From an optimization exercise on the open Yosys and OpenROAD flow, aimed at small area and a short achievable clock period; shortcuts taken in it are not production practice.
In this exercise RTL edits were held to simulation tests only and were not proved equivalent to the original.
Some runs may be left out. An edit can pass the tests and still lose a function that they never use.
No activity file was given, so power comes from the tool's default toggle rates.

**Run 1: floorplan with the power grid**

Drawn at 1 px/um. Pins as bars on the die edge. Tap cells in gray.
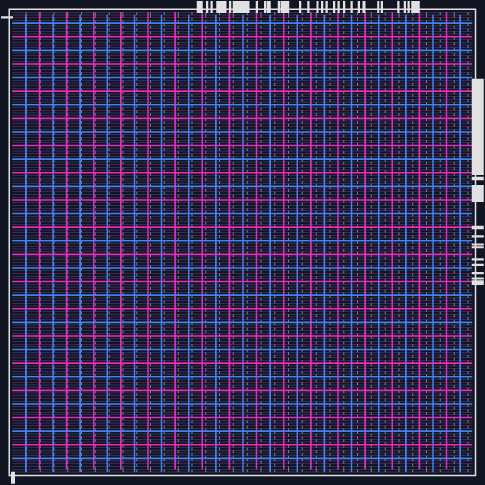
**Run 1: cell classes on the final placement**

Drawn at 1 px/um. Fill, decap, tap and diode cells in gray.
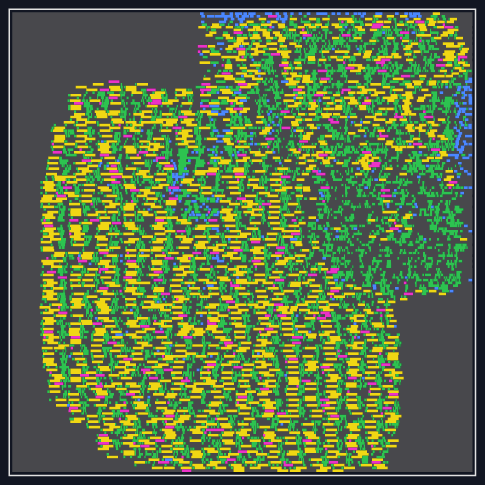
**Run 1: clock wires, drivers and flops**

Drawn at 1 px/um.
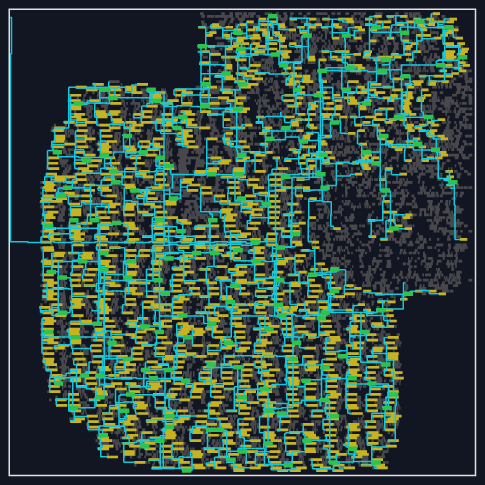
**Run 1: wiring by layer**

Drawn at 1 px/um. Two of the layers only.
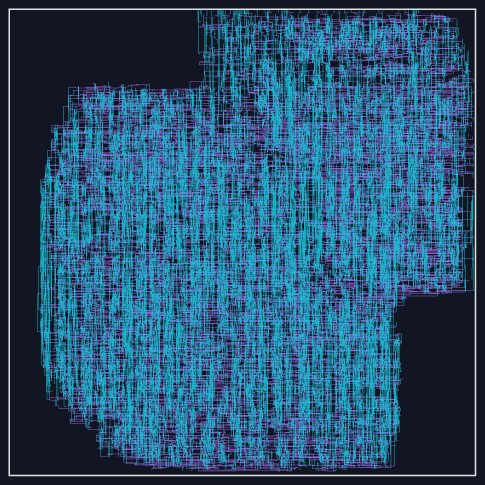
[design/flow/config.mk]
export PLATFORM = sky130hd
export DESIGN_NAME = pipeline
export DESIGN_NICKNAME = pipeline
export VERILOG_FILES = /design/flow/design.v
export SDC_FILE = /design/flow/constraint.sdc
export NUM_CORES = 4
export LEC_CHECK = 0
export CAP_MARGIN = 20
export CORE_MARGIN = 2
export CORE_UTILIZATION = 40
export SLEW_MARGIN = 20
[design/flow/constraint.sdc]
create_clock -name core_clock -period 10.5 [get_ports {clk}]
set_input_delay 2.1000 -clock core_clock [delete_from_list [all_inputs] [get_ports {clk}]]
set_output_delay 2.1000 -clock core_clock [all_outputs]
set_load 0.01 [all_outputs]
[design/flow/design.v]
module id_decoder(
  instr,
  alu_op,
  imm,
  alu_a_src,
  alu_b_src,
  mem_op,
  branch_op,
  dest_src
);
  parameter INSTR_W = 32;
  parameter ALU_OP_W = (4);
  parameter WORD_W = 32;
  input [INSTR_W - 1:0] instr;
  output reg [ALU_OP_W - 1:0] alu_op;
  output reg [WORD_W - 1:0] imm;
  output reg [(2) - 1:0] alu_a_src;
  output reg [(2) - 1:0] alu_b_src;
  output reg [(4) - 1:0] mem_op;
  output reg branch_op;
  output reg [(2) - 1:0] dest_src;
  wire [6:0] opcode = (instr[6:0]);
  wire [2:0] funct3 = (instr[14:12]);
  wire [6:0] funct7 = (instr[31:25]);
  wire [16:0] opcode_rtype = 
({(instr[31:25]), (instr[14:12]), (instr[6:0])});
  wire [16:0] opcode_itype = 
({7'b0, (instr[14:12]), (instr[6:0])});
  wire [16:0] opcode_stype = 
({7'b0, (instr[14:12]), (instr[6:0])});
  wire [16:0] opcode_btype = 
({7'b0, (instr[14:12]), (instr[6:0])});
  reg [16:0] opcode_complete;
  wire [11:0] itype_imm12 = (instr[31:20]);
  wire [11:0] stype_imm12 = ({instr[31:25], instr[11:7]});
  wire [11:0] btype_imm12 = 
({instr[31], instr[7], instr[30:25], instr[11:8], 1'b0});
  always@(*) begin
    case(opcode)
      (7'b0110011): opcode_complete = opcode_rtype;
      (7'b0010011): opcode_complete = opcode_itype;
      (7'b0000011): opcode_complete = opcode_stype;
      (7'b0100011): opcode_complete = opcode_stype;
      (7'b1100011): opcode_complete = opcode_btype;
      (7'b0110111): opcode_complete = ({10'b0, (7'b0110111)});
      (7'b0010111): opcode_complete = ({10'b0, (7'b0010111)});
      (7'b1101111): opcode_complete = ({10'b0, (7'b1101111)});
      (7'b1100111): opcode_complete = ({10'b0, (7'b1100111)});
      default: opcode_complete = 0;
    endcase
  end
  always@(*) begin
    mem_op = (0);
    branch_op = 0;
    case(opcode)
      (7'b0110011): begin
        imm = {32{1'b0}};
        alu_a_src = (0);
        alu_b_src = (0);
        dest_src = (1);
      end
      (7'b0010011): begin
        imm = $signed(itype_imm12);
        alu_a_src = (0);
        alu_b_src = (1);
        dest_src = (1);
      end
      (7'b0000011): begin
        imm = $signed(itype_imm12);
        alu_a_src = (0);
        alu_b_src = (1);
        dest_src = (2);
        case(funct3)
          (3'b000): mem_op = (6);
          (3'b001): mem_op = (5);
          (3'b010): mem_op = (4);
          (3'b100): mem_op = (7);
          (3'b101): mem_op = (8);
          default: mem_op = (0);
        endcase
      end
      (7'b0100011): begin
        imm = $signed(stype_imm12);
        alu_a_src = (0);
        alu_b_src = (0);
        dest_src = (0);
        case(funct3)
          (3'b000): mem_op = (3);
          (3'b001): mem_op = (2);
          (3'b010): mem_op = (1);
          default: mem_op = (0);
        endcase
      end
      (7'b1100011): begin
        imm = $signed(btype_imm12);
        alu_a_src = (0);
        alu_b_src = (0);
        dest_src = (0);
        branch_op = 1;
      end
      (7'b0110111): begin
        imm = ({instr[31:12], 12'b0});
        alu_a_src = (2);
        alu_b_src = (1);
        dest_src = (1);
      end
      (7'b0010111): begin
        imm = ({instr[31:12], 12'b0});
        alu_a_src = (1);
        alu_b_src = (1);
        dest_src = (1);
      end
      (7'b1101111): begin
        imm = ({instr[31], instr[19:12], instr[20], instr[30:21], 
12'b0});
        alu_a_src = (2);
        alu_b_src = (3);
        dest_src = (0);
        branch_op = 1;
      end
      (7'b1100111): begin
        imm = ($signed(instr[31:20]));
        alu_a_src = (2);
        alu_b_src = (3);
        dest_src = (3);
        branch_op = 1;
      end
      default: begin
        imm = 0;
        alu_a_src = (0);
        alu_b_src = (0);
        dest_src = (0);
      end
    endcase
  end
  always@(*) begin
    case(opcode_complete)
      ({(7'b0000000), (3'b000), (7'b0110011)}), ({7'b0000000, (3'b000), (7'b0010011)}): alu_op = (0);
      ({(7'b0100000), (3'b000), (7'b0110011)}): alu_op = (6);
      ({(7'b0000000), (3'b010), (7'b0110011)}), ({7'b0000000, (3'b010), (7'b0010011)}): alu_op = (4);
      ({(7'b0000000), (3'b010), (7'b0110011)}), ({7'b0000000, (3'b011), (7'b0010011)}): alu_op = (5);
      ({(7'b0000000), (3'b100), (7'b0110011)}), ({7'b0000000, (3'b100), (7'b0010011)}): alu_op = (3);
      ({(7'b0000000), (3'b110), (7'b0110011)}), ({7'b0000000, (3'b110), (7'b0010011)}): alu_op = (2);
      ({(7'b0000000), (3'b111), (7'b0110011)}), ({7'b0000000, (3'b111), (7'b0010011)}): alu_op = (1);
      ({7'h00, (3'b000), (7'b1100011)}): alu_op = (3);
      ({7'h00, (3'b001), (7'b1100011)}): alu_op = (12);
      ({7'h00, (3'b100), (7'b1100011)}): alu_op = (10);
      ({7'h00, (3'b101), (7'b1100011)}): alu_op = (4);
      ({7'h00, (3'b110), (7'b1100011)}): alu_op = (10);
      ({7'h00, (3'b111), (7'b1100011)}): alu_op = (11);
      ({10'b0, (7'b0110111)}): alu_op = (0);
      ({10'b0, (7'b0010111)}): alu_op = (0);
      ({10'b0, (7'b1101111)}): alu_op = (0);
      ({10'b0, (7'b1100111)}): alu_op = (0);
      default: alu_op = (0);
    endcase
  end
endmodule
module alu(
  opp_a,
  opp_b,
  op,
  eval,
  zero
);
  parameter DATA_W = 32;
  localparam ALU_OP_W = (4);
  input [DATA_W - 1:0] opp_a;
  input [DATA_W - 1:0] opp_b;
  input [ALU_OP_W - 1:0] op;
  output reg [DATA_W - 1:0] eval;
  output zero;
  assign zero = (eval == 0);
  always@(*) begin
    case(op)
      (0): eval = opp_a + opp_b;
      (6): eval = opp_a - opp_b;
      (1): eval = opp_a & opp_b;
      (2): eval = opp_a | opp_b;
      (3): eval = opp_a ^ opp_b;
      (4): eval = $signed(opp_a) < $signed(opp_b);
      (5): eval = opp_a < opp_b;
      (10): eval = $signed(opp_a) >= $signed(opp_b);
      (11): eval = opp_a >= opp_b;
      (12): eval = opp_a != opp_b;
      default: eval = 0;
    endcase
  end
endmodule
module register_file(
  clk,
  aresetn,
  rd_reg_a,
  rd_reg_b,
  rd_data_a,
  rd_data_b,
  wr_en,
  wr_reg,
  wr_data
);
  parameter REG_COUNT = 32;
  parameter REG_W = 32;
  parameter REG_IDX_W = $clog2(REG_COUNT);
  input clk;
  input aresetn;
  input [REG_IDX_W - 1:0] rd_reg_a;
  input [REG_IDX_W - 1:0] rd_reg_b;
  output [REG_W - 1:0] rd_data_a;
  output [REG_W - 1:0] rd_data_b;
  input wr_en;
  input [REG_IDX_W - 1:0] wr_reg;
  input [REG_W - 1:0] wr_data;
  reg [REG_W - 1:0] registers [0:REG_COUNT - 1];
  integer i;
  always@(posedge clk) begin
    if(aresetn == 0) begin
      for(i = 0; i < REG_COUNT; i = i + 1) begin
        registers[i] <= 0;
      end
    end else if(wr_en == 1 && wr_reg != 0) begin
      registers[wr_reg] <= wr_data;
    end
  end
  assign rd_data_a = registers[rd_reg_a];
  assign rd_data_b = registers[rd_reg_b];
endmodule
module fe(
  clk,
  clr,
  stall,
  i_branch,
  i_branch_addr,
  o_pc,
  o_instr_req
);
  input clk;
  input clr;
  input stall;
  input i_branch;
  input [32 - 1:0] i_branch_addr;
  output [32 -1:0] o_pc;
  output o_instr_req;
  reg [32 - 1:0] r_pc;
  always@(posedge clk) begin
    if(clr == 1) begin
      r_pc <= 0;
    end else if(stall == 0) begin
      if (i_branch == 1) begin
        r_pc <= i_branch_addr + 32 / 8;
      end else begin
        r_pc <= r_pc + 32 / 8;
      end
    end
  end
  assign o_pc = i_branch ? i_branch_addr : r_pc;
  assign o_instr_req = ~clr;
endmodule
module id(
  clk,
  clr,
  stall,
  rf_reset,
  i_pc,
  i_instr,
  i_ex_alu_eval,
  i_ex_dest_reg,
  i_ex_dest_src,
  i_me_dest_reg,
  i_me_dest_src,
  i_me_dest_data,
  i_wb_dest_en,
  i_wb_dest_reg,
  i_wb_dest_data,
  o_pc,
  o_instr,
  o_alu_op,
  o_alu_data_a,
  o_alu_data_b,
  o_imm,
  o_mem_op,
  o_dest_src,
  o_dest_reg,
  o_branch_op,
  o_mem_hazard
);
  input clk;
  input clr;
  input stall;
  input rf_reset;
  input [32 - 1:0] i_pc;
  input [32 - 1:0] i_instr;
  wire [32 - 1:0] s_instr;
  input [$clog2(32) - 1:0] i_ex_dest_reg;
  input [(2) - 1:0] i_ex_dest_src;
  input [32 - 1:0] i_ex_alu_eval;
  input [$clog2(32) - 1:0] i_me_dest_reg;
  input [(2) - 1:0] i_me_dest_src;
  input [32 - 1:0] i_me_dest_data;
  input i_wb_dest_en;
  input [$clog2(32) - 1:0] i_wb_dest_reg;
  input [32 - 1:0] i_wb_dest_data;
  output [32 - 1:0] o_pc;
  output [32 - 1:0] o_instr;
  reg [32 - 1:0] r_pc;
  reg [32 - 1:0] r_instr;
  output [(4) - 1:0] o_alu_op;
  output reg[32 - 1:0] o_alu_data_a;
  output reg[32 - 1:0] o_alu_data_b;
  output [32 - 1:0] o_imm;
  output [(4) - 1:0] o_mem_op;
  output o_branch_op;
  output [(2) - 1:0] o_dest_src;
  output [$clog2(32) - 1:0] o_dest_reg;
  assign o_dest_reg = (s_instr[11:7]);
  output o_mem_hazard;
  wire [(2) - 1:0] s_alu_src_a;
  wire [(2) - 1:0] s_alu_src_b;
  wire [(4) - 1:0] s_mem_op;
  wire [(2) - 1:0] s_dest_src;
  wire s_branch_op;
  wire [$clog2(32) - 1:0] s_reg_a = (s_instr[19:15]);
  wire [32 - 1:0] s_reg_data_a;
  wire [$clog2(32) - 1:0] s_reg_b = (s_instr[24:20]);
  wire [32 - 1:0] s_reg_data_b;
  reg s_mem_hazard_reg_a;
  reg s_mem_hazard_reg_b;
  reg [32 - 1:0] r_temp_pc;
  reg [32 - 1:0] r_temp_instr;
  reg r_temp_valid;
  always@(posedge clk) begin
    if(clr == 1) begin
      r_pc <= 0;
      r_instr <= 0;
      r_temp_valid <= 0;
    end else begin
      if(r_temp_valid == 0) begin
        r_pc <= i_pc;
        r_instr <= i_instr;
      end
      if(stall == 1) begin
        r_temp_pc <= r_pc;
        r_temp_instr <= r_instr;
      end
      r_temp_valid <= stall;
    end
  end
  assign o_pc = r_temp_valid ? r_temp_pc : r_pc;
  assign o_instr = r_temp_valid ? r_temp_instr : r_instr;
  assign s_instr = o_instr;
  assign o_mem_hazard = s_mem_hazard_reg_a | s_mem_hazard_reg_b;
  assign o_mem_op = stall ? (0) : s_mem_op;
  assign o_dest_src = stall ? (0) : s_dest_src;
  assign o_branch_op = ~stall & s_branch_op;
  id_decoder dec(
    .instr(s_instr),
    .alu_op(o_alu_op),
    .imm(o_imm),
    .mem_op(s_mem_op),
    .alu_a_src(s_alu_src_a),
    .alu_b_src(s_alu_src_b),
    .dest_src(s_dest_src),
    .branch_op(s_branch_op)
  );
  register_file rf(
    .clk(clk),
    .aresetn(rf_reset),
    .rd_reg_a(s_reg_a),
    .rd_reg_b(s_reg_b),
    .rd_data_a(s_reg_data_a),
    .rd_data_b(s_reg_data_b),
    .wr_en(i_wb_dest_en),
    .wr_reg(i_wb_dest_reg),
    .wr_data(i_wb_dest_data)
  );
  function [32 - 1:0] fwd_alu_data;
    input [$clog2(32) - 1:0] reg_num;
    input [32 - 1:0] reg_data;
  begin
    if(reg_num != 0 && reg_num == i_ex_dest_reg &&
      i_ex_dest_src == (1)) begin
      fwd_alu_data = i_ex_alu_eval;
    end else if(reg_num != 0 && reg_num == i_me_dest_reg &&
      i_me_dest_src != (0)) begin
      fwd_alu_data = i_me_dest_data;
    end else if(reg_num != 0 && reg_num == i_wb_dest_reg &&
      i_wb_dest_en == 1) begin
      fwd_alu_data = i_wb_dest_data;
    end else begin
      fwd_alu_data = reg_data;
    end
  end
  endfunction
  function mem_hazard_stall;
    input [$clog2(32) - 1:0] reg_num;
  begin
    if(reg_num != 0 && reg_num == i_ex_dest_reg &&
      i_ex_dest_src == (2)) begin
      mem_hazard_stall = 1;
    end else begin
      mem_hazard_stall = 0;
    end
  end
  endfunction
  always@(*) begin
    s_mem_hazard_reg_a = 0;
    case(s_alu_src_a)
      (0): begin
        o_alu_data_a = fwd_alu_data(s_reg_a, s_reg_data_a);
        s_mem_hazard_reg_a = mem_hazard_stall(s_reg_a);
      end
      (1): o_alu_data_a = r_pc;
      (2): o_alu_data_a = 0;
      default: o_alu_data_a = 0;
    endcase
    s_mem_hazard_reg_b = 0;
    case(s_alu_src_b)
      (0): begin
        o_alu_data_b = fwd_alu_data(s_reg_b, s_reg_data_b);
        s_mem_hazard_reg_b = mem_hazard_stall(s_reg_b);
      end
      (1): o_alu_data_b = o_imm;
      (2): o_alu_data_b = 32 / 8;
      (3): o_alu_data_b = 0;
      default: o_alu_data_b = 0;
    endcase
  end
endmodule
module ex(
  clk,
  clr,
  stall,
  i_pc,
  i_instr,
  i_alu_op,
  i_alu_data_a,
  i_alu_data_b,
  i_imm,
  i_mem_op,
  i_dest_src,
  i_dest_reg,
  i_branch_op,
  o_pc,
  o_instr,
  o_dest_src,
  o_dest_reg,
  o_alu_eval,
  o_mem_op,
  o_mem_req_addr,
  o_mem_req_wr_data,
  o_mem_req_wr_en,
  o_mem_req_count,
  o_branch,
  o_branch_addr
);
  input clk;
  input clr;
  input stall;
  input [32 - 1:0] i_pc;
  input [32 - 1:0] i_instr;
  input [(4) - 1:0] i_alu_op;
  input [32 - 1:0] i_alu_data_a;
  input [32 - 1:0] i_alu_data_b;
  input [32 - 1:0] i_imm;
  input [(4) - 1:0] i_mem_op;
  input [(2) - 1:0] i_dest_src;
  input [$clog2(32) - 1:0] i_dest_reg;
  input i_branch_op;
  reg [32 - 1:0] r_pc;
  reg [32 - 1:0] r_instr;
  reg [(4) - 1:0] r_alu_op;
  reg [32 - 1:0] r_alu_data_a;
  reg [32 - 1:0] r_alu_data_b;
  reg [32 - 1:0] r_imm;
  reg [(4) - 1:0] r_mem_op;
  reg [(2) - 1:0] r_dest_src;
  reg [$clog2(32) - 1:0] r_dest_reg;
  reg r_branch_op;
  wire [32 - 1:0] s_alu_eval;
  wire s_alu_zero;
  output [32 - 1:0] o_pc;
  output [32 - 1:0] o_instr;
  output [(2) - 1:0] o_dest_src;
  output [$clog2(32) - 1:0] o_dest_reg;
  output [32 - 1:0] o_alu_eval;
  output [(4) - 1:0] o_mem_op;
  output [32 - 1:0] o_mem_req_addr;
  output [32 - 1:0] o_mem_req_wr_data;
  output reg o_mem_req_wr_en;
  output reg [(2) - 1:0] o_mem_req_count;
  output o_branch;
  output [32 - 1:0] o_branch_addr;
  assign o_pc = r_pc;
  assign o_instr = r_instr;
  assign o_dest_src = r_dest_src;
  assign o_dest_reg = r_dest_reg;
  assign o_alu_eval = s_alu_eval;
  assign o_mem_op = r_mem_op;
  assign o_branch = s_alu_zero & r_branch_op;
  assign o_branch_addr = r_pc + r_imm;
  always@(posedge clk) begin
    if(clr == 1) begin
      r_pc <= 0;
      r_instr <= 0;
      r_alu_op <= (0);
      r_alu_data_a <= 0;
      r_alu_data_b <= 0;
      r_imm <= 0;
      r_mem_op <= (0);
      r_dest_src <= (0);
      r_dest_reg <= 0;
      r_branch_op <= 0;
    end else if(stall == 0) begin
      r_pc <= i_pc;
      r_instr <= i_instr;
      r_alu_op <= i_alu_op;
      r_mem_op <= i_mem_op;
      r_alu_data_a <= i_alu_data_a;
      r_alu_data_b <= i_alu_data_b;
      r_imm <= i_imm;
      r_dest_src <= i_dest_src;
      r_dest_reg <= i_dest_reg;
      r_branch_op <= i_branch_op;
    end
  end
  alu comp(
    .opp_a(r_alu_data_a),
    .opp_b(r_alu_data_b),
    .op(r_alu_op),
    .eval(s_alu_eval),
    .zero(s_alu_zero)
  );
  assign o_mem_req_addr = r_imm + r_alu_data_a;
  assign o_mem_req_wr_data = r_alu_data_b;
  always@(*) begin
    case(r_mem_op)
      (1): begin
        o_mem_req_count = (3);
        o_mem_req_wr_en = 1;
      end
      (2): begin
        o_mem_req_count = (2);
        o_mem_req_wr_en = 1;
      end
      (3): begin
        o_mem_req_count = (1);
        o_mem_req_wr_en = 1;
      end
      (4): begin
        o_mem_req_count = (3);
        o_mem_req_wr_en = 0;
      end
      (5): begin
        o_mem_req_count = (2);
        o_mem_req_wr_en = 0;
      end
      (6): begin
        o_mem_req_count = (1);
        o_mem_req_wr_en = 0;
      end
      (8): begin
        o_mem_req_count = (2);
        o_mem_req_wr_en = 0;
      end
      (7): begin
        o_mem_req_count = (1);
        o_mem_req_wr_en = 0;
      end
      default: begin
        o_mem_req_count = (0);
        o_mem_req_wr_en = 0;
      end
    endcase
  end
endmodule
module me(
  clk,
  clr,
  stall,
  i_pc,
  i_instr,
  i_dest_src,
  i_dest_reg,
  i_alu_eval,
  i_mem_read,
  i_mem_op,
  o_pc,
  o_instr,
  o_dest_src,
  o_dest_reg,
  o_dest_data
);
  input clk;
  input clr;
  input stall;
  input [32 - 1:0] i_pc;
  input [32 - 1:0] i_instr;
  input [(2) - 1:0] i_dest_src;
  input [$clog2(32) - 1:0] i_dest_reg;
  input [32 - 1:0] i_alu_eval;
  input [32 - 1:0] i_mem_read;
  input [(4) -1:0] i_mem_op;
  reg [32 - 1:0] r_pc;
  reg [32 - 1:0] r_instr;
  reg [(2) - 1:0] r_dest_src;
  reg [$clog2(32) - 1:0] r_dest_reg;
  reg [32 - 1:0] r_alu_eval;
  reg [32 - 1:0] r_mem_read;
  reg [32 - 1:0] s_final_mem_read;
  output [32 - 1:0] o_pc;
  output [32 - 1:0] o_instr;
  output [(2) - 1:0] o_dest_src;
  output [$clog2(32) - 1:0] o_dest_reg;
  output reg [32 - 1:0] o_dest_data;
  assign o_pc = r_pc;
  assign o_instr = r_instr;
  assign o_dest_src = r_dest_src;
  assign o_dest_reg = r_dest_reg;
  always@(posedge clk) begin
    if(clr == 1) begin
      r_pc <= 0;
      r_instr <= 0;
      r_dest_src <= 0;
      r_dest_reg <= 0;
      r_alu_eval <= 0;
      r_mem_read <= 0;
    end else if(stall == 0) begin
      r_pc <= i_pc;
      r_instr <= i_instr;
      r_dest_src <= i_dest_src;
      r_dest_reg <= i_dest_reg;
      r_alu_eval <= i_alu_eval;
      r_mem_read <= i_mem_read;
    end
  end
  always@(*) begin
    if(i_mem_op == (7) || i_mem_op == (8)) begin
      s_final_mem_read = i_mem_read;
    end else begin
      s_final_mem_read = $signed(i_mem_read);
    end
    case(r_dest_src)
      (0): o_dest_data = 0;
      (1): o_dest_data = r_alu_eval;
      (2): o_dest_data = s_final_mem_read;
      (3): o_dest_data = r_pc + 32 / 8;
      default: o_dest_data = 0;
    endcase
  end
endmodule
module wb(
  clk,
  clr,
  i_pc,
  i_instr,
  i_dest_src,
  i_dest_reg,
  i_dest_data,
  o_pc,
  o_instr,
  o_dest_en,
  o_dest_reg,
  o_dest_data
);
  input clk;
  input clr;
  input [32 - 1:0] i_pc;
  input [32 - 1:0] i_instr;
  input [(2) - 1:0] i_dest_src;
  input [$clog2(32) - 1:0] i_dest_reg;
  input [32 - 1:0] i_dest_data;
  reg [32 - 1:0] r_pc;
  reg [32 - 1:0] r_instr;
  reg [(2) - 1:0] r_dest_src;
  reg [$clog2(32) - 1:0] r_dest_reg;
  reg [32 - 1:0] r_dest_data;
  output [32 - 1:0] o_pc;
  output [32 - 1:0] o_instr;
  output o_dest_en;
  output [$clog2(32) - 1:0] o_dest_reg;
  output [32 - 1:0] o_dest_data;
  assign o_pc = r_pc;
  assign o_instr = r_instr;
  assign o_dest_en = r_dest_src != (0);
  assign o_dest_reg = r_dest_reg;
  assign o_dest_data = r_dest_data;
  always@(posedge clk) begin
    if(clr == 1) begin
      r_pc <= 0;
      r_instr <= 0;
      r_dest_src <= (0);
      r_dest_reg <= 0;
      r_dest_data <= 0;
    end else begin
      r_pc <= i_pc;
      r_instr <= i_instr;
      r_dest_src <= i_dest_src;
      r_dest_reg <= i_dest_reg;
      r_dest_data <= i_dest_data;
    end
  end
endmodule
module pipeline(
  clk,
  resetn,
  o_instr_req_addr,
  o_instr_req_en,
  i_instr_res_data,
  o_mem_req_addr,
  o_mem_req_wr_data,
  o_mem_req_wr_en,
  o_mem_req_count,
  i_mem_res_rd_data,
  i_mem_res_code
);
  input clk;
  input resetn;
  output [32 - 1:0] o_instr_req_addr;
  output o_instr_req_en;
  input [32 - 1:0] i_instr_res_data;
  output [32 - 1:0] o_mem_req_addr;
  output [32 - 1:0] o_mem_req_wr_data;
  output o_mem_req_wr_en;
  output [(2) - 1:0] o_mem_req_count;
  input [32 - 1:0] i_mem_res_rd_data;
  input [(3) - 1:0] i_mem_res_code;
  wire fe_clr;
  wire fe_stall;
  wire fe_branch;
  wire [32 - 1:0] fe_branch_addr;
  wire [32 - 1:0] fe_pc;
  wire id_clr;
  wire id_stall;
  wire [32 - 1:0] id_pc;
  wire [32 - 1:0] id_instr;
  wire [(4) - 1:0] id_alu_op;
  wire [32 - 1:0] id_alu_data_a;
  wire [32 - 1:0] id_alu_data_b;
  wire [32 - 1:0] id_imm;
  wire [(4) - 1:0] id_mem_op;
  wire [(2) - 1:0] id_dest_src;
  wire [$clog2(32) - 1:0] id_dest_reg;
  wire id_branch_op;
  wire id_mem_hazard;
  wire ex_clr;
  wire ex_stall;
  wire [32 - 1:0] ex_pc;
  wire [32 - 1:0] ex_instr;
  wire [32 - 1:0] ex_alu_eval;
  wire [(2) - 1:0] ex_dest_src;
  wire [$clog2(32) - 1:0] ex_dest_reg;
  wire [(4) - 1:0] ex_mem_op;
  wire me_clr;
  wire me_stall;
  wire [32 - 1:0] me_pc;
  wire [32 - 1:0] me_instr;
  wire [(2) - 1:0] me_dest_src;
  wire [$clog2(32) - 1:0] me_dest_reg;
  wire [32 - 1:0] me_dest_data;
  wire wb_clr;
  wire wb_stall;
  wire wb_dest_en;
  wire [$clog2(32) - 1:0] wb_dest_reg;
  wire [32 - 1:0] wb_dest_data;
  assign fe_clr = ~resetn;
  assign id_clr = ~resetn | fe_branch;
  assign ex_clr = ~resetn | fe_branch;
  assign me_clr = ~resetn;
  assign wb_clr = ~resetn;
  assign fe_stall = id_mem_hazard;
  assign id_stall = id_mem_hazard;
  assign ex_stall = 0;
  assign me_stall = 0;
  assign wb_stall = 0;
  assign o_instr_req_addr = fe_pc;
  fe p0(
    .clk(clk),
    .clr(fe_clr),
    .stall(fe_stall),
    .i_branch(fe_branch),
    .i_branch_addr(fe_branch_addr),
    .o_pc(fe_pc),
    .o_instr_req(o_instr_req_en)
  );
  reg [32 - 1:0] fe_pc_delay;
  always@(posedge clk) begin
    fe_pc_delay <= fe_pc;
  end
  id p1(
    .clk(clk),
    .clr(id_clr),
    .stall(id_stall),
    .rf_reset(resetn),
    .i_pc(fe_pc_delay),
    .i_instr(i_instr_res_data),
    .i_ex_dest_reg(ex_dest_reg),
    .i_ex_dest_src(ex_dest_src),
    .i_ex_alu_eval(ex_alu_eval),
    .i_me_dest_reg(me_dest_reg),
    .i_me_dest_src(me_dest_src),
    .i_me_dest_data(me_dest_data),
    .i_wb_dest_en(wb_dest_en),
    .i_wb_dest_reg(wb_dest_reg),
    .i_wb_dest_data(wb_dest_data),
    .o_pc(id_pc),
    .o_instr(id_instr),
    .o_alu_op(id_alu_op),
    .o_alu_data_a(id_alu_data_a),
    .o_alu_data_b(id_alu_data_b),
    .o_imm(id_imm),
    .o_mem_op(id_mem_op),
    .o_dest_src(id_dest_src),
    .o_dest_reg(id_dest_reg),
    .o_branch_op(id_branch_op),
    .o_mem_hazard(id_mem_hazard)
  );
  ex p2(
    .clk(clk),
    .clr(ex_clr),
    .stall(ex_stall),
    .i_pc(id_pc),
    .i_instr(id_instr),
    .i_alu_op(id_alu_op),
    .i_alu_data_a(id_alu_data_a),
    .i_alu_data_b(id_alu_data_b),
    .i_imm(id_imm),
    .i_mem_op(id_mem_op),
    .i_dest_src(id_dest_src),
    .i_dest_reg(id_dest_reg),
    .i_branch_op(id_branch_op),
    .o_pc(ex_pc),
    .o_instr(ex_instr),
    .o_dest_src(ex_dest_src),
    .o_dest_reg(ex_dest_reg),
    .o_alu_eval(ex_alu_eval),
    .o_mem_op(ex_mem_op),
    .o_mem_req_addr(o_mem_req_addr),
    .o_mem_req_wr_data(o_mem_req_wr_data),
    .o_mem_req_wr_en(o_mem_req_wr_en),
    .o_mem_req_count(o_mem_req_count),
    .o_branch(fe_branch),
    .o_branch_addr(fe_branch_addr)
  );
  me p3(
    .clk(clk),
    .clr(me_clr),
    .stall(me_stall),
    .i_pc(ex_pc),
    .i_instr(ex_instr),
    .i_dest_src(ex_dest_src),
    .i_dest_reg(ex_dest_reg),
    .i_alu_eval(ex_alu_eval),
    .i_mem_read(i_mem_res_rd_data),
    .i_mem_op(ex_mem_op),
    .o_pc(me_pc),
    .o_instr(me_instr),
    .o_dest_src(me_dest_src),
    .o_dest_reg(me_dest_reg),
    .o_dest_data(me_dest_data)
  );
  wb p4(
    .clk(clk),
    .clr(wb_clr),
    .i_pc(me_pc),
    .i_instr(me_instr),
    .i_dest_src(me_dest_src),
    .i_dest_reg(me_dest_reg),
    .i_dest_data(me_dest_data),
    .o_dest_en(wb_dest_en),
    .o_dest_reg(wb_dest_reg),
    .o_dest_data(wb_dest_data)
  );
endmodule
[design/flow/run.sh]
#!/bin/bash
# synth_recipe.tcl (not shown) runs the flow's synth.tcl, then flattens the netlist and writes it again
# the make line also repeats each setting of config.mk as NAME=value (left out here)
make -C /OpenROAD-flow-scripts/flow DESIGN_CONFIG=/design/flow/config.mk WORK_HOME=/design/flow/orfs CLKGATE_MAP_FILE= SYNTH_SCRIPT=/design/flow/synth_recipe.tcl finish
==> results.toml, run 1 <==
[status]
status = "timing/DRC/antenna clean"

[clock_network]
post_cts_buffers = 0
clkTransAtPathRegs_ns = 0.06
numCtsBuffers = 166
clkSinkCount = 1470
cts_tree = "built"
hold_buffers = 0
clockBufferDepth = 3
cts-root-buf = "clkbuf_16"
cts-htree-levels = 4
cts_resized = 0

[sta]
post-route-min-period_ns = 10.21
finClkSkew_ns = 0.0466
timing.slew.headroom_pct = 13.2
finalCritPeriodShare_pct = 97.2
worst_slack_ns = 0.290
finalMaxSlewViolations = 0
rsz0062_at_grt = "no"
setup_violations = 0
tightest_slew_ns = 1.29
timing.fmax_ghz = 0.0979
setup_tns_ns = 0
hold_viol = 0

[route]
finalWirelength_um = 359000
drt-wirelength-per-cell_um = 28.9
post-route-drc-count = 0
num_vias = 77600
drt-initial-drc-count = 12600
ant_nets = 0
dr.pass1.iters = 9
via_per_inst = 6.25

[floorplanning]
die_h_um = 465
core_mm2 = 0.211
io_pins = 169
rows = 169
initial_utilization_pct = 40.1
die-width_um = 465
die_area_mm2 = 0.216

[placement]
dpl.hpwl_um = 218000
dp_slack_ns = 1.49
gp_congestion = 0.995
io_buffers = 165
placed_area_mm2 = 0.0895

[finish]
nNetsFinal = 9691
largest_reg_flops = 1024
multi_input_area_mm2 = 0.0418
drive_above_1_share_pct = 6.29
area_growth_pct = 11.8
regArea_mm2 = 0.0403
n_fill_cell = 20100
final_area_mm2 = 0.0949
largest-register = "p1.rf.registers"

[power_and_ir_drop]
powerDensity_mw_per_mm2 = 153
leakagePower_nw = 34.8
vdd_drop_max_mv = 0.112
power_mw = 14.5

[logic_synthesis]
ys_seq_area_share_pct = 47.5
syn-cell-area_mm2 = 0.0849
yosys_register_bits = 1470
ys_types = 88
yosysWarnings = 9
synth.top_cell.area_share_pct = 38.5
synthArstFlopShare_pct = 0
yosys.area.top_type = "edfxtp_1"
synth-main-ff-cell = "edfxtp_1"
synthCells = 9748
ys_top_cells_by_area = "edfxtp_1, nand2_1, dfxtp_1"
netlist_top_cells_count = "nand2_1, edfxtp_1, and2_1"
synth_most_common_cell = "nand2_1"
synth_edf_count = 1088
avgSynthCellArea_um2 = 8.71

[critical_path]
path_buf_inv = 3
worst-endpoint-required_ns = 8.40
reg2reg_slack_ns = 1.34
cpPeakStageDelay_ns = 0.97
end_kind = "output pin"
rr_endpoint = "p0.r_pc[28]"
crit_top_cell = "o21ai_0"
crit_fanout = 35
r2r-start = "p2.r_alu_data_a[8]"
slowest_stage = "nor2_4"
cp-start-kind = "register"
path_class = "register to output pin"
arrival_ns = 8.11
startpoint = "p2.r_alu_data_a[8]"
reg2reg_depth = 24

[grt]
antenna_found_initial = 27
grt_overflow = 0
grt_pass1_vias = 72000
grt_max_degree = 168
globalRouteTotalUtil_pct = 32.1
grt_pass1_wl_um = 510000

[min_path]
hold-path-endpoint = "p1.r_temp_instr[28]"
holdPathStages = 0
hp-class = "register to register"
min-delay-start = "p1.r_instr[28]"

[job]
cap_violations = 0
Notes on 'floorplan with the power grid' above:
Key: VDD = magenta; VSS = blue
170 met1 rails follow the rows. 2,821 tap cells. 33 straps on met5. 169 signal pins sit on the boundary.

Notes on 'cell classes on the final placement' above:
Key: clock drivers and dummy loads = magenta [cells 305, share of their area 5.8%]; other buffers and delay cells = blue [cells 356, share of their area 3.6%]; flops = yellow [cells 1,470, share of their area 44%]; combinational and other logic = green [cells 7,462, share of their area 46%]

Notes on 'clock wires, drivers and flops' above:
Key: flip-flops = yellow [count 1,470]; clock wires = cyan [length 20.1 mm]; clock drivers = green [count 166]
There are 167 routed clock nets. Position of the flops: widely spread.

Notes on 'wiring by layer' above:
Key: metal 1 = purple [wire length 135 mm]; metal 2 = cyan [wire length 159 mm]

==> run 1: routing by layer <==
layer	part of all wire [%]	vias to the layer above	wire, um	GRT usage (%)
li1	-	33700	-	-
met1	38	37700	135000	41.5
met2	44	5208	159000	49.4
met3	12	1076	42600	7.22
met4	6.2	10	22100	18.1
met5	0.029	-	105	0
==> run 1: logic make-up after synthesis <==
| group | synth area share (%) |
|---|---|
| XOR/XNOR | 1.44 |
| other | 0.00442 |
| AO/OA/AOI/OAI | 13.0 |
| adder cells (fa/ha/maj) | 2.48 |
| multiplexers | 2.23 |
| buffers and inverters | 4.42 |
| AND/OR/NAND/NOR | 28.9 |
| flip-flops | 47.5 |
==> run 1: metrics by stage <==
step           utilization (%)  hold WS, ns  cells
5_1_grt                   44.9        0.452  12400
6_report                  44.9        0.437  12400
4_1_cts                   44.9        0.442  12400
3_3_place_gp              42.3        0.443  12100
3_5_place_dp              42.3        0.446  12100
2_1_floorplan                -        0.426   9779
==> run 1: area by class of cell <==
| class | instances | area share, % |
|---|---|---|
| Multi-Input combinational cell | 7327 | 44.1 |
| Timing Repair Buffer | 356 | 3.51 |
| Clock buffer | 219 | 4.78 |
| Sequential cell | 1470 | 42.5 |
| Clock inverter | 86 | 0.820 |
| Inverter | 135 | 0.537 |
| Antenna cell | 11 | 0.0290 |
| Tap cell | 2821 | 3.72 |
==> run 1: worst max-delay path by stage <==
stage	to	slack, ns	cells past startpoint
3_3_place_gp	o_instr_req_addr[28]	1.44	15
5_1_grt	o_instr_req_addr[19]	0.02	15
6_report	o_instr_req_addr[9]	0.29	16
4_1_cts	o_instr_req_addr[9]	0.53	16
3_5_place_dp	o_instr_req_addr[2]	1.49	14
2_1_floorplan	p1.r_temp_instr[0]	3.33	19
==> run 1: cells in the final DEF, fill, tap and decap left out, drive strengths merged, types with 50 or more instances in the layout <==
master         count
o211ai           119
dfxtp            382
clkdlybuf4s50    164
o21ai            245
a31oi            120
a311oi           356
nand3            857
ha               162
nand2           2339
nor3              50
a22oi             70
inv              140
mux2i            150
and2            1058
and3             222
clkbuf           219
a21oi            357
buf              192
edfxtp          1088
clkinv            68
a211oi            63
nor2             459
xnor2             91
==> run 1: power by group <==
part	internal [mW]	total (mW)	switching [mW]
logic	0.623	2.15	1.53
clock network	3.25	5.79	2.54
registers	6.43	6.57	0.143
## Run 2: files that changed since run 1, shown whole
==> design/flow/design.v <==
module pipeline(
  clk,
  resetn,
  o_instr_req_addr,
  o_instr_req_en,
  i_instr_res_data,
  o_mem_req_addr,
  o_mem_req_wr_data,
  o_mem_req_wr_en,
  o_mem_req_count,
  i_mem_res_rd_data,
  i_mem_res_code
);
  input clk;
  input resetn;
  output [31:0] o_instr_req_addr;
  output o_instr_req_en;
  input [31:0] i_instr_res_data;
  output [31:0] o_mem_req_addr;
  output [31:0] o_mem_req_wr_data;
  output o_mem_req_wr_en;
  output [1:0] o_mem_req_count;
  input [31:0] i_mem_res_rd_data;
  input [2:0] i_mem_res_code;
  wire rst = ~resetn;
  assign o_instr_req_en = resetn;
  reg [31:0] pcd;
  reg rst_q;
  reg stall_q;
  reg [31:0] id_instr;
  reg [31:0] id_pc;
  reg [31:0] hold_instr;    
  reg id_v;                 
  reg id_replay;            
  reg [31:0] ex_a;
  reg [31:0] ex_b;
  reg [31:0] ex_t;          
  reg ex_cin;
  reg ex_op_and, ex_op_or, ex_op_xor, ex_op_lts, ex_op_ltu;
  reg ex_wr_alu, ex_wr_pc4, ex_wr_mem;
  reg [4:0] ex_rd;
  reg [1:0] ex_cnt;
  reg ex_we;
  reg ex_jump, ex_beq, ex_bs0, ex_blt, ex_bge, ex_bltu;
  reg [31:0] me_res;
  reg me_wr;
  reg me_ld;
  reg [4:0] me_rd;
  wire [32:0] ex_sum = {1'b0, ex_a} + {1'b0, ex_b} + {32'd0, ex_cin};
  wire [31:0] sum = ex_sum[31:0];
  wire lt_u = ~ex_sum[32];
  wire lt_s = (ex_a[31] == ex_b[31]) ? ex_a[31] : lt_u;
  wire eq = &(ex_a ^ ex_b);
  wire s0 = ((ex_a ^ ex_b) == {ex_a[30:0] | ex_b[30:0], 1'b0});
  wire branch = ex_jump | (ex_beq & eq) | (ex_bs0 & s0) |
                (ex_blt & lt_s) | (ex_bge & ~lt_s) | (ex_bltu & lt_u);
  reg [31:0] ex_res;
  always @(*) begin
    if (ex_op_and) ex_res = ex_a & ex_b;
    else if (ex_op_or) ex_res = ex_a | ex_b;
    else if (ex_op_xor) ex_res = ex_a ^ ex_b;
    else if (ex_op_lts) ex_res = {31'd0, lt_s};
    else if (ex_op_ltu) ex_res = {31'd0, lt_u};
    else ex_res = sum;
  end
  assign o_mem_req_addr = sum;
  assign o_mem_req_wr_data = ex_t;
  assign o_mem_req_wr_en = ex_we;
  assign o_mem_req_count = ex_cnt;
  wire [31:0] f_pc = rst_q ? 32'd0 : stall_q ? pcd : pcd + 32'd4;
  wire [31:0] o_pc = branch ? ex_t : f_pc;
  assign o_instr_req_addr = o_pc;
  wire [31:0] me_data = me_ld ? i_mem_res_rd_data : me_res;
  wire [32*32-1:0] rf_flat;
  assign rf_flat[31:0] = 32'd0;
  genvar g;
  generate
    for (g = 1; g < 32; g = g + 1) begin : rf
      reg [31:0] q;
      always @(posedge clk) begin
        if (rst | (me_wr && me_rd == g)) q <= rst ? 32'd0 : me_data;
      end
      assign rf_flat[g*32 +: 32] = q;
    end
  endgenerate
  wire [6:0] opc = id_instr[6:0];
  wire [2:0] f3 = id_instr[14:12];
  wire [6:0] f7 = id_instr[31:25];
  wire [4:0] rs1 = id_instr[19:15];
  wire [4:0] rs2 = id_instr[24:20];
  wire [4:0] rd = id_instr[11:7];
  wire is_r = opc == 7'b0110011;
  wire is_i = opc == 7'b0010011;
  wire is_ld = opc == 7'b0000011;
  wire is_st = opc == 7'b0100011;
  wire is_br = opc == 7'b1100011;
  wire is_lui = opc == 7'b0110111;
  wire is_auipc = opc == 7'b0010111;
  wire is_jal = opc == 7'b1101111;
  wire is_jalr = opc == 7'b1100111;
  wire reads_a = ~(is_lui | is_auipc | is_jal | is_jalr);
  wire reads_b = ~(is_i | is_ld | is_lui | is_auipc | is_jal | is_jalr);
  reg [31:0] rf_a, rf_b;
  integer i;
  always @(*) begin
    rf_a = 32'd0;
    rf_b = 32'd0;
    for (i = 1; i < 32; i = i + 1) begin
      rf_a = rf_a | ({32{rs1 == i}} & rf_flat[i*32 +: 32]);
      rf_b = rf_b | ({32{rs2 == i}} & rf_flat[i*32 +: 32]);
    end
  end
  wire fa_ex = (rs1 != 5'd0) & (rs1 == ex_rd) & ex_wr_alu;
  wire fa_me = (rs1 != 5'd0) & (rs1 == me_rd) & me_wr;
  wire fb_ex = (rs2 != 5'd0) & (rs2 == ex_rd) & ex_wr_alu;
  wire fb_me = (rs2 != 5'd0) & (rs2 == me_rd) & me_wr;
  wire [31:0] va = fa_ex ? ex_res : fa_me ? me_data : rf_a;
  wire [31:0] vb = fb_ex ? ex_res : fb_me ? me_data : rf_b;
  wire haz_a = reads_a & (rs1 != 5'd0) & (rs1 == ex_rd) & ex_wr_mem;
  wire haz_b = reads_b & (rs2 != 5'd0) & (rs2 == ex_rd) & ex_wr_mem;
  wire stall = id_v & (haz_a | haz_b);
  wire [31:0] imm_i = {{20{id_instr[31]}}, id_instr[31:20]};
  wire [31:0] imm_s = {{20{id_instr[31]}}, id_instr[31:25], id_instr[11:7]};
  wire [31:0] imm_b = {{20{id_instr[7]}}, id_instr[7], id_instr[30:25],
                       id_instr[11:8], 1'b0};
  wire [31:0] imm_u = {id_instr[31:12], 12'd0};
  wire [31:0] imm_j = {id_instr[31], id_instr[19:12], id_instr[20],
                       id_instr[30:21], 12'd0};
  wire [31:0] target = id_pc + (is_br ? imm_b : is_jal ? imm_j : imm_i);
  wire f7z = f7 == 7'd0;
  wire r_sub = is_r & (f7 == 7'b0100000) & (f3 == 3'd0);
  wire r_lo = is_r & f7z;           
  wire op_and = (r_lo | is_i) & (f3 == 3'd7);
  wire op_or = (r_lo | is_i) & (f3 == 3'd6);
  wire op_xor = (r_lo | is_i) & (f3 == 3'd4);
  wire op_lts = (r_lo | is_i) & (f3 == 3'd2);
  wire op_ltu = is_i & (f3 == 3'd3);
  wire b_inv = r_sub | op_lts | op_ltu | (is_br & (f3[2:1] != 2'b01));
  wire [31:0] a_val = reads_a ? va : (is_auipc | is_jalr) ? id_pc : 32'd0;
  wire [31:0] b_sel = (is_i | is_ld) ? imm_i :
                      is_st ? imm_s :
                      (is_lui | is_auipc) ? imm_u :
                      is_jalr ? 32'd4 : vb;
  wire [31:0] b_val = b_inv ? ~b_sel : b_sel;
  reg [1:0] cnt;
  always @(*) begin
    cnt = 2'd0;
    if (is_ld) begin
      case (f3)
        3'd0, 3'd4: cnt = 2'd1;
        3'd1, 3'd5: cnt = 2'd2;
        3'd2: cnt = 2'd3;
        default: cnt = 2'd0;
      endcase
    end else if (is_st) begin
      case (f3)
        3'd0: cnt = 2'd1;
        3'd1: cnt = 2'd2;
        3'd2: cnt = 2'd3;
        default: cnt = 2'd0;
      endcase
    end
  end
  wire flush = rst | branch;
  wire ok = id_v & ~stall & ~flush;
  always @(posedge clk) begin
    pcd <= o_pc;
    rst_q <= rst;
    stall_q <= stall;
    id_v <= ~flush;
    id_replay <= ~flush & stall;
    if (stall) begin
      hold_instr <= i_instr_res_data;
    end else begin
      id_instr <= id_replay ? hold_instr : i_instr_res_data;
      id_pc <= id_replay ? pcd - 32'd4 : pcd;
    end
    ex_a <= a_val;
    ex_b <= b_val;
    ex_t <= is_st ? vb : target;
    ex_cin <= b_inv;
    ex_op_and <= op_and;
    ex_op_or <= op_or;
    ex_op_xor <= op_xor;
    ex_op_lts <= op_lts;
    ex_op_ltu <= op_ltu;
    ex_rd <= rd;
    ex_we <= is_st;
    ex_wr_alu <= ok & (is_r | is_i | is_lui | is_auipc);
    ex_wr_pc4 <= ok & is_jalr;
    ex_wr_mem <= ok & is_ld;
    ex_cnt <= ok ? cnt : 2'd0;
    ex_jump <= ok & (is_jal | is_jalr);
    ex_beq <= ok & is_br & (f3[2:1] == 2'b00);
    ex_bs0 <= ok & is_br & (f3[2:1] == 2'b01);
    ex_blt <= ok & is_br & ((f3 == 3'd4) | (f3 == 3'd6));
    ex_bge <= ok & is_br & (f3 == 3'd5);
    ex_bltu <= ok & is_br & (f3 == 3'd7);
    me_res <= ex_res;
    me_wr <= ~rst & (ex_wr_alu | ex_wr_pc4 | ex_wr_mem);
    me_ld <= ex_wr_mem;
    me_rd <= ex_rd;
  end
endmodule
==> run 2 against run 1 <==
  * Still clean
  * Register-to-register slack improved by 3.2 ns
  * Utilization rose by 1.6 points
  * Routed wire length fell by 21%
  * Combinational power rose by 45%
  * Total power rose by 4.4%
  * Setup slack improved by 3.0 ns
==> results.toml, run 2 <==
[power_and_ir_drop]
vdd_drop_max_mv = 0.170
internal-power_mw = 10.4
leakagePower_nw = 24.9
sw_frac_of_total_pct = 31.6
power.switching_mw = 4.79

[critical_path]
r2r-start = "id_instr[23]"
reg2reg_depth = 10

[logic_synthesis]
synth-main-ff-cell = "edfxtp_1"
ys_types = 88
netlist_top_cells_count = "edfxtp_1, a22oi_1, nand2_1"
yosys.area.top_type = "edfxtp_1"
avgSynthCellArea_um2 = 12.2
synth_fa_ha_area_share_pct = 2.13
synthArstFlopShare_pct = 0
synth_most_common_cell = "edfxtp_1"
synthMuxAreaShare_pct = 2.19
post_synth_xor_area_fraction_pct = 2.76

[job]
cap_violations = 0

[finish]
area_growth_pct = 15.2
largest-register = "rf.q"
final_cells = 7068

[placement]
placed_area_mm2 = 0.0644
dpl.cell_count = 6813
dpl.hpwl_um = 165000

[sta]
hold_viol = 0
setup_violations = 0
tightest_slew_ns = 1.27
finalCritPeriodShare_pct = 68.2
setup_tns_ns = 0

[status]
status = "timing/DRC/antenna clean"

[clock_network]
hold_buffers = 0
post_cts_buffers = 0

[floorplanning]
die-width_um = 390
die_area_mm2 = 0.152
rows = 141
die_h_um = 390

[grt]
grt_pass1_vias = 46600

[min_path]
hp-class = "register to register"

[route]
drt-wirelength-per-cell_um = 40.4
dr.pass1.iters = 10
finalWirelength_um = 285000
[run 2: cell types whose count changed after synthesis, sizes merged, moves of 188 or more]
cell / delta
nand2: -1984
and2: -1005
a22oi: +823
nand3: -712
clkbuf: -478
a311oi: -356
a21oi: -227
nor2: -225
dfxtp: -188
[run 2: power by group through the flow]
stage	clock network (mW)	logic (mW)	registers, mW
2_1_floorplan	0	1.58	7.11
3_3_place_gp	0	2.95	7.27
3_5_place_dp	0	2.97	7.28
4_1_cts	4.82	2.98	7.18
5_1_grt	5.02	3.22	7.28
6_report	4.81	3.12	7.23
[run 2: metal layers]
layer	GRT usage [%]	vias to the layer above	part of all wire, %
met5	0.319	-	0.062
met1	44.2	24500	34
li1	-	19700	-
met3	15.2	1489	16
met4	24.2	16	8.7
met2	51.7	5208	41
[run 2: how the worst min path moves through the flow]
stage | to | slack [ns] | cells after the start
after global routing | me_ld | 0.38 | 0
final | me_ld | 0.37 | 0
after detailed placement | me_ld | 0.36 | 0
after floorplan | me_ld | 0.35 | 0
after global placement | me_ld | 0.36 | 0
after CTS | me_ld | 0.37 | 0
[run 2: cell type report]
class	count	area, um2
Clock buffer	167	3600
Multi-Input combinational cell	3161	22200
Fill cell	13200	79200
Inverter	113	424
Tap cell	1930	2410
Antenna cell	9	22.5
Timing Repair Buffer	330	2900
Sequential cell	1282	36600
Clock inverter	76	763
[run 2: metrics by stage]
| stage | utilization (%) | setup WS (ns) | hold WS [ns] |
|---|---|---|---|
| floorplan | - | 5.04 | 0.351 |
| global placement | 43.5 | 4.19 | 0.357 |
| detailed placement | 43.5 | 4.14 | 0.360 |
| CTS | 46.5 | 3.30 | 0.365 |
| global route | 46.5 | 3.15 | 0.376 |
| finish | 46.5 | 3.34 | 0.366 |
[run 2: worst max-delay path, delay by kind of cell (launching register included)]
kind | cells | cell delay, ns
AND/OR/NAND/NOR | 1 | 0.23
adder cells (fa/ha/maj) | 2 | 0.69
AO/OA/AOI/OAI | 5 | 1.13
flip-flops | 1 | 0.39
multiplexers | 2 | 0.74
buffers and inverters | 3 | 1.04
[run 2: kinds of logic (layout without fill, tap and decap cells)]
logic type               count (synthesis)  in the layout
multiplexers                           119            119
other                                    0              9
AO/OA/AOI/OAI                         1548           1548
XOR/XNOR                               188            188
adder cells (fa/ha/maj)                100            100
AND/OR/NAND/NOR                       1206           1206
buffers and inverters                  465            686
flip-flops                            1282           1282
**Run 2: floorplan with the power grid**

Drawn at 1 px/um. Pins as bars on the die edge. Tap cells in gray.
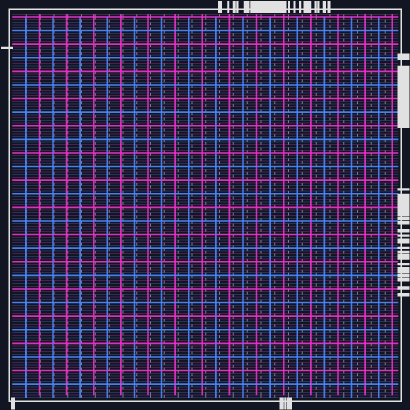
Key: VSS = blue; VDD = magenta
The core has 141 rows. 28 straps on met5. 142 met1 rails follow the rows. 1,930 tap cells. 169 signal pins sit on the boundary.

**Run 2: cell classes on the final placement**

Drawn at 1 px/um. Fill, decap, tap and diode cells in gray.
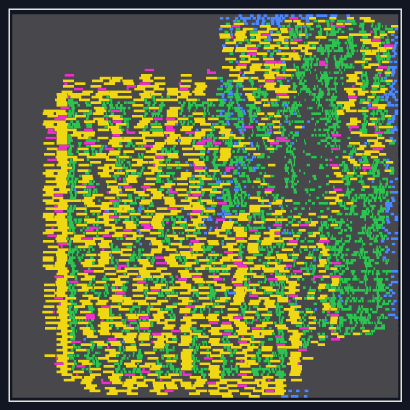
Key: clock drivers and dummy loads = magenta [cells 243, share of their area 6.6%]; flops = yellow [cells 1,282, share of their area 55%]; combinational and other logic = green [cells 3,274, share of their area 34%]; other buffers and delay cells = blue [cells 330, share of their area 4.4%]

**Run 2: clock wires, drivers and flops**

Drawn at 1 px/um.
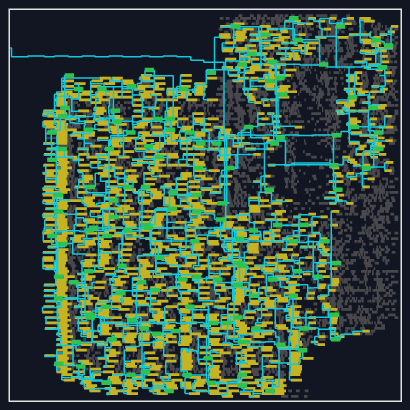
Key: flip-flops = yellow [count 1,282]; clock wires = cyan [length 15,700 um]; clock drivers = green [count 136]
Position of the flops: widely spread.

## Run 3: files that changed since run 2, shown whole
==> design/flow/design.v <==
module pipeline(
  clk,
  resetn,
  o_instr_req_addr,
  o_instr_req_en,
  i_instr_res_data,
  o_mem_req_addr,
  o_mem_req_wr_data,
  o_mem_req_wr_en,
  o_mem_req_count,
  i_mem_res_rd_data,
  i_mem_res_code
);
  input clk;
  input resetn;
  output [31:0] o_instr_req_addr;
  output o_instr_req_en;
  input [31:0] i_instr_res_data;
  output [31:0] o_mem_req_addr;
  output [31:0] o_mem_req_wr_data;
  output o_mem_req_wr_en;
  output [1:0] o_mem_req_count;
  input [31:0] i_mem_res_rd_data;
  input [2:0] i_mem_res_code;
  wire rst = ~resetn;
  assign o_instr_req_en = resetn;
  reg [31:0] f_pc;          
  reg [31:0] pcd;           
  reg [31:0] id_instr;
  reg [31:0] id_pc;
  reg [31:0] hold_instr;    
  reg id_v;                 
  reg id_replay;            
  reg [31:0] ex_res;        
  reg [31:0] ex_t;          
  reg ex_br;                
  reg ex_wr_alu, ex_wr_pc4, ex_wr_mem;
  reg [4:0] ex_rd;
  reg [1:0] ex_cnt;
  reg ex_we;
  reg [31:0] me_res;
  reg me_wr;
  reg me_ld;
  reg [4:0] me_rd;
  wire [31:0] o_pc = ex_br ? ex_t : f_pc;
  assign o_instr_req_addr = o_pc;
  assign o_mem_req_addr = ex_res;
  assign o_mem_req_wr_data = ex_t;
  assign o_mem_req_wr_en = ex_we;
  assign o_mem_req_count = ex_cnt;
  wire [31:0] me_data = me_ld ? i_mem_res_rd_data : me_res;
  wire [32*32-1:0] rf_flat;
  assign rf_flat[31:0] = 32'd0;
  genvar g;
  generate
    for (g = 1; g < 32; g = g + 1) begin : rf
      reg [31:0] q;
      always @(posedge clk) begin
        if (rst | (me_wr && me_rd == g)) q <= rst ? 32'd0 : me_data;
      end
      assign rf_flat[g*32 +: 32] = q;
    end
  endgenerate
  wire [6:0] opc = id_instr[6:0];
  wire [2:0] f3 = id_instr[14:12];
  wire [6:0] f7 = id_instr[31:25];
  wire [4:0] rs1 = id_instr[19:15];
  wire [4:0] rs2 = id_instr[24:20];
  wire [4:0] rd = id_instr[11:7];
  wire is_r = opc == 7'b0110011;
  wire is_i = opc == 7'b0010011;
  wire is_ld = opc == 7'b0000011;
  wire is_st = opc == 7'b0100011;
  wire is_br = opc == 7'b1100011;
  wire is_lui = opc == 7'b0110111;
  wire is_auipc = opc == 7'b0010111;
  wire is_jal = opc == 7'b1101111;
  wire is_jalr = opc == 7'b1100111;
  wire reads_a = ~(is_lui | is_auipc | is_jal | is_jalr);
  wire reads_b = ~(is_i | is_ld | is_lui | is_auipc | is_jal | is_jalr);
  reg [31:0] rf_a, rf_b;
  integer i;
  always @(*) begin
    rf_a = 32'd0;
    rf_b = 32'd0;
    for (i = 1; i < 32; i = i + 1) begin
      rf_a = rf_a | ({32{rs1 == i}} & rf_flat[i*32 +: 32]);
      rf_b = rf_b | ({32{rs2 == i}} & rf_flat[i*32 +: 32]);
    end
  end
  wire fa_ex = (rs1 != 5'd0) & (rs1 == ex_rd) & ex_wr_alu;
  wire fa_me = (rs1 != 5'd0) & (rs1 == me_rd) & me_wr;
  wire fb_ex = (rs2 != 5'd0) & (rs2 == ex_rd) & ex_wr_alu;
  wire fb_me = (rs2 != 5'd0) & (rs2 == me_rd) & me_wr;
  wire fa_ld = ~fa_ex & fa_me & me_ld;
  wire fb_ld = ~fb_ex & fb_me & me_ld;
  wire [31:0] va_r = fa_ex ? ex_res : fa_me ? me_res : rf_a;
  wire [31:0] vb_r = fb_ex ? ex_res : fb_me ? me_res : rf_b;
  wire [31:0] va = fa_ld ? i_mem_res_rd_data : va_r;
  wire [31:0] vb = fb_ld ? i_mem_res_rd_data : vb_r;
  wire haz_a = reads_a & (rs1 != 5'd0) & (rs1 == ex_rd) & ex_wr_mem;
  wire haz_b = reads_b & (rs2 != 5'd0) & (rs2 == ex_rd) & ex_wr_mem;
  wire stall = id_v & (haz_a | haz_b);
  wire [31:0] imm_i = {{20{id_instr[31]}}, id_instr[31:20]};
  wire [31:0] imm_s = {{20{id_instr[31]}}, id_instr[31:25], id_instr[11:7]};
  wire [31:0] imm_b = {{20{id_instr[7]}}, id_instr[7], id_instr[30:25],
                       id_instr[11:8], 1'b0};
  wire [31:0] imm_u = {id_instr[31:12], 12'd0};
  wire [31:0] imm_j = {id_instr[31], id_instr[19:12], id_instr[20],
                       id_instr[30:21], 12'd0};
  wire [31:0] target = id_pc + (is_br ? imm_b : is_jal ? imm_j : imm_i);
  wire r_sub = is_r & (f7 == 7'b0100000) & (f3 == 3'd0);
  wire r_lo = is_r & (f7 == 7'd0);   
  wire op_and = (r_lo | is_i) & (f3 == 3'd7);
  wire op_or = (r_lo | is_i) & (f3 == 3'd6);
  wire op_xor = (r_lo | is_i) & (f3 == 3'd4);
  wire op_lts = (r_lo | is_i) & (f3 == 3'd2);
  wire op_ltu = is_i & (f3 == 3'd3);
  wire [31:0] a_oth = (is_auipc | is_jalr) ? id_pc : 32'd0;
  wire [31:0] b_oth = (is_i | is_ld) ? imm_i :
                      is_st ? imm_s :
                      (is_lui | is_auipc) ? imm_u : 32'd4;
  wire [31:0] a_val = ~reads_a ? a_oth : fa_ld ? i_mem_res_rd_data : va_r;
  wire [31:0] b_val = (~reads_b | is_st) ? b_oth : fb_ld ? i_mem_res_rd_data : vb_r;
  wire sub = r_sub | op_lts | op_ltu | (is_br & (f3[2:1] != 2'b01));
  wire sflip = op_lts | (is_br & f3[2] & (f3 != 3'd7));
  wire [31:0] a_op = a_val ^ {sflip, 31'd0};
  wire [31:0] b_op = b_val ^ {32{sub}} ^ {sflip, 31'd0};
  wire [33:0] add = {1'b0, a_op, 1'b1} + {1'b0, b_op, sub};
  wire [31:0] sum = add[32:1];
  wire lt = ~add[33];
  wire [31:0] p = a_op ^ b_op;
  wire eq = &p;
  wire s0 = (p == {p[30:0] | (a_op[30:0] & b_op[30:0]), 1'b0});
  reg [31:0] result;
  always @(*) begin
    if (op_and) result = a_val & b_val;
    else if (op_or) result = a_val | b_val;
    else if (op_xor) result = a_val ^ b_val;
    else if (op_lts | op_ltu) result = {31'd0, lt};
    else result = sum;
  end
  reg taken;
  always @(*) begin
    case (f3)
      3'd0, 3'd1: taken = eq;
      3'd2, 3'd3: taken = s0;
      3'd5: taken = ~lt;
      default: taken = lt;
    endcase
    if (is_jal | is_jalr) taken = 1'b1;
    else if (~is_br) taken = 1'b0;
  end
  reg [1:0] cnt;
  always @(*) begin
    cnt = 2'd0;
    if (is_ld) begin
      case (f3)
        3'd0, 3'd4: cnt = 2'd1;
        3'd1, 3'd5: cnt = 2'd2;
        3'd2: cnt = 2'd3;
        default: cnt = 2'd0;
      endcase
    end else if (is_st) begin
      case (f3)
        3'd0: cnt = 2'd1;
        3'd1: cnt = 2'd2;
        3'd2: cnt = 2'd3;
        default: cnt = 2'd0;
      endcase
    end
  end
  wire flush = rst | ex_br;
  wire ok = id_v & ~stall & ~flush;
  always @(posedge clk) begin
    f_pc <= rst ? 32'd0 : stall ? f_pc : o_pc + 32'd4;
    pcd <= o_pc;
    id_v <= ~flush;
    id_replay <= ~flush & stall;
    if (stall) begin
      hold_instr <= i_instr_res_data;
    end else begin
      id_instr <= id_replay ? hold_instr : i_instr_res_data;
      id_pc <= id_replay ? pcd - 32'd4 : pcd;
    end
    ex_res <= result;
    ex_t <= is_st ? vb : target;
    ex_br <= ok & taken;
    ex_rd <= rd;
    ex_we <= is_st;
    ex_wr_alu <= ok & (is_r | is_i | is_lui | is_auipc);
    ex_wr_pc4 <= ok & is_jalr;
    ex_wr_mem <= ok & is_ld;
    ex_cnt <= ok ? cnt : 2'd0;
    me_res <= ex_res;
    me_wr <= ~rst & (ex_wr_alu | ex_wr_pc4 | ex_wr_mem);
    me_ld <= ex_wr_mem;
    me_rd <= ex_rd;
  end
endmodule
==> run 3 against run 2 <==
  * Non-clock buffer count rose by 27
  * Largest power group unchanged
  * Via count is 4.9% higher
  * Still clean
  * Utilization increased by 0.21 points
  * Total power is essentially flat
  * Largest cell class unchanged
  * Combinational power decreased by 3%
  * Cell area rose by 3.3%
  * Clock skew up 0.048 ns
==> results.toml, run 3 <==
[placement]
io_buffers = 165
gp_congestion = 1.02
dpl.hpwl_um = 174000

[finish]
nNetsFinal = 5530
drive_above_1_share_pct = 11.4
largest_reg_flops = 992
area_growth_pct = 15.8
largest-register = "rf.q"
layout_commonest_cell = "edfxtp_1"
final_cell_mix = "edfxtp_1, a22oi_1, nand2_1"
regArea_mm2 = 0.0363
multi_input_area_mm2 = 0.0241
n_fill_cell = 13700

[route]
finalWirelength_um = 292000
post-route-drc-count = 0
num_vias = 53400
met3_wirelength_um = 49100
wl_met2_um = 117000
dr.pass1.iters = 11
ant_nets = 0
top_layer_used = "met5"
drt-initial-drc-count = 12000
via_per_inst = 7.16
wl_met1_um = 99000
drt-wirelength-per-cell_um = 39.1

[logic_synthesis]
synthArstFlopShare_pct = 0
ys_seq_area_share_pct = 59.1
yosys.area.top_type = "edfxtp_1"
netlist_top_cells_count = "edfxtp_1, a22oi_1, nand2_1"
synth-main-ff-cell = "edfxtp_1"
synth_edf_count = 1088
avgSynthCellArea_um2 = 11.9
ys_types = 101
ys_top_cells_by_area = "edfxtp_1, a22oi_1, dfxtp_1"
syn-cell-area_mm2 = 0.0614
synth.top_cell.area_share_pct = 53.2
yosys_register_bits = 1269
synthCells = 5172
synth_most_common_cell = "edfxtp_1"
yosysWarnings = 1

[clock_network]
insertion_delay_ns = 0.85
cts_resized = 0
hold_buffers = 0
post_cts_buffers = 0
cts_tree = "built"
clkSinkCount = 1269
clockBufferDepth = 3
cts-htree-levels = 4
clkTransAtPathRegs_ns = 0.06
numCtsBuffers = 131
cts-root-buf = "clkbuf_16"

[grt]
grt_overflow = 0
globalRouteTotalUtil_pct = 36.0
grt_pass1_wl_um = 394000
grt_pass1_vias = 49500
antenna_found_initial = 10
grt_max_degree = 83

[sta]
rsz0062_at_grt = "no"
finalMaxSlewViolations = 0
whs_ns = 0.367
tightest_slew_ns = 1.42
setup_tns_ns = 0
hold_viol = 0
post-route-min-period_ns = 8.20
setup_violations = 0
timing.slew.headroom_pct = 5.28
finClkSkew_ns = 0.0964
timing.fmax_ghz = 0.122
finalCritPeriodShare_pct = 78.1

[floorplanning]
initial_utilization_pct = 40.3
rows = 143
die_h_um = 396
die_area_mm2 = 0.157
core_mm2 = 0.152
die-width_um = 396
io_pins = 169

[min_path]
hp-class = "register to register"

[critical_path]
cpLargestDelayFamily = "compound AO/OA/AOI/OAI gates"
path_buf_inv = 2
end_kind = "register"
path_class = "register to register"
worst-endpoint-required_ns = 11.18
cpPeakStageDelay_ns = 0.91
crit_top_cell = "o21ai_0"
arrival_ns = 8.88
crit_fanout = 21
slowest_stage = "nand2b_1"
cp-start-kind = "register"

[power_and_ir_drop]
leakagePower_nw = 26.2
vdd_drop_max_mv = 0.139
powerDensity_mw_per_mm2 = 213

[job]
cap_violations = 0

[status]
status = "timing/DRC/antenna clean"
==> run 3: path summary, 6_finish.rpt <==
kind	from	endpoint	slack, ns	cells after the start
setup / recovery	id_instr[21]	ex_res[25]	2.30	26
hold reg to reg	ex_wr_mem	me_ld	0.37	0
hold / removal	ex_wr_mem	me_ld	0.37	0
setup reg to reg	id_instr[21]	ex_res[25]	2.30	26
==> run 3: final cells by class <==
cell class | instances | area share (%)
clock inverters | 88 | 1.39
clock buffers | 152 | 4.76
flip-flops and latches | 1269 | 51.0
well taps | 2030 | 3.57
repair buffers | 357 | 4.51
inverters | 157 | 0.828
multi-input cells | 3387 | 33.8
diodes | 20 | 0.0704
==> run 3: cells by family after synthesis <==
family	Yosys count	synth area share, %
compound gates	1575	18.8
xor+xnor	193	2.76
fa+ha+maj	158	3.23
buf+inv	516	3.24
flops	1269	59.1
mux	138	2.39
simple gates	1323	10.4
==> run 3: stage by stage <==
| step | setup slack, ns | area, um2 | utilization [%] | instances | power [mW] |
|---|---|---|---|---|---|
| global route | 2.33 | 71100 | 46.7 | 7441 | 15.5 |
| floorplan | 4.88 | 61400 | - | 5172 | 8.67 |
| detailed placement | 2.67 | 66600 | 43.7 | 7197 | 10.2 |
| CTS | 2.82 | 71000 | 46.6 | 7437 | 14.9 |
| global placement | 2.70 | 66600 | 43.7 | 7197 | 10.2 |
| finish | 2.30 | 71100 | 46.7 | 7460 | 15.1 |
==> run 3: power by group <==
group | internal, mW | total [mW] | switching [mW]
Clock | 2.56 | 4.77 | 2.22
Sequential | 6.67 | 7.34 | 0.673
Combinational | 0.931 | 3.03 | 2.10
Total | 10.2 | 15.1 | 4.99
==> run 3: per-layer routing <==
layer | up-vias | GRT usage [%]
li1 | 20500 | -
met2 | 5650 | 50.6
met3 | 1645 | 15.3
met4 | 10 | 24.6
met5 | - | 0.616
met1 | 25600 | 44.4
**Run 3: floorplan with the power grid**

Drawn at 1 px/um. Pins as bars on the die edge. Tap cells in gray.
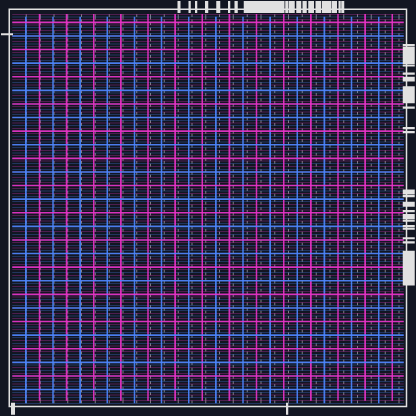
Key: VDD = magenta; VSS = blue
28 straps on met5. 144 met1 rails follow the rows.

**Run 3: routing congestion map**

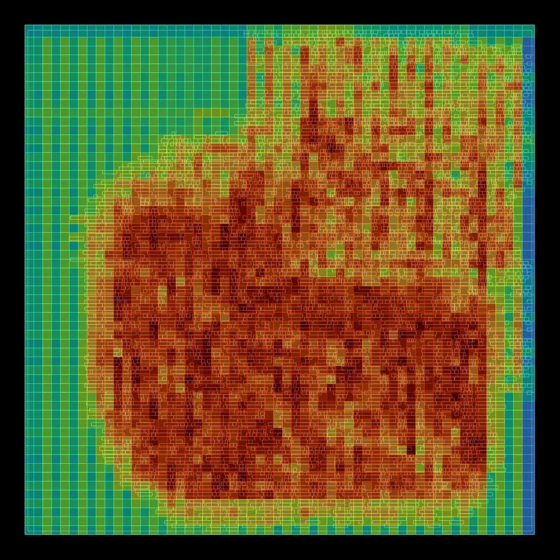
fin util: 46.7%
M3 GR Usage: 15.3%

**Run 3: clock wires, drivers and flops**

Drawn at 1 px/um.
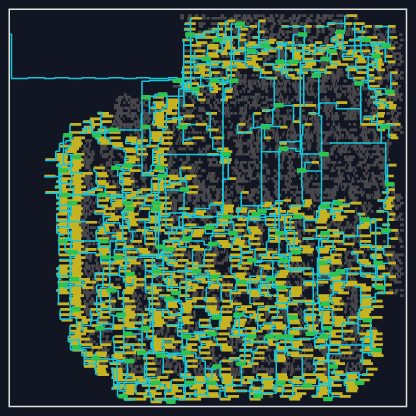
Key: clock drivers = green [count 131]; flip-flops = yellow [count 1,269]; clock wires = cyan [length 15,800 um]
There are 132 routed clock nets.

--- run 4 (diff from run 3) ---
==> design/flow/flow/run.sh (new file) <==
#!/bin/bash
set -euo pipefail
bash standard.sh ADDER_MAP_FILE= SETUP_SLACK_MARGIN=6 finish > standard.log 2>&1
==> design/flow/standard.sh (new file) <==
#!/bin/bash
# synth_recipe.tcl (not shown) runs the flow's synth.tcl, then flattens the netlist and writes it again
# the make line also repeats each setting of config.mk as NAME=value (left out here)
make -C /OpenROAD-flow-scripts/flow DESIGN_CONFIG=/design/flow/config.mk WORK_HOME=/design/flow/orfs CLKGATE_MAP_FILE= SYNTH_SCRIPT=/design/flow/synth_recipe.tcl "${@:-finish}"
removed: design/flow/run.sh
==> run 4 against run 3 <==
  * Cell area is 12% higher
  * First-iteration DRC count is 26% higher
  * Clock power is 2% higher
  * Combinational power is 23% higher
  * Global-route usage is 5.7 points higher
  * Synthesized area is 3.2% higher
  * Utilization is 3.8 points higher
  * Maximum frequency is 45% higher
  * Total power is 5.3% higher
  * Largest cell class unchanged
  * Highest routed layer unchanged
==> results.toml, run 4 <==
[power_and_ir_drop]
power.switching_mw = 5.34
p_clk_share_pct = 30.5
power.share.sequential_pct = 46.0
vdd_drop_max_mv = 0.154
powerDensity_mw_per_mm2 = 200
p_comb_share_pct = 23.5
leakagePower_nw = 29.3

[route]
drt-wirelength-per-cell_um = 43.0
ant_nets = 0
num_vias = 63200
wl_met2_um = 135000
finalWirelength_um = 356000
post-route-drc-count = 0
drt-initial-drc-count = 15000
dr.pass1.iters = 17

[finish]
layout_commonest_cell = "edfxtp_1"
final_area_mm2 = 0.0797
final_cells = 8287
drive_above_1_share_pct = 22.2
final_cell_mix = "edfxtp_1, nand3_1, a22oi_1"
largest_reg_flops = 992
nNetsFinal = 6136
largest-register = "rf.q"

[clock_network]
numCtsBuffers = 137
clkSinkCount = 1269
cts-htree-levels = 4
clkTransAtPathRegs_ns = 0.07
cts-root-buf = "clkbuf_16"
hold_buffers = 0

[sta]
post-route-min-period_ns = 5.66
rsz0062_at_grt = "yes"
finalMaxSlewViolations = 0
worst_slack_ns = 4.84
finClkSkew_ns = 0.0476

[critical_path]
reg2reg_slack_ns = 4.84
worst-endpoint-required_ns = 11.17
arrival_ns = 6.33
path_buf_inv = 4
end_kind = "register"
cpPeakStageDelay_ns = 0.55
crit_fanout = 8
cpLargestDelayFamily = "compound AO/OA/AOI/OAI gates"
r2r-start = "id_instr[24]"

[min_path]
hold-path-endpoint = "me_ld"
holdPathStages = 0

[floorplanning]
die_h_um = 402
die-width_um = 402
io_pins = 169
initial_utilization_pct = 40.2

[grt]
antenna_found_initial = 32
grt_pass1_wl_um = 465000
grt_overflow = 0
met1_usage_pct = 47.9
grt_use_met3_pct = 22.9
grt_max_degree = 87

[placement]
placed_area_mm2 = 0.0683
dpl.hpwl_um = 199000
io_buffers = 165
gp_congestion = 1.04

[logic_synthesis]
ys_seq_area_share_pct = 57.2
synth-main-ff-cell = "edfxtp_1"
synthArstFlopShare_pct = 0
yosys_register_bits = 1269
yosysWarnings = 1
netlist_top_cells_count = "edfxtp_1, nand3_1, a22oi_1"
ys_types = 115
ys_top_cells_by_area = "edfxtp_1, dfxtp_1, a22oi_1"
syn-cell-area_mm2 = 0.0634
synth_most_common_cell = "edfxtp_1"

[status]
status = "timing/DRC/antenna clean"

[job]
cap_violations = 0
==> run 4: cell types whose count changed after synthesis, sizes merged, moves of 52 or more <==
cell / previous run / this run
a221o: 88 / 9
nand3: 107 / 571
a2111oi: 11 / 72
and3: 59 / 249
ha: 157 / 0
nand2: 486 / 347
a22oi: 700 / 457
inv: 156 / 58
nand4: 86 / 196
a31oi: 17 / 69
buf: 100 / 195
==> run 4: worst max-delay path by stage <==
stage | start | cells after the start | slack [ns] | endpoint
3_3_place_gp | id_instr[15] | 19 | 3.02 | ex_res[0]
5_1_grt | id_instr[24] | 20 | 4.90 | ex_res[16]
4_1_cts | id_instr[18] | 21 | 5.03 | ex_res[27]
3_5_place_dp | id_instr[21] | 17 | 3.17 | ex_res[27]
2_1_floorplan | i_mem_res_rd_data[1] | 14 | 5.35 | ex_res[27]
6_report | id_instr[24] | 20 | 4.84 | ex_res[16]
==> run 4: metrics by stage <==
| stage | power, mW | hold slack, ns |
|---|---|---|
| 6_report | 15.9 | 0.372 |
| 5_1_grt | 16.1 | 0.383 |
| 4_1_cts | 15.4 | 0.370 |
| 3_5_place_dp | 10.3 | 0.361 |
| 3_3_place_gp | 10.2 | 0.358 |
| 2_1_floorplan | 8.66 | 0.348 |
==> run 4: layout make-up <==
class                           count  area (um2)  share of cell area [%]
Antenna cell                       41         103                   0.129
Clock buffer                      162        3550                    4.46
Clock inverter                     84         806                    1.01
Inverter                           60         225                   0.283
Multi-Input combinational cell   3864       28500                    35.7
Sequential cell                  1269       36300                    45.5
Tap cell                         2072        2590                    3.25
Timing Repair Buffer              735        7670                    9.63
==> run 4: repair_timing <==
item                       4_1_cts  5_1_grt
gates resized for setup        499      259
pin swaps                       88       87
setup endpoints to repair      109       62
buffers inserted               196      116
cloned                          22       10
==> run 4: cells by family after synthesis <==
kind of cell | Yosys count | synth area share [%]
simple gates | 2072 | 17.2
fa+ha+maj | 21 | 0.335
mux | 148 | 2.50
compound gates | 1382 | 15.9
buf+inv | 492 | 3.39
xor+xnor | 236 | 3.34
flops | 1269 | 57.2
==> run 4: power groups by stage <==
stage / clock [mW] / combinational (mW) / sequential (mW)
2_1_floorplan: 0 / 1.57 / 7.09
3_3_place_gp: 0 / 2.89 / 7.34
3_5_place_dp: 0 / 2.91 / 7.34
4_1_cts: 4.85 / 3.27 / 7.26
5_1_grt: 5.04 / 3.74 / 7.36
6_report: 4.87 / 3.74 / 7.33
**Run 4: clock wires, drivers and flops**

Drawn at 1 px/um.
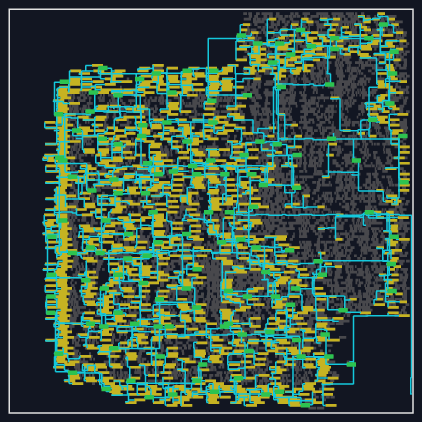
Key: clock drivers = green [count 137]; flip-flops = yellow [count 1,269]; clock wires = cyan [length 16,500 um]
There are 138 routed clock nets. Position of the flops: widely spread.

**Run 4: floorplan with the power grid**

Drawn at 1 px/um. Pins as bars on the die edge. Tap cells in gray.
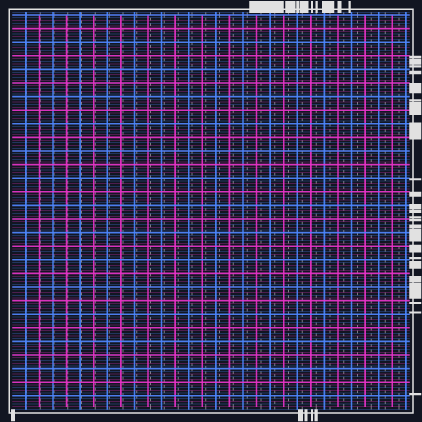
Key: VSS = blue; VDD = magenta
169 signal pins sit on the boundary. 147 met1 rails follow the rows. 29 straps on met4.

**Run 4: routing congestion map**

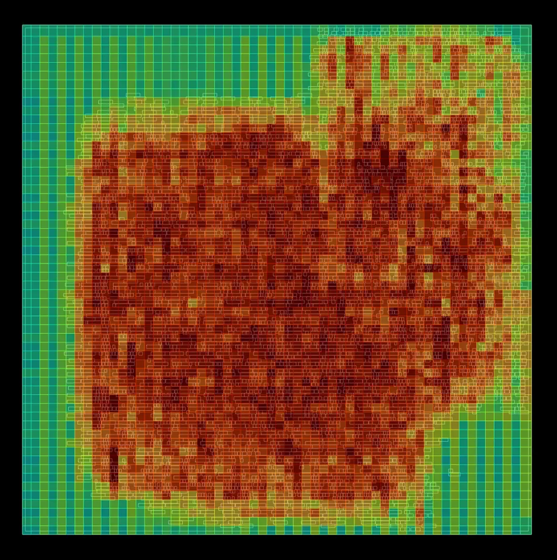
met2 Use GR: 55.7%
GRT Overall Usage: 41.7%
GRT Max-Usage Layer: met2

--- run 5 (diff from run 4) ---
--- a/design/flow/design.v
+++ b/design/flow/design.v
@@ -33,2 +33,4 @@
   reg id_replay;            
+  reg [31:0] id_rfa;        
+  reg [31:0] id_rfb;        
   reg [31:0] ex_res;        
@@ -80,2 +82,5 @@
   wire reads_b = ~(is_i | is_ld | is_lui | is_auipc | is_jal | is_jalr);
+  wire [31:0] nx_instr = id_replay ? hold_instr : i_instr_res_data;
+  wire [4:0] nx_rs1 = nx_instr[19:15];
+  wire [4:0] nx_rs2 = nx_instr[24:20];
   reg [31:0] rf_a, rf_b;
@@ -86,4 +91,4 @@
     for (i = 1; i < 32; i = i + 1) begin
-      rf_a = rf_a | ({32{rs1 == i}} & rf_flat[i*32 +: 32]);
-      rf_b = rf_b | ({32{rs2 == i}} & rf_flat[i*32 +: 32]);
+      rf_a = rf_a | ({32{nx_rs1 == i}} & rf_flat[i*32 +: 32]);
+      rf_b = rf_b | ({32{nx_rs2 == i}} & rf_flat[i*32 +: 32]);
     end
@@ -96,4 +101,4 @@
   wire fb_ld = ~fb_ex & fb_me & me_ld;
-  wire [31:0] va_r = fa_ex ? ex_res : fa_me ? me_res : rf_a;
-  wire [31:0] vb_r = fb_ex ? ex_res : fb_me ? me_res : rf_b;
+  wire [31:0] va_r = fa_ex ? ex_res : fa_me ? me_res : id_rfa;
+  wire [31:0] vb_r = fb_ex ? ex_res : fb_me ? me_res : id_rfb;
   wire [31:0] va = fa_ld ? i_mem_res_rd_data : va_r;
@@ -172,2 +177,6 @@
   end
+  wire [4:0] pa = stall ? rs1 : nx_rs1;
+  wire [4:0] pb = stall ? rs2 : nx_rs2;
+  wire pa_me = (pa != 5'd0) & (pa == me_rd) & me_wr;
+  wire pb_me = (pb != 5'd0) & (pb == me_rd) & me_wr;
   wire flush = rst | ex_br;
@@ -179,5 +188,6 @@
     id_replay <= ~flush & stall;
-    if (stall) begin
-      hold_instr <= i_instr_res_data;
-    end else begin
+    hold_instr <= i_instr_res_data;
+    id_rfa <= pa_me ? me_data : stall ? id_rfa : rf_a;
+    id_rfb <= pb_me ? me_data : stall ? id_rfb : rf_b;
+    if (~stall) begin
       id_instr <= id_replay ? hold_instr : i_instr_res_data;
==> run 5 against run 4 <==
  * Maximum frequency grew 9.1%
  * Hold slack better by 0.016 ns
  * First-iteration DRC count is 16% lower
  * Utilization grew 0.83 points
  * Critical path depth is 5 lower
  * Clock skew down 0.0021 ns
  * Clock-buffer cell count rose by 8
  * Largest power group unchanged
  * Highest routed layer unchanged
==> results.toml, run 5 <==
[status]
status = "timing/DRC/antenna clean"

[floorplanning]
die_h_um = 403
rows = 146
core_mm2 = 0.158

[clock_network]
cts-htree-levels = 4
clockBufferDepth = 3
numCtsBuffers = 141
clkTransAtPathRegs_ns = 0.06
cts_tree = "built"
clkSinkCount = 1333

[critical_path]
reg2reg_slack_ns = 5.36
worst-endpoint-required_ns = 11.17
r2r-start = "id_instr[20]"
crit_fanout = 7
path_class = "primary input to register"
slowest_stage = "or4b_4"

[placement]
dpl.cell_count = 7385
dp_slack_ns = 3.29
dpl.hpwl_um = 183000

[route]
finalWirelength_um = 328000
via_per_inst = 7.33
num_vias = 58700
drt-initial-drc-count = 12600
drt-wirelength-per-cell_um = 41.0

[logic_synthesis]
netlist_top_cells_count = "edfxtp_1, nor2_1, a221oi_1, a22o_1, clkbuf_1"
ys_types = 106
synth_most_common_cell = "edfxtp_1"
synth-main-ff-cell = "edfxtp_1"
avgSynthCellArea_um2 = 12.0
yosys.area.top_type = "edfxtp_1"
synth.top_cell.area_share_pct = 52.7
yosys_register_bits = 1333

[sta]
timing.fmax_ghz = 0.193
post-route-min-period_ns = 5.19
finalCritPeriodShare_pct = 49.4
hold_viol = 0
whs_ns = 0.388
finalMaxSlewViolations = 0

[finish]
final_util_pct = 51.3
nNetsFinal = 5871
layout_commonest_cell = "edfxtp_1"

[grt]
grt_overflow = 0
antenna_found_initial = 12

[power_and_ir_drop]
vdd_drop_max_mv = 0.129
powerDensity_mw_per_mm2 = 209

[min_path]
hold-path-endpoint = "me_rd[4]"

[job]
cap_violations = 0
-- run 5: worst max-delay path by stage --
stage | start | cells past startpoint | end
final | i_mem_res_rd_data[20] | 15 | ex_res[31]
after global routing | id_instr[20] | 21 | ex_res[31]
after CTS | i_mem_res_rd_data[3] | 16 | ex_res[31]
after detailed placement | i_mem_res_rd_data[19] | 15 | ex_res[31]
after global placement | i_mem_res_rd_data[19] | 15 | ex_res[31]
after floorplan | i_mem_res_rd_data[13] | 15 | ex_res[31]
-- run 5: layout make-up --
type / instances / area (um2)
sequential: 1333 / 37900
multi-input combinational: 3510 / 28500
timing repair buffer: 742 / 7150
inverter: 74 / 287
fill: 13500 / 77100
clock buffer: 170 / 3770
tap: 2072 / 2590
clock inverter: 85 / 1030
antenna: 13 / 32.5
-- run 5: timing repair --
item / in CTS / in global routing
gates resized for setup: 496 / 337
buffers inserted: 211 / 122
cloned: 8 / 5
setup endpoints to repair: 169 / 145
pin swaps: 128 / 159
-- run 5: logic make-up (layout without fill, tap and decap cells) --
| logic type | after synthesis | count (layout) | synth area share [%] |
|---|---|---|---|
| other | 0 | 13 | 0 |
| XOR/XNOR | 242 | 242 | 3.32 |
| flip-flops | 1333 | 1333 | 59.4 |
| AND/OR/NAND/NOR | 1256 | 1258 | 9.79 |
| AO/OA/AOI/OAI | 1843 | 1843 | 21.8 |
| buffers and inverters | 473 | 1071 | 2.95 |
| adder cells (fa/ha/maj) | 34 | 34 | 0.534 |
| multiplexers | 133 | 133 | 2.21 |
-- run 5: critical path, delay by kind of cell --
kind                   cells  cell delay [ns]
multiplexers               1             0.39
AO/OA/AOI/OAI              6             1.35
buffers and inverters      2             0.57
AND/OR/NAND/NOR            5             1.29
XOR/XNOR                   1             0.16
-- run 5: layer usage --
layer	track usage [%]	up-vias	routed length, um
met2	56.3	6097	135000
met3	15.9	1889	52300
li1	-	22600	-
met5	0.238	-	101
met1	44.9	28100	106000
met4	30.2	10	34700
-- run 5: power by group --
group / switching, mW / leakage (nW) / total [mW] / internal (mW)
clock network: 2.27 / 2.32 / 5.24 / 2.97
registers: 0.758 / 13.3 / 7.77 / 7.01
logic: 2.50 / 12.9 / 3.99 / 1.49
**Run 5: floorplan with the power grid**

Drawn at 1 px/um. Pins as bars on the die edge. Tap cells in gray.
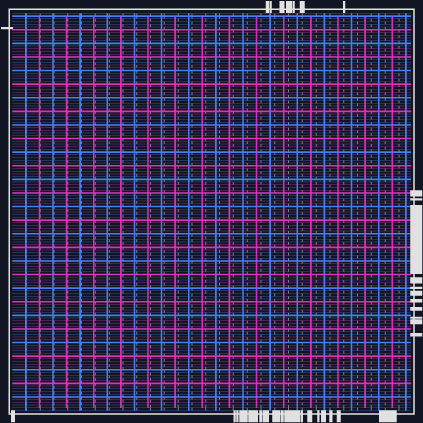
Key: VDD = magenta; VSS = blue
29 straps on met5. 29 straps on met4.

**Run 5: cell classes on the final placement**

Drawn at 1 px/um. Fill, decap, tap and diode cells in gray.
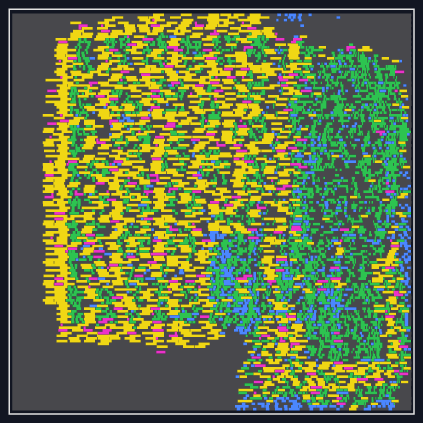
Key: clock drivers and dummy loads = magenta [cells 255, share of their area 6.1%]; combinational and other logic = green [cells 3,584, share of their area 37%]; other buffers and delay cells = blue [cells 742, share of their area 9.1%]; flops = yellow [cells 1,333, share of their area 48%]

**Run 5: wiring by layer**

Drawn at 1 px/um. Two of the layers only.
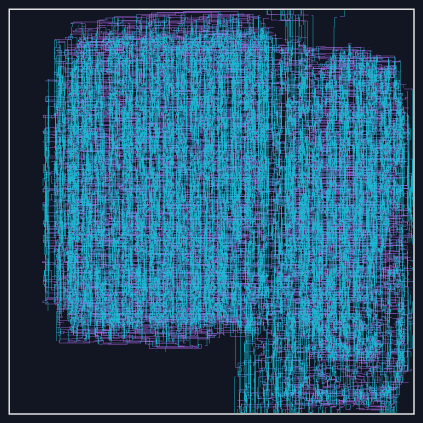
Key: metal 2 = cyan [wire length 135 mm]; metal 1 = purple [wire length 106 mm]

## Run 6: files that changed since run 5, shown whole
==> design/flow/design.v <==
module alu(
  input [31:0] rfa,
  input [31:0] rfb,
  input [31:0] ex_res,
  input [31:0] me_res,
  input [31:0] mem,
  input fa_ex, fa_me, fa_ld,
  input fb_ex, fb_me, fb_ld,
  input a_imm,
  input [31:0] a_oth,
  input b_imm,
  input [31:0] b_oth,
  input sub,         
  input sflip,       
  input op_sum,      
  input op_and,
  input op_or,
  input op_xor,
  input op_lt,
  input [2:0] f3,    
  input is_br,
  input is_jump,
  output reg [31:0] result,
  output [31:0] vb,  
  output reg taken
);
  wire [31:0] va_r = fa_ex ? ex_res : fa_me ? me_res : rfa;
  wire [31:0] vb_r = fb_ex ? ex_res : fb_me ? me_res : rfb;
  assign vb = fb_ld ? mem : vb_r;
  wire [31:0] a_val = a_imm ? a_oth : fa_ld ? mem : va_r;
  wire [31:0] b_val = b_imm ? b_oth : vb;
  wire [31:0] a_op = a_val ^ {sflip, 31'd0};
  wire [31:0] b_op = b_val ^ {32{sub}} ^ {sflip, 31'd0};
  wire [33:0] add = {1'b0, a_op, 1'b1} + {1'b0, b_op, sub};
  wire [31:0] sum = add[32:1];
  wire lt = ~add[33];
  wire [31:0] p = a_op ^ b_op;
  wire eq = &p;
  wire s0 = (p == {p[30:0] | (a_op[30:0] & b_op[30:0]), 1'b0});
  wire [31:0] lg = ({32{op_and}} & (a_val & b_val)) |
                   ({32{op_or}} & (a_val | b_val)) |
                   ({32{op_xor}} & (a_val ^ b_val));
  always @(*) begin
    if (op_sum) result = sum;
    else result = {lg[31:1], lg[0] | (op_lt & lt)};
  end
  always @(*) begin
    case (f3)
      3'd0, 3'd1: taken = eq;
      3'd2, 3'd3: taken = s0;
      3'd5: taken = ~lt;
      default: taken = lt;
    endcase
    if (is_jump) taken = 1'b1;
    else if (~is_br) taken = 1'b0;
  end
endmodule
module pipeline(
  clk,
  resetn,
  o_instr_req_addr,
  o_instr_req_en,
  i_instr_res_data,
  o_mem_req_addr,
  o_mem_req_wr_data,
  o_mem_req_wr_en,
  o_mem_req_count,
  i_mem_res_rd_data,
  i_mem_res_code
);
  input clk;
  input resetn;
  output [31:0] o_instr_req_addr;
  output o_instr_req_en;
  input [31:0] i_instr_res_data;
  output [31:0] o_mem_req_addr;
  output [31:0] o_mem_req_wr_data;
  output o_mem_req_wr_en;
  output [1:0] o_mem_req_count;
  input [31:0] i_mem_res_rd_data;
  input [2:0] i_mem_res_code;
  wire rst = ~resetn;
  assign o_instr_req_en = resetn;
  reg [31:0] f_pc;          
  reg [31:0] pcd;           
  reg [31:0] id_instr;
  reg [31:0] id_pc;
  reg [31:0] hold_instr;    
  reg id_v;                 
  reg id_replay;            
  reg stall;                
  reg [31:0] id_rfa;        
  reg [31:0] id_rfb;        
  reg fa_ex, fa_me, fa_ld;  
  reg fb_ex, fb_me, fb_ld;  
  reg [31:0] ex_res;        
  reg [31:0] ex_t;          
  reg ex_br;                
  reg ex_wr_alu, ex_wr_pc4, ex_wr_mem;
  reg [4:0] ex_rd;
  reg [1:0] ex_cnt;
  reg ex_we;
  reg [31:0] me_res;
  reg me_wr;
  reg me_ld;
  reg [4:0] me_rd;
  wire [31:0] o_pc = ex_br ? ex_t : f_pc;
  assign o_instr_req_addr = o_pc;
  assign o_mem_req_addr = ex_res;
  assign o_mem_req_wr_data = ex_t;
  assign o_mem_req_wr_en = ex_we;
  assign o_mem_req_count = ex_cnt;
  wire [31:0] me_data = me_ld ? i_mem_res_rd_data : me_res;
  wire [32*32-1:0] rf_flat;
  assign rf_flat[31:0] = 32'd0;
  genvar g;
  generate
    for (g = 1; g < 32; g = g + 1) begin : rf
      reg [31:0] q;
      always @(posedge clk) begin
        if (rst | (me_wr && me_rd == g)) q <= rst ? 32'd0 : me_data;
      end
      assign rf_flat[g*32 +: 32] = q;
    end
  endgenerate
  wire [6:0] opc = id_instr[6:0];
  wire [2:0] f3 = id_instr[14:12];
  wire [6:0] f7 = id_instr[31:25];
  wire [4:0] rs1 = id_instr[19:15];
  wire [4:0] rs2 = id_instr[24:20];
  wire [4:0] rd = id_instr[11:7];
  wire is_r = opc == 7'b0110011;
  wire is_i = opc == 7'b0010011;
  wire is_ld = opc == 7'b0000011;
  wire is_st = opc == 7'b0100011;
  wire is_br = opc == 7'b1100011;
  wire is_lui = opc == 7'b0110111;
  wire is_auipc = opc == 7'b0010111;
  wire is_jal = opc == 7'b1101111;
  wire is_jalr = opc == 7'b1100111;
  wire flush = rst | ex_br;
  wire ok = id_v & ~stall & ~flush;
  wire [31:0] nx_instr = id_replay ? hold_instr : i_instr_res_data;
  wire [6:0] nx_opc = nx_instr[6:0];
  wire [4:0] nx_rs1 = nx_instr[19:15];
  wire [4:0] nx_rs2 = nx_instr[24:20];
  reg [31:0] rf_a, rf_b;
  integer i;
  always @(*) begin
    rf_a = 32'd0;
    rf_b = 32'd0;
    for (i = 1; i < 32; i = i + 1) begin
      rf_a = rf_a | ({32{nx_rs1 == i}} & rf_flat[i*32 +: 32]);
      rf_b = rf_b | ({32{nx_rs2 == i}} & rf_flat[i*32 +: 32]);
    end
  end
  wire [4:0] pa = stall ? rs1 : nx_rs1;
  wire [4:0] pb = stall ? rs2 : nx_rs2;
  wire pa_me = (pa != 5'd0) & (pa == me_rd) & me_wr;
  wire pb_me = (pb != 5'd0) & (pb == me_rd) & me_wr;
  wire nx_reads_a = ~((nx_opc == 7'b0110111) | (nx_opc == 7'b0010111) |
                      (nx_opc == 7'b1101111) | (nx_opc == 7'b1100111));
  wire nx_reads_b = nx_reads_a & (nx_opc != 7'b0010011) &
                    (nx_opc != 7'b0000011);
  wire nx_haz = (nx_reads_a & (nx_rs1 != 5'd0) & (nx_rs1 == rd)) |
                (nx_reads_b & (nx_rs2 != 5'd0) & (nx_rs2 == rd));
  wire nx_wr_alu = ok & (is_r | is_i | is_lui | is_auipc);
  wire nx_me_wr = ~rst & (ex_wr_alu | ex_wr_pc4 | ex_wr_mem);
  wire na_ex = (pa != 5'd0) & (pa == rd) & nx_wr_alu;
  wire na_me = (pa != 5'd0) & (pa == ex_rd) & nx_me_wr;
  wire nb_ex = (pb != 5'd0) & (pb == rd) & nx_wr_alu;
  wire nb_me = (pb != 5'd0) & (pb == ex_rd) & nx_me_wr;
  wire [31:0] imm_i = {{20{id_instr[31]}}, id_instr[31:20]};
  wire [31:0] imm_s = {{20{id_instr[31]}}, id_instr[31:25], id_instr[11:7]};
  wire [31:0] imm_b = {{20{id_instr[7]}}, id_instr[7], id_instr[30:25],
                       id_instr[11:8], 1'b0};
  wire [31:0] imm_u = {id_instr[31:12], 12'd0};
  wire [31:0] imm_j = {id_instr[31], id_instr[19:12], id_instr[20],
                       id_instr[30:21], 12'd0};
  wire [31:0] target = id_pc + (is_br ? imm_b : is_jal ? imm_j : imm_i);
  wire r_sub = is_r & (f7 == 7'b0100000) & (f3 == 3'd0);
  wire r_lo = is_r & (f7 == 7'd0);   
  wire op_and = (r_lo | is_i) & (f3 == 3'd7);
  wire op_or = (r_lo | is_i) & (f3 == 3'd6);
  wire op_xor = (r_lo | is_i) & (f3 == 3'd4);
  wire op_lts = (r_lo | is_i) & (f3 == 3'd2);
  wire op_ltu = is_i & (f3 == 3'd3);
  wire sub = r_sub | op_lts | op_ltu | (is_br & (f3[2:1] != 2'b01));
  wire sflip = op_lts | (is_br & f3[2] & (f3 != 3'd7));
  wire a_imm = is_lui | is_auipc | is_jal | is_jalr;
  wire b_imm = a_imm | is_i | is_ld | is_st;
  wire [31:0] a_oth = (is_auipc | is_jalr) ? id_pc : 32'd0;
  wire [31:0] b_oth = (is_i | is_ld) ? imm_i :
                      is_st ? imm_s :
                      (is_lui | is_auipc) ? imm_u : 32'd4;
  wire [31:0] result;
  wire [31:0] vb;
  wire taken;
  alu u_alu(
    .rfa(id_rfa), .rfb(id_rfb), .ex_res(ex_res), .me_res(me_res),
    .mem(i_mem_res_rd_data),
    .fa_ex(fa_ex), .fa_me(fa_me), .fa_ld(fa_ld),
    .fb_ex(fb_ex), .fb_me(fb_me), .fb_ld(fb_ld),
    .a_imm(a_imm), .a_oth(a_oth), .b_imm(b_imm), .b_oth(b_oth),
    .sub(sub), .sflip(sflip),
    .op_sum(~(op_and | op_or | op_xor | op_lts | op_ltu)),
    .op_and(op_and), .op_or(op_or), .op_xor(op_xor), .op_lt(op_lts | op_ltu),
    .f3(f3), .is_br(is_br), .is_jump(is_jal | is_jalr),
    .result(result), .vb(vb), .taken(taken)
  );
  reg [1:0] cnt;
  always @(*) begin
    cnt = 2'd0;
    if (is_ld) begin
      case (f3)
        3'd0, 3'd4: cnt = 2'd1;
        3'd1, 3'd5: cnt = 2'd2;
        3'd2: cnt = 2'd3;
        default: cnt = 2'd0;
      endcase
    end else if (is_st) begin
      case (f3)
        3'd0: cnt = 2'd1;
        3'd1: cnt = 2'd2;
        3'd2: cnt = 2'd3;
        default: cnt = 2'd0;
      endcase
    end
  end
  always @(posedge clk) begin
    f_pc <= rst ? 32'd0 : stall ? f_pc : o_pc + 32'd4;
    pcd <= o_pc;
    id_v <= ~flush;
    id_replay <= ~flush & stall;
    stall <= ok & is_ld & nx_haz;
    fa_ex <= na_ex;
    fa_me <= na_me;
    fa_ld <= ~na_ex & na_me & ex_wr_mem;
    fb_ex <= nb_ex;
    fb_me <= nb_me;
    fb_ld <= ~nb_ex & nb_me & ex_wr_mem;
    hold_instr <= i_instr_res_data;
    id_rfa <= pa_me ? me_data : stall ? id_rfa : rf_a;
    id_rfb <= pb_me ? me_data : stall ? id_rfb : rf_b;
    if (~stall) begin
      id_instr <= nx_instr;
      id_pc <= id_replay ? pcd - 32'd4 : pcd;
    end
    ex_res <= result;
    ex_t <= is_st ? vb : target;
    ex_br <= ok & taken;
    ex_rd <= rd;
    ex_we <= is_st;
    ex_wr_alu <= nx_wr_alu;
    ex_wr_pc4 <= ok & is_jalr;
    ex_wr_mem <= ok & is_ld;
    ex_cnt <= ok ? cnt : 2'd0;
    me_res <= ex_res;
    me_wr <= nx_me_wr;
    me_ld <= ex_wr_mem;
    me_rd <= ex_rd;
  end
endmodule
==> design/flow/flow/run.sh <==
#!/bin/bash
# Layout flow: the standard flow (standard.sh) with changes to how it
# optimises, not to what it builds or measures:
#  * ADDER_MAP_FILE is cleared, so synthesis skips the full/half adder
#    extraction and ABC maps the adders' logic together with the rest;
#  * port buffers are plain buffers (buf_2) rather than delay cells.
# Each make step writes its own log under orfs/logs/; the make output itself
# goes to standard.log here.
set -euo pipefail
export BUFFER_PORTS_ARGS="-buffer_cell sky130_fd_sc_hd__buf_2"
bash standard.sh ADDER_MAP_FILE= SETUP_SLACK_MARGIN=6 TNS_END_PERCENT=10 \
  "BUFFER_PORTS_ARGS=$BUFFER_PORTS_ARGS" finish > standard.log 2>&1
==> run 6 against run 5 <==
  * Critical path depth decreased by 4
  * Combinational power shrank 18%
  * First-iteration DRC count is 3.9% lower
  * Clock-buffer cell count fell by 7
  * Maximum frequency up 2.4%
  * Clock skew is 0.026 ns higher
  * Global-route usage decreased by 2.0 points
  * Largest cell class unchanged
  * Largest power group unchanged
==> results.toml, run 6 <==
[status]
status = "timing/DRC/antenna clean"

[sta]
setup_violations = 0
whs_ns = 0.389
finalMaxSlewViolations = 0
rsz0062_at_grt = "yes"
finalCritPeriodShare_pct = 48.3
hold_viol = 0
setup_tns_ns = 0
tightest_slew_ns = 1.22
timing.fmax_ghz = 0.197
timing.slew.headroom_pct = 18.4

[min_path]
holdPathStages = 0
hold-path-endpoint = "me_ld"

[critical_path]
cpLargestDelayFamily = "simple AND/OR/NAND/NOR gates"
arrival_ns = 5.59
reg2reg_slack_ns = 5.65
r2r-start = "id_instr[3]"
end_kind = "register"
reg2reg_depth = 16
path_class = "primary input to register"
cp-start-kind = "primary input"
startpoint = "i_instr_res_data[19]"
slowest_stage = "nor3_1"

[logic_synthesis]
yosys.area.top_type = "edfxtp_1"
yosys_register_bits = 1340
synthCells = 5330
synth.top_cell.area_share_pct = 51.8
yosysWarnings = 2
syn-cell-area_mm2 = 0.0649
avgSynthCellArea_um2 = 12.2
ys_seq_area_share_pct = 58.6
ys_top_cells_by_area = "edfxtp_1, dfxtp_1, a221oi_1"

[grt]
grt_pass1_vias = 52400
grt_use_met2_pct = 52.2
busiest_layer = "met2"
grt_overflow = 0
grt_max_degree = 70
antenna_found_initial = 17

[route]
met3_wirelength_um = 48500
via_per_inst = 7.28
drt-initial-drc-count = 12100
finalWirelength_um = 312000
ant_nets = 0
num_vias = 56800
wl_met2_um = 128000
wl_met1_um = 104000

[finish]
drive_above_1_share_pct = 19.1
n_fill_cell = 14300
nNetsFinal = 5587

[placement]
dpl.cell_count = 7434
placed_area_mm2 = 0.0691

[floorplanning]
io_pins = 169
die_area_mm2 = 0.166
rows = 147

[clock_network]
insertion_delay_ns = 0.84
numCtsBuffers = 141
==> run 6: cell count changes in the layout (fill, tap and decap cells not counted), moves of 42 or more <==
| cell | before | now |
|---|---|---|
| a22oi_1 | 306 | 169 |
| mux2i_1 | 33 | 121 |
| nor2_1 | 250 | 175 |
| a22o_1 | 318 | 382 |
| clkdlybuf4s50_1 | 130 | 0 |
| buf_6 | 80 | 12 |
| buf_2 | 4 | 159 |
| nor2b_1 | 10 | 54 |
| a221oi_1 | 300 | 384 |
| buf_4 | 429 | 258 |
| nand2_1 | 261 | 303 |
==> run 6: report_power, final <==
part	total, mW	switching, mW	internal [mW]	leakage (nW)
registers	7.72	0.683	7.04	13.4
clock network	5.26	2.34	2.92	2.33
logic	3.27	2.21	1.06	10.6
total	16.3	5.23	11.0	26.3
==> run 6: stage by stage <==
stage / utilization, % / setup slack, ns / power [mW]
floorplan: - / 5.38 / 9.25
finish: 47.3 / 5.43 / 16.3
detailed placement: 43.0 / 3.86 / 10.6
global placement: 43.0 / 3.91 / 10.6
CTS: 47.0 / 5.74 / 16.0
global route: 47.3 / 5.51 / 16.6
==> run 6: kinds of logic after synthesis <==
family                     count (synthesis)  share of synthesized area (%)
muxes                                    218                           3.52
adders and majority gates                 33                          0.509
AOI/OAI and AO/OA                       1810                           21.4
buffers and inverters                    464                           2.91
and+or+nand+nor                         1197                           9.35
xor gates and xnor gates                 268                           3.68
DFF                                     1340                           58.6
==> run 6: cell type report <==
type,instances,area (um2),area share [%]
Timing Repair Buffer,447,3210,4.22
Inverter,60,228,0.299
Antenna cell,17,42.5,0.0559
Clock inverter,96,1210,1.60
Tap cell,2160,2700,3.55
Sequential cell,1340,38100,50.0
Clock buffer,163,3630,4.77
Multi-Input combinational cell,3528,27000,35.5
==> run 6: what timing repair did <==
item	in CTS	in global routing
gates resized for setup	187	57
setup buffers	81	17
setup endpoints to repair	149	140
pin swaps	57	20
gates cloned	2	0
==> run 6: how the worst max path moves through the flow <==
stage                       to  slack [ns]  cells past startpoint
global route        ex_res[29]        5.51                     16
finish              id_rfa[29]        5.43                     11
floorplan           ex_res[30]        5.38                     14
detailed placement       ex_br        3.86                     12
global placement         ex_br        3.91                     12
CTS                 ex_res[30]        5.74                     15
**Run 6: routing congestion map**

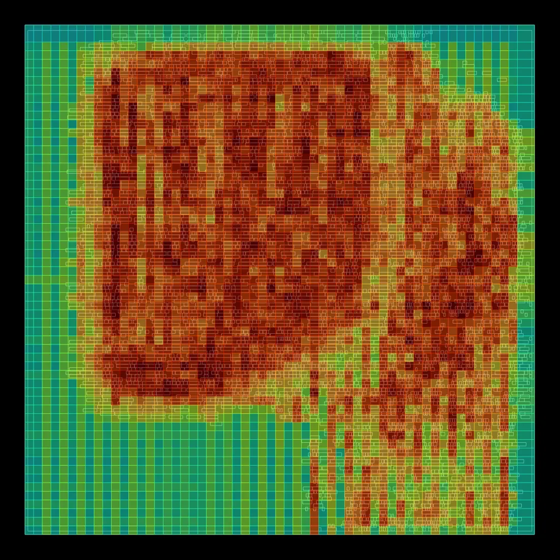
grt met1 use: 43.1%
M3 GR Usage: 15.3%
GRT Overall Usage: 36.5%
drt wl/cell: 39.9 um

**Run 6: cell classes on the final placement**

Drawn at 1 px/um. Fill, decap, tap and diode cells in gray.
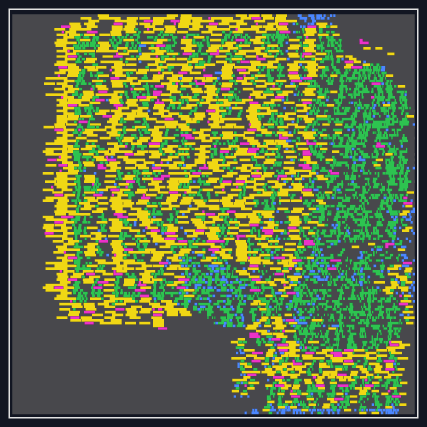
Key: other buffers and delay cells = blue [cells 447, share of their area 4.4%]; clock drivers and dummy loads = magenta [cells 259, share of their area 6.6%]; flops = yellow [cells 1,340, share of their area 52%]; combinational and other logic = green [cells 3,588, share of their area 37%]

**Run 6: wiring by layer**

Drawn at 1 px/um. Two of the layers only.
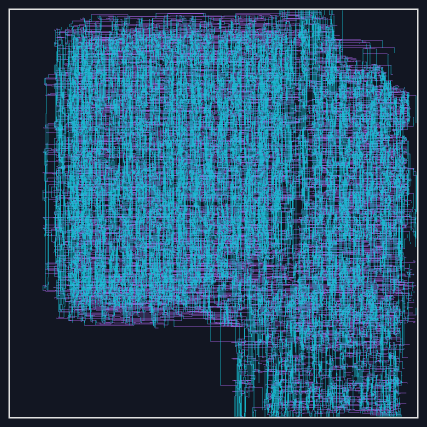
Key: metal 1 = purple [wire length 104 mm]; metal 2 = cyan [wire length 128 mm]

--- run 7 (diff from run 6) ---
==> design/flow/flow/run.sh (replaced) <==
#!/bin/bash
# Layout flow: the standard flow (standard.sh) with changes to how it
# optimises, not to what it builds or measures:
#  * ADDER_MAP_FILE is cleared, so synthesis skips the full/half adder
#    extraction and ABC maps the adders' logic together with the rest;
#  * port buffers are plain buffers (buf_2) rather than delay cells;
#  * synthesis is hierarchical, so the ALU module is mapped on its own
#    (it holds no registers; the netlist is flattened after synthesis).
# Each make step writes its own log under orfs/logs/; the make output itself
# goes to standard.log here.
set -euo pipefail
export BUFFER_PORTS_ARGS="-buffer_cell sky130_fd_sc_hd__buf_2"
bash standard.sh ADDER_MAP_FILE= SETUP_SLACK_MARGIN=6 TNS_END_PERCENT=10 SYNTH_HIERARCHICAL=1 \
  "BUFFER_PORTS_ARGS=$BUFFER_PORTS_ARGS" finish > standard.log 2>&1
==> run 7 against run 6 <==
  * Die area shrank 0.78%
  * Via count is 1.0% lower
  * Still clean on timing, DRC and antenna
  * Sequential power about the same
  * Combinational power is 7.6% lower
  * Global-route usage fell by 0.56 points
  * Setup slack improved by 0.0024 ns
  * Sequential share of layout area is essentially flat
  * Register-to-register slack got worse by 0.06 ns
  * Clock-buffer cell count is 4 higher
  * Highest routed layer unchanged
  * Clock skew shrank 0.0075 ns
  * Largest power group unchanged
  * Total power down 2.7%
==> results.toml, run 7 <==
[job]
cap_violations = 0

[finish]
multi_input_area_mm2 = 0.0266
regArea_mm2 = 0.0380
layout_commonest_cell = "edfxtp_1"
final_cell_mix = "edfxtp_1, a221oi_1, a22o_1"
drive_above_1_share_pct = 20.0
largest_reg_flops = 992
nNetsFinal = 5645
largest-register = "rf.q"
area_growth_pct = 18.2
n_fill_cell = 14100

[min_path]
hp-class = "register to register"

[power_and_ir_drop]
vdd_drop_max_mv = 0.196
sw_frac_of_total_pct = 31.8
p_comb_share_pct = 19.1
powerDensity_mw_per_mm2 = 208
internal-power_mw = 10.8
p_clk_share_pct = 32.1
power.share.sequential_pct = 48.8
power.switching_mw = 5.03
leakagePower_nw = 26.8

[route]
ant_nets = 0
post-route-drc-count = 0
finalWirelength_um = 306000
num_vias = 56300
drt-initial-drc-count = 11700
via_per_inst = 7.16
dr.pass1.iters = 13

[logic_synthesis]
netlist_top_cells_count = "edfxtp_1, a221oi_1, a22o_1"
synthSimpleGateAreaFrac_pct = 9.46
synthCells = 5317
yosysWarnings = 8
ys_seq_area_share_pct = 59.0
synth.top_cell.area_share_pct = 52.2
ys_types = 105
syn-cell-area_mm2 = 0.0644
synth_top_family_by_area = "compound AO/OA/AOI/OAI gates"
synthMuxAreaShare_pct = 3.65
post_synth_xor_area_fraction_pct = 3.25
avgSynthCellArea_um2 = 12.1
synthArstFlopShare_pct = 0
yosys.area.top_type = "edfxtp_1"
synth_compound_area_share_pct = 21.0
synth_fa_ha_area_share_pct = 0.610
synth_edf_count = 1120
synth_most_common_cell = "edfxtp_1"
synth-main-ff-cell = "edfxtp_1"
yosys_register_bits = 1340
ys_top_cells_by_area = "edfxtp_1, dfxtp_1, a221oi_1"

[clock_network]
cts_resized = 219
cts_tree = "built"
post_cts_buffers = 114
cts-root-buf = "clkbuf_16"
clockBufferDepth = 3
cts-htree-levels = 4
numCtsBuffers = 140
hold_buffers = 0
clkSinkCount = 1340
insertion_delay_ns = 0.83
clkTransAtPathRegs_ns = 0.07

[sta]
rsz0062_at_grt = "yes"
timing.fmax_ghz = 0.197
setup_tns_ns = 0
hold_viol = 0
tightest_slew_ns = 1.21
whs_ns = 0.389
setup_violations = 0
post-route-min-period_ns = 5.07
finClkSkew_ns = 0.0642
finalMaxSlewViolations = 0
timing.slew.headroom_pct = 18.3
finalCritPeriodShare_pct = 48.3

[grt]
antenna_found_initial = 14
grt_overflow = 0
busiest_layer = "met2"
grt_pass1_vias = 51900
grt_pass1_wl_um = 412000
grt_use_met3_pct = 15.3
grt_max_degree = 60

[floorplanning]
core_mm2 = 0.160
initial_utilization_pct = 40.2
die_area_mm2 = 0.164
io_pins = 169
die_h_um = 405
die-width_um = 405
rows = 147

[critical_path]
path_class = "primary input to register"
end_kind = "register"
arrival_ns = 5.61
crit_fanout = 25
worst-endpoint-required_ns = 11.05
cp-start-kind = "primary input"

[placement]
gp_congestion = 1.01
dpl.hpwl_um = 172000
io_buffers = 165

[status]
status = "timing/DRC/antenna clean"
==> run 7: through the flow <==
| step | setup slack [ns] | instance area [um2] | total power, mW | cells |
|---|---|---|---|---|
| floorplan | 5.37 | 64500 | 9.01 | 5317 |
| global placement | 3.21 | 68800 | 10.3 | 7439 |
| detailed placement | 3.14 | 68800 | 10.3 | 7439 |
| CTS | 5.61 | 75500 | 15.5 | 7817 |
| global route | 5.48 | 76100 | 16.2 | 7852 |
| finish | 5.43 | 76200 | 15.8 | 7862 |
==> run 7: kinds of logic (layout without fill, tap and decap cells) <==
logic type | after synthesis | in the layout
muxes | 225 | 225
adders and majority gates | 39 | 39
other | 0 | 13
AOI/OAI and AO/OA | 1789 | 1789
buffers and inverters | 486 | 857
DFF | 1340 | 1340
and+or+nand+nor | 1200 | 1201
xor gates and xnor gates | 238 | 238
==> run 7: worst paths after layout <==
check,cells after the start,to,slack (ns),from
max reg2reg,20,ex_res[31],5.59,id_instr[2]
min,0,me_ld,0.39,ex_wr_mem
max,11,id_rfb[16],5.43,i_instr_res_data[23]
min reg2reg,0,me_ld,0.39,ex_wr_mem
==> run 7: cell type report <==
type,count,share of cell area [%]
well taps,2160,3.55
clock inverters,88,1.30
clock buffers,167,4.77
repair inverters,1,0.00657
multi-input cells,3492,34.9
repair buffers,514,4.97
flip-flops and latches,1340,49.9
diodes,13,0.0427
inverters,87,0.460
==> run 7: Yosys stat by module (local to each module, per instance) <==
module / flip-flops and latches / cells inside
pipeline: 1340 / 4148
alu: 0 / 1169
==> run 7: layer usage <==
layer	wire [um]	share of wire [%]
met1	101000	33
met2	125000	41
met3	49200	16
met4	29600	9.7
met5	148	0.048
==> run 7: worst max-delay path, cell delays in order <==
cell      delay, ns
buf_2          0.14
mux2i_2        0.40
inv_1          0.23
nand3_1        0.46
nor2_4         0.25
buf_4          0.43
a22o_1         0.33
a221oi_1       0.32
nand4_1        0.20
nor3_2         0.63
a21oi_1        0.10
==> run 7: power groups by stage <==
stage | Clock, mW | Sequential [mW] | Combinational [mW]
3_5_place_dp | 0 | 7.75 | 2.57
4_1_cts | 5.07 | 7.65 | 2.80
6_report | 5.08 | 7.71 | 3.02
5_1_grt | 5.28 | 7.76 | 3.12
2_1_floorplan | 0 | 7.53 | 1.48
3_3_place_gp | 0 | 7.75 | 2.55
**Run 7: routing congestion map**

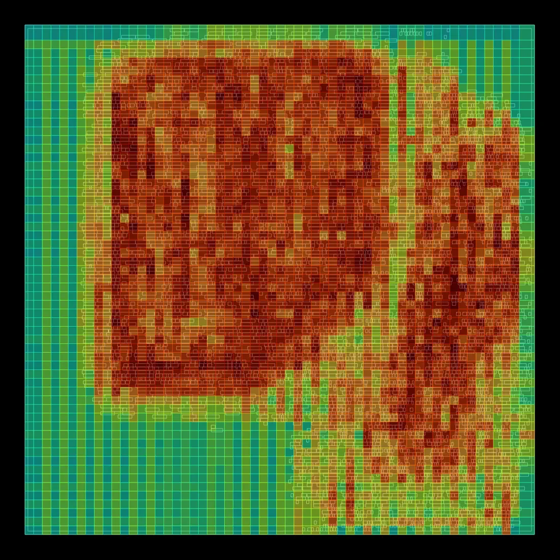
drt wl/cell: 38.9 um
fin util: 47.5%
met2 Use GR: 51.8%
GRT Overall Usage: 36.0%
grt met1 use: 42.8%

**Run 7: clock wires, drivers and flops**

Drawn at 1 px/um.
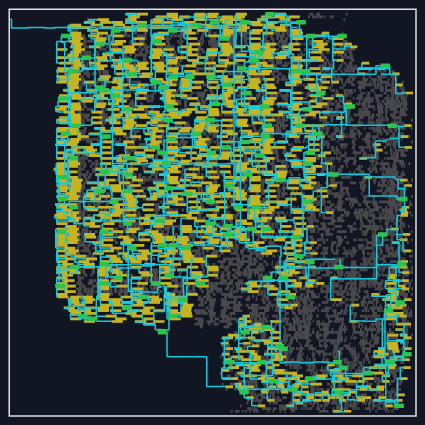
Key: clock wires = cyan [length 16,600 um]; clock drivers = green [count 140]; flip-flops = yellow [count 1,340]
There are 141 routed clock nets. Position of the flops: widely spread.

**Run 7: cell classes on the final placement**

Drawn at 1 px/um. Fill, decap, tap and diode cells in gray.
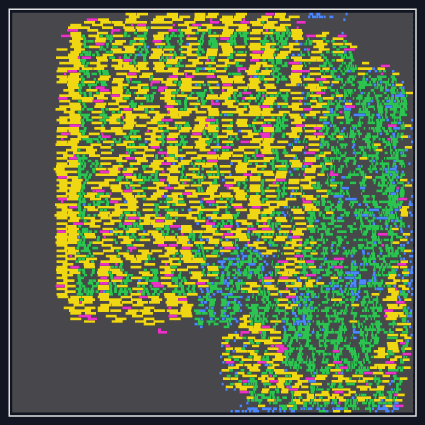
Key: combinational and other logic = green [cells 3,580, share of their area 37%]; other buffers and delay cells = blue [cells 514, share of their area 5.2%]; clock drivers and dummy loads = magenta [cells 255, share of their area 6.3%]; flops = yellow [cells 1,340, share of their area 52%]

--- run 8 (diff from run 7) ---
--- a/design/flow/design.v
+++ b/design/flow/design.v
@@ -86,2 +86,3 @@
   reg [31:0] id_instr;
+  reg [17:0] id_dec;        
   reg [31:0] id_pc;
@@ -131,11 +132,7 @@
   wire [4:0] rd = id_instr[11:7];
-  wire is_r = opc == 7'b0110011;
-  wire is_i = opc == 7'b0010011;
-  wire is_ld = opc == 7'b0000011;
-  wire is_st = opc == 7'b0100011;
-  wire is_br = opc == 7'b1100011;
-  wire is_lui = opc == 7'b0110111;
-  wire is_auipc = opc == 7'b0010111;
-  wire is_jal = opc == 7'b1101111;
-  wire is_jalr = opc == 7'b1100111;
+  wire is_r, is_i, is_ld, is_st, is_br, is_lui, is_auipc, is_jal, is_jalr;
+  wire sub, sflip, op_sum, op_and, op_or, op_xor, op_lt, a_imm, b_imm;
+  assign {is_r, is_i, is_ld, is_st, is_br, is_lui, is_auipc, is_jal, is_jalr,
+          sub, sflip, op_sum, op_and, op_or, op_xor, op_lt, a_imm, b_imm} =
+         id_dec;
   wire flush = rst | ex_br;
@@ -144,4 +141,41 @@
   wire [6:0] nx_opc = nx_instr[6:0];
+  function [17:0] decode;
+    input [31:0] w;
+    reg [6:0] o;
+    reg [2:0] f;
+    reg r, im, ld, st, br, lui, aui, jal, jalr, lo, lts, ltu, rsub;
+    begin
+      o = w[6:0];
+      f = w[14:12];
+      r = o == 7'b0110011;
+      im = o == 7'b0010011;
+      ld = o == 7'b0000011;
+      st = o == 7'b0100011;
+      br = o == 7'b1100011;
+      lui = o == 7'b0110111;
+      aui = o == 7'b0010111;
+      jal = o == 7'b1101111;
+      jalr = o == 7'b1100111;
+      rsub = r & (w[31:25] == 7'b0100000) & (f == 3'd0);
+      lo = (r & (w[31:25] == 7'd0)) | im;   
+      lts = lo & (f == 3'd2);
+      ltu = im & (f == 3'd3);
+      decode = {r, im, ld, st, br, lui, aui, jal, jalr,
+                rsub | lts | ltu | (br & (f[2:1] != 2'b01)),
+                lts | (br & f[2] & (f != 3'd7)),
+                ~((lo & ((f == 3'd7) | (f == 3'd6) | (f == 3'd4))) | lts | ltu),
+                lo & (f == 3'd7),
+                lo & (f == 3'd6),
+                lo & (f == 3'd4),
+                lts | ltu,
+                lui | aui | jal | jalr,
+                lui | aui | jal | jalr | im | ld | st};
+    end
+  endfunction
+  wire [17:0] nx_dec = decode(nx_instr);
   wire [4:0] nx_rs1 = nx_instr[19:15];
   wire [4:0] nx_rs2 = nx_instr[24:20];
+  wire nx_in = ~stall & ~id_replay;
+  wire [4:0] pa = nx_in ? i_instr_res_data[19:15] : stall ? rs1 : hold_instr[19:15];
+  wire [4:0] pb = nx_in ? i_instr_res_data[24:20] : stall ? rs2 : hold_instr[24:20];
   reg [31:0] rf_a, rf_b;
@@ -152,8 +186,6 @@
     for (i = 1; i < 32; i = i + 1) begin
-      rf_a = rf_a | ({32{nx_rs1 == i}} & rf_flat[i*32 +: 32]);
-      rf_b = rf_b | ({32{nx_rs2 == i}} & rf_flat[i*32 +: 32]);
-    end
-  end
-  wire [4:0] pa = stall ? rs1 : nx_rs1;
-  wire [4:0] pb = stall ? rs2 : nx_rs2;
+      rf_a = rf_a | ({32{pa == i}} & rf_flat[i*32 +: 32]);
+      rf_b = rf_b | ({32{pb == i}} & rf_flat[i*32 +: 32]);
+    end
+  end
   wire pa_me = (pa != 5'd0) & (pa == me_rd) & me_wr;
@@ -180,13 +212,2 @@
   wire [31:0] target = id_pc + (is_br ? imm_b : is_jal ? imm_j : imm_i);
-  wire r_sub = is_r & (f7 == 7'b0100000) & (f3 == 3'd0);
-  wire r_lo = is_r & (f7 == 7'd0);   
-  wire op_and = (r_lo | is_i) & (f3 == 3'd7);
-  wire op_or = (r_lo | is_i) & (f3 == 3'd6);
-  wire op_xor = (r_lo | is_i) & (f3 == 3'd4);
-  wire op_lts = (r_lo | is_i) & (f3 == 3'd2);
-  wire op_ltu = is_i & (f3 == 3'd3);
-  wire sub = r_sub | op_lts | op_ltu | (is_br & (f3[2:1] != 2'b01));
-  wire sflip = op_lts | (is_br & f3[2] & (f3 != 3'd7));
-  wire a_imm = is_lui | is_auipc | is_jal | is_jalr;
-  wire b_imm = a_imm | is_i | is_ld | is_st;
   wire [31:0] a_oth = (is_auipc | is_jalr) ? id_pc : 32'd0;
@@ -205,4 +226,4 @@
     .sub(sub), .sflip(sflip),
-    .op_sum(~(op_and | op_or | op_xor | op_lts | op_ltu)),
-    .op_and(op_and), .op_or(op_or), .op_xor(op_xor), .op_lt(op_lts | op_ltu),
+    .op_sum(op_sum),
+    .op_and(op_and), .op_or(op_or), .op_xor(op_xor), .op_lt(op_lt),
     .f3(f3), .is_br(is_br), .is_jump(is_jal | is_jalr),
@@ -242,6 +263,7 @@
     hold_instr <= i_instr_res_data;
-    id_rfa <= pa_me ? me_data : stall ? id_rfa : rf_a;
-    id_rfb <= pb_me ? me_data : stall ? id_rfb : rf_b;
+    id_rfa <= pa_me ? me_data : rf_a;
+    id_rfb <= pb_me ? me_data : rf_b;
     if (~stall) begin
       id_instr <= nx_instr;
+      id_dec <= nx_dec;
       id_pc <= id_replay ? pcd - 32'd4 : pcd;
==> design/flow/flow/run.sh (replaced) <==
#!/bin/bash
# Layout flow: the standard flow (standard.sh) with changes to how it
# optimises, not to what it builds or measures:
#  * ADDER_MAP_FILE is cleared, so synthesis skips the full/half adder
#    extraction and ABC maps the adders' logic together with the rest;
#  * port buffers are plain buffers (buf_2) rather than delay cells.
# Each make step writes its own log under orfs/logs/; the make output itself
# goes to standard.log here.
set -euo pipefail
export BUFFER_PORTS_ARGS="-buffer_cell sky130_fd_sc_hd__buf_2"
bash standard.sh ADDER_MAP_FILE= SETUP_SLACK_MARGIN=6 TNS_END_PERCENT=10 \
  "BUFFER_PORTS_ARGS=$BUFFER_PORTS_ARGS" finish > standard.log 2>&1
==> run 8 against run 7 <==
  * Synthesized area decreased by 0.75%
  * Setup slack better by 0.17 ns
  * Total power up 2.9%
  * Final cell count fell by 0.71%
  * Utilization increased by 0.36 points
  * Combinational power grew 7.0%
  * Die area down 0.74%
  * First-iteration DRC count rose by 11%
  * Largest power group unchanged
  * Highest routed layer unchanged
==> results.toml, run 8 <==
[critical_path]
cp-start-kind = "primary input"
slowest_stage = "a311o_1"
cpLargestDelayFamily = "compound AO/OA/AOI/OAI gates"
path_buf_inv = 3
path_cells = "buf_4, nand2_1, a21oi_2, a221o_1, nor2_1, maj3_1, o41ai_2, a311oi_2, buf_4, o21ai_4, a31oi_4, buf_4, nand4_1, o311ai_1, a311o_1, o21a_2, o21a_1, a31o_2"
cpPeakStageDelay_ns = 0.39
path_class = "primary input to register"
crit_top_cell = "buf_4"

[power_and_ir_drop]
vdd_drop_max_mv = 0.150
leakagePower_nw = 26.5
internal-power_mw = 11.1
power.switching_mw = 5.14
power.share.sequential_pct = 47.6
p_clk_share_pct = 32.6
p_comb_share_pct = 19.9
power_leader = "registers"
powerDensity_mw_per_mm2 = 214
p_seq_mw = 7.74
sw_frac_of_total_pct = 31.6
powerComb_mw = 3.23

[grt]
grt_pass1_wl_um = 414000
grt_overflow = 0

[clock_network]
numCtsBuffers = 141
cts-htree-levels = 4
clockBufferDepth = 3
clkSinkCount = 1351
hold_buffers = 0
clkTransAtPathRegs_ns = 0.07
insertion_delay_ns = 0.81

[route]
ant_nets = 0
drt-wirelength-per-cell_um = 39.4
drt-initial-drc-count = 13000
finalWirelength_um = 308000
via_per_inst = 7.28
dr.pass1.iters = 14

[logic_synthesis]
yosys_register_bits = 1351
avgSynthCellArea_um2 = 12.0
syn-cell-area_mm2 = 0.0639
synth.top_cell.area_share_pct = 50.1
netlist_top_cells_count = "edfxtp_1, a22oi_1, nor2_1"
synth-main-ff-cell = "edfxtp_1"
ys_top_cells_by_area = "edfxtp_1, dfxtp_1, a22oi_1"
synth_edf_count = 1067
synth_most_common_cell = "edfxtp_1"

[sta]
post-route-min-period_ns = 4.90
finalMaxSlewViolations = 0
hold_viol = 0
timing.fmax_ghz = 0.204
rsz0062_at_grt = "yes"
setup_violations = 0
setup_tns_ns = 0
finalCritPeriodShare_pct = 46.7

[min_path]
hp-class = "register to register"

[floorplanning]
rows = 146
die-width_um = 404
io_pins = 169

[finish]
final_area_mm2 = 0.0760
n_fill_cell = 14000
regArea_mm2 = 0.0377
largest_reg_flops = 992
drive_above_1_share_pct = 20.3
largest-register = "rf.q"
multi_input_area_mm2 = 0.0267
layout_commonest_cell = "edfxtp_1"

[placement]
dpl.hpwl_um = 171000
io_buffers = 165
dp_slack_ns = 4.12

[status]
status = "timing/DRC/antenna clean"
## run 8: cell types whose count changed in the layout (fill, tap and decap cells not counted), sizes merged, moves of 47 or more
cell and delta:
a21oi +57, edfxtp -53, a22o -131, dfxtp +64
a22oi +275, nor2 +57, a221oi -121, nor4 +47
nor3 -55, nand3 +83
## run 8: kinds of logic after synthesis
family                   count (synthesis)  share of synthesized area [%]
adder cells (fa/ha/maj)                 44                          0.691
XOR/XNOR                               243                           3.40
flip-flops                            1351                           59.0
AO/OA/AOI/OAI                         1816                           21.0
buffers and inverters                  444                           2.79
AND/OR/NAND/NOR                       1217                           9.56
multiplexers                           220                           3.59
## run 8: per-stage QoR
| stage | hold slack, ns | total power, mW | cells |
|---|---|---|---|
| finish | 0.382 | 16.3 | 7806 |
| global route | 0.393 | 16.6 | 7795 |
| CTS | 0.385 | 15.9 | 7730 |
| detailed placement | 0.382 | 10.5 | 7390 |
| global placement | 0.376 | 10.5 | 7389 |
| floorplan | 0.346 | 9.15 | 5335 |
## run 8: what timing repair did
item | 4_1_cts | 5_1_grt
endpoints found under the setup margin | 103 | 117
pin swaps | 75 | 51
buffers inserted | 83 | 60
cloned | 1 | 2
gates resized for setup | 165 | 135
## run 8: final timing paths
| path | from | end | slack [ns] | cells after the start |
|---|---|---|---|---|
| worst min register to register | ex_wr_mem | me_ld | 0.38 | 0 |
| worst min-delay path | ex_wr_mem | me_ld | 0.38 | 0 |
| worst max register to register | id_dec[1] | ex_res[27] | 5.64 | 17 |
| worst max-delay path | i_mem_res_rd_data[5] | ex_res[27] | 5.60 | 18 |
## run 8: area by class of cell
| class | count | share of cell area, % |
|---|---|---|
| flip-flops and latches | 1351 | 49.7 |
| multi-input cells | 3542 | 35.2 |
| clock inverters | 83 | 1.34 |
| repair buffers | 519 | 5.08 |
| well taps | 2072 | 3.41 |
| inverters | 52 | 0.260 |
| clock buffers | 173 | 5.00 |
| diodes | 14 | 0.0461 |
## run 8: per-layer routing
layer / vias up / routed length, um / part of all wire, % / global-route usage, %
met3: 1760 / 49900 / 16 / 16.0
li1: 22000 / - / - / -
met4: 21 / 30300 / 9.9 / 27.5
met1: 27200 / 102000 / 33 / 43.2
met5: - / 456 / 0.15 / 1.19
met2: 5836 / 125000 / 41 / 51.2
**Run 8: wiring by layer**

Drawn at 1 px/um. Two of the layers only.
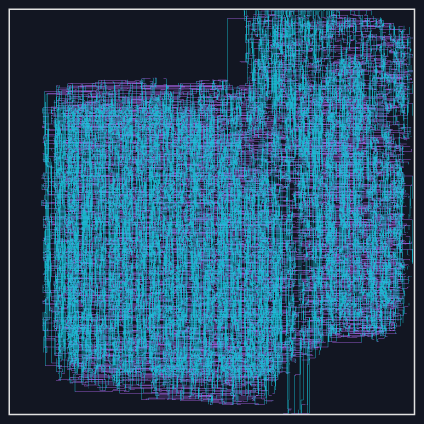
Key: metal 1 = purple [wire length 102 mm]; metal 2 = cyan [wire length 125 mm]

**Run 8: floorplan with the power grid**

Drawn at 1 px/um. Pins as bars on the die edge. Tap cells in gray.
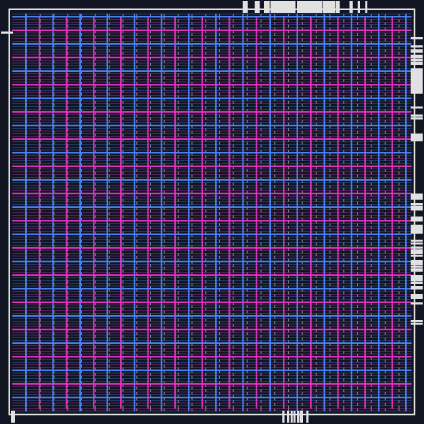
Key: VDD = magenta; VSS = blue
The core has 146 rows. 169 signal pins sit on the boundary. 29 straps on met4.

**Run 8: routing congestion map**

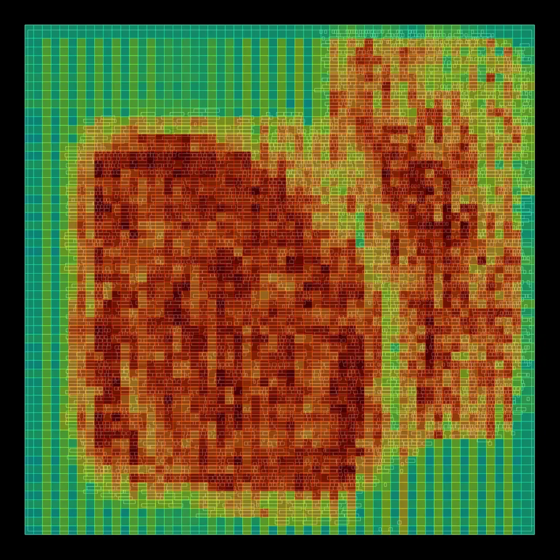
met2 Use GR: 51.2%
fin util: 47.9%
grt met1 use: 43.2%
GRT Overall Usage: 36.2%


==> gallery <==
Routing congestion map.
Plate I
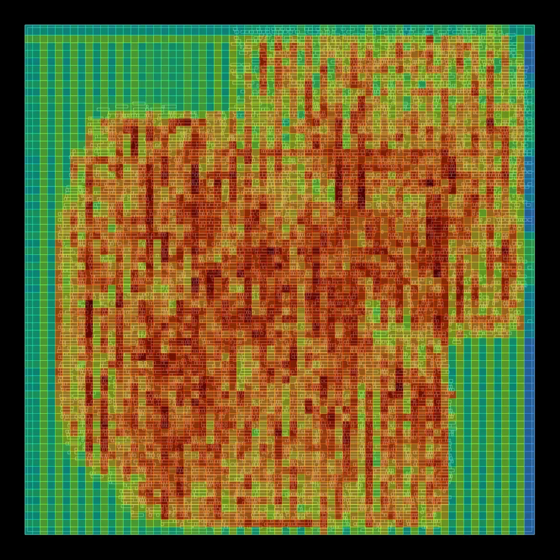
Plate II
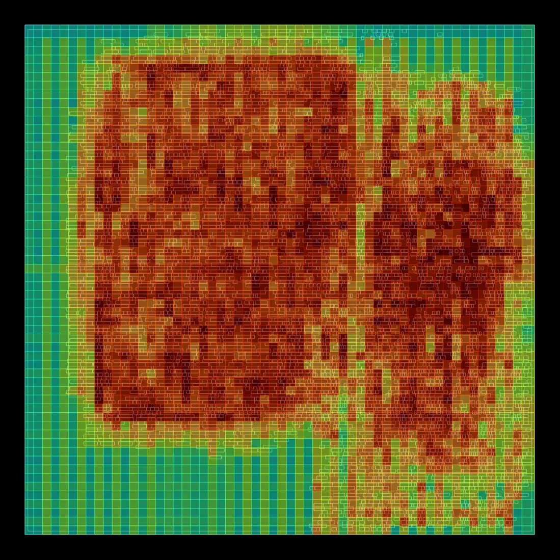
Plate III
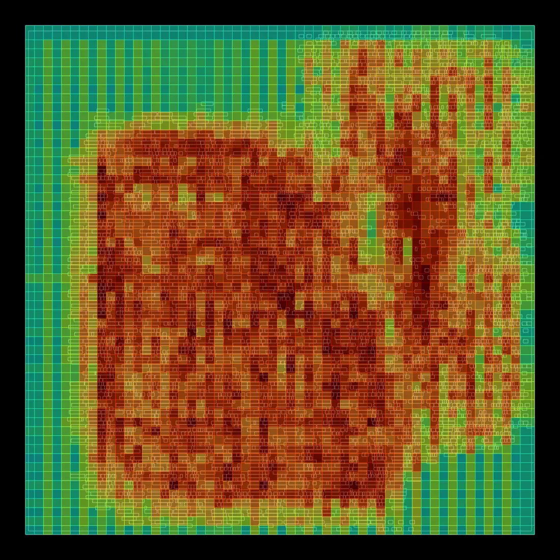
Of these, least wire per cell: Plate I
Run 2 is Plate III.
Run 5 is Plate II.
Run 1 is Plate I.


## Gallery

Cell classes on the final placement.
Drawn at 1 px/um. Fill, decap, tap and diode cells in gray.
image #1
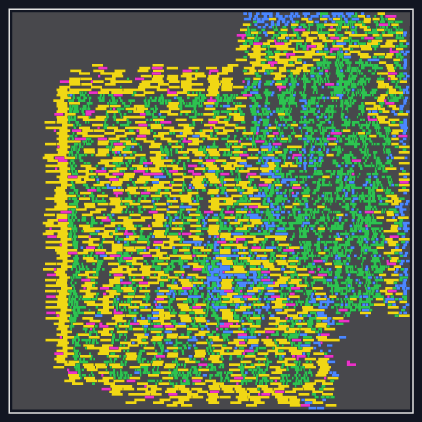
image #2
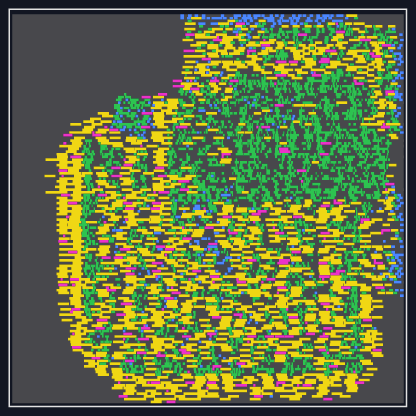
Image #1 comes from run 4.
Image #2 comes from run 3.

==> static timing again, ports no longer ideal <==
The flow's constraints put no driver on any port. The routed layouts listed below were extracted and timed again, unchanged, in two steps. Step 1 assumes that a clkbuf_16 drives the clock port and a buf_2 every other input. Step 2, shift: input delay + t, output delay - t, t = (earliest + latest rising clock arrival at the registers) / 2. This alone moves slack from input paths to output paths. Slacks: no drivers / after step 1 / after step 2; pairs: no drivers / after step 1.
| run | t (ns) | setup slack, ns | latest minus earliest clock arrival (ns) |
|---|---|---|---|
| run 1 | 0.924 | 0.290 / 0.199 / 1.123 | 0.053 / 0.053 |
| run 2 | 0.863 | 3.339 / 3.260 / 4.123 | 0.073 / 0.073 |
| run 3 | 0.883 | 2.302 / 2.302 / 2.302 | 0.105 / 0.105 |
| run 4 | 0.895 | 4.840 / 4.840 / 4.010 | 0.048 / 0.047 |
| run 5 | 0.891 | 5.310 / 5.358 / 4.469 | 0.053 / 0.053 |
| run 6 | 0.891 | 5.430 / 5.476 / 4.586 | 0.078 / 0.077 |
| run 7 | 0.897 | 5.433 / 5.509 / 4.612 | 0.072 / 0.071 |
| run 8 | 0.873 | 5.598 / 5.601 / 4.729 | 0.039 / 0.039 |
After both steps setup and hold are still met in every run listed. For run 8, which loses most, drivers alone change the setup slack by +0.003 ns; drivers and shift together by -0.869 ns.
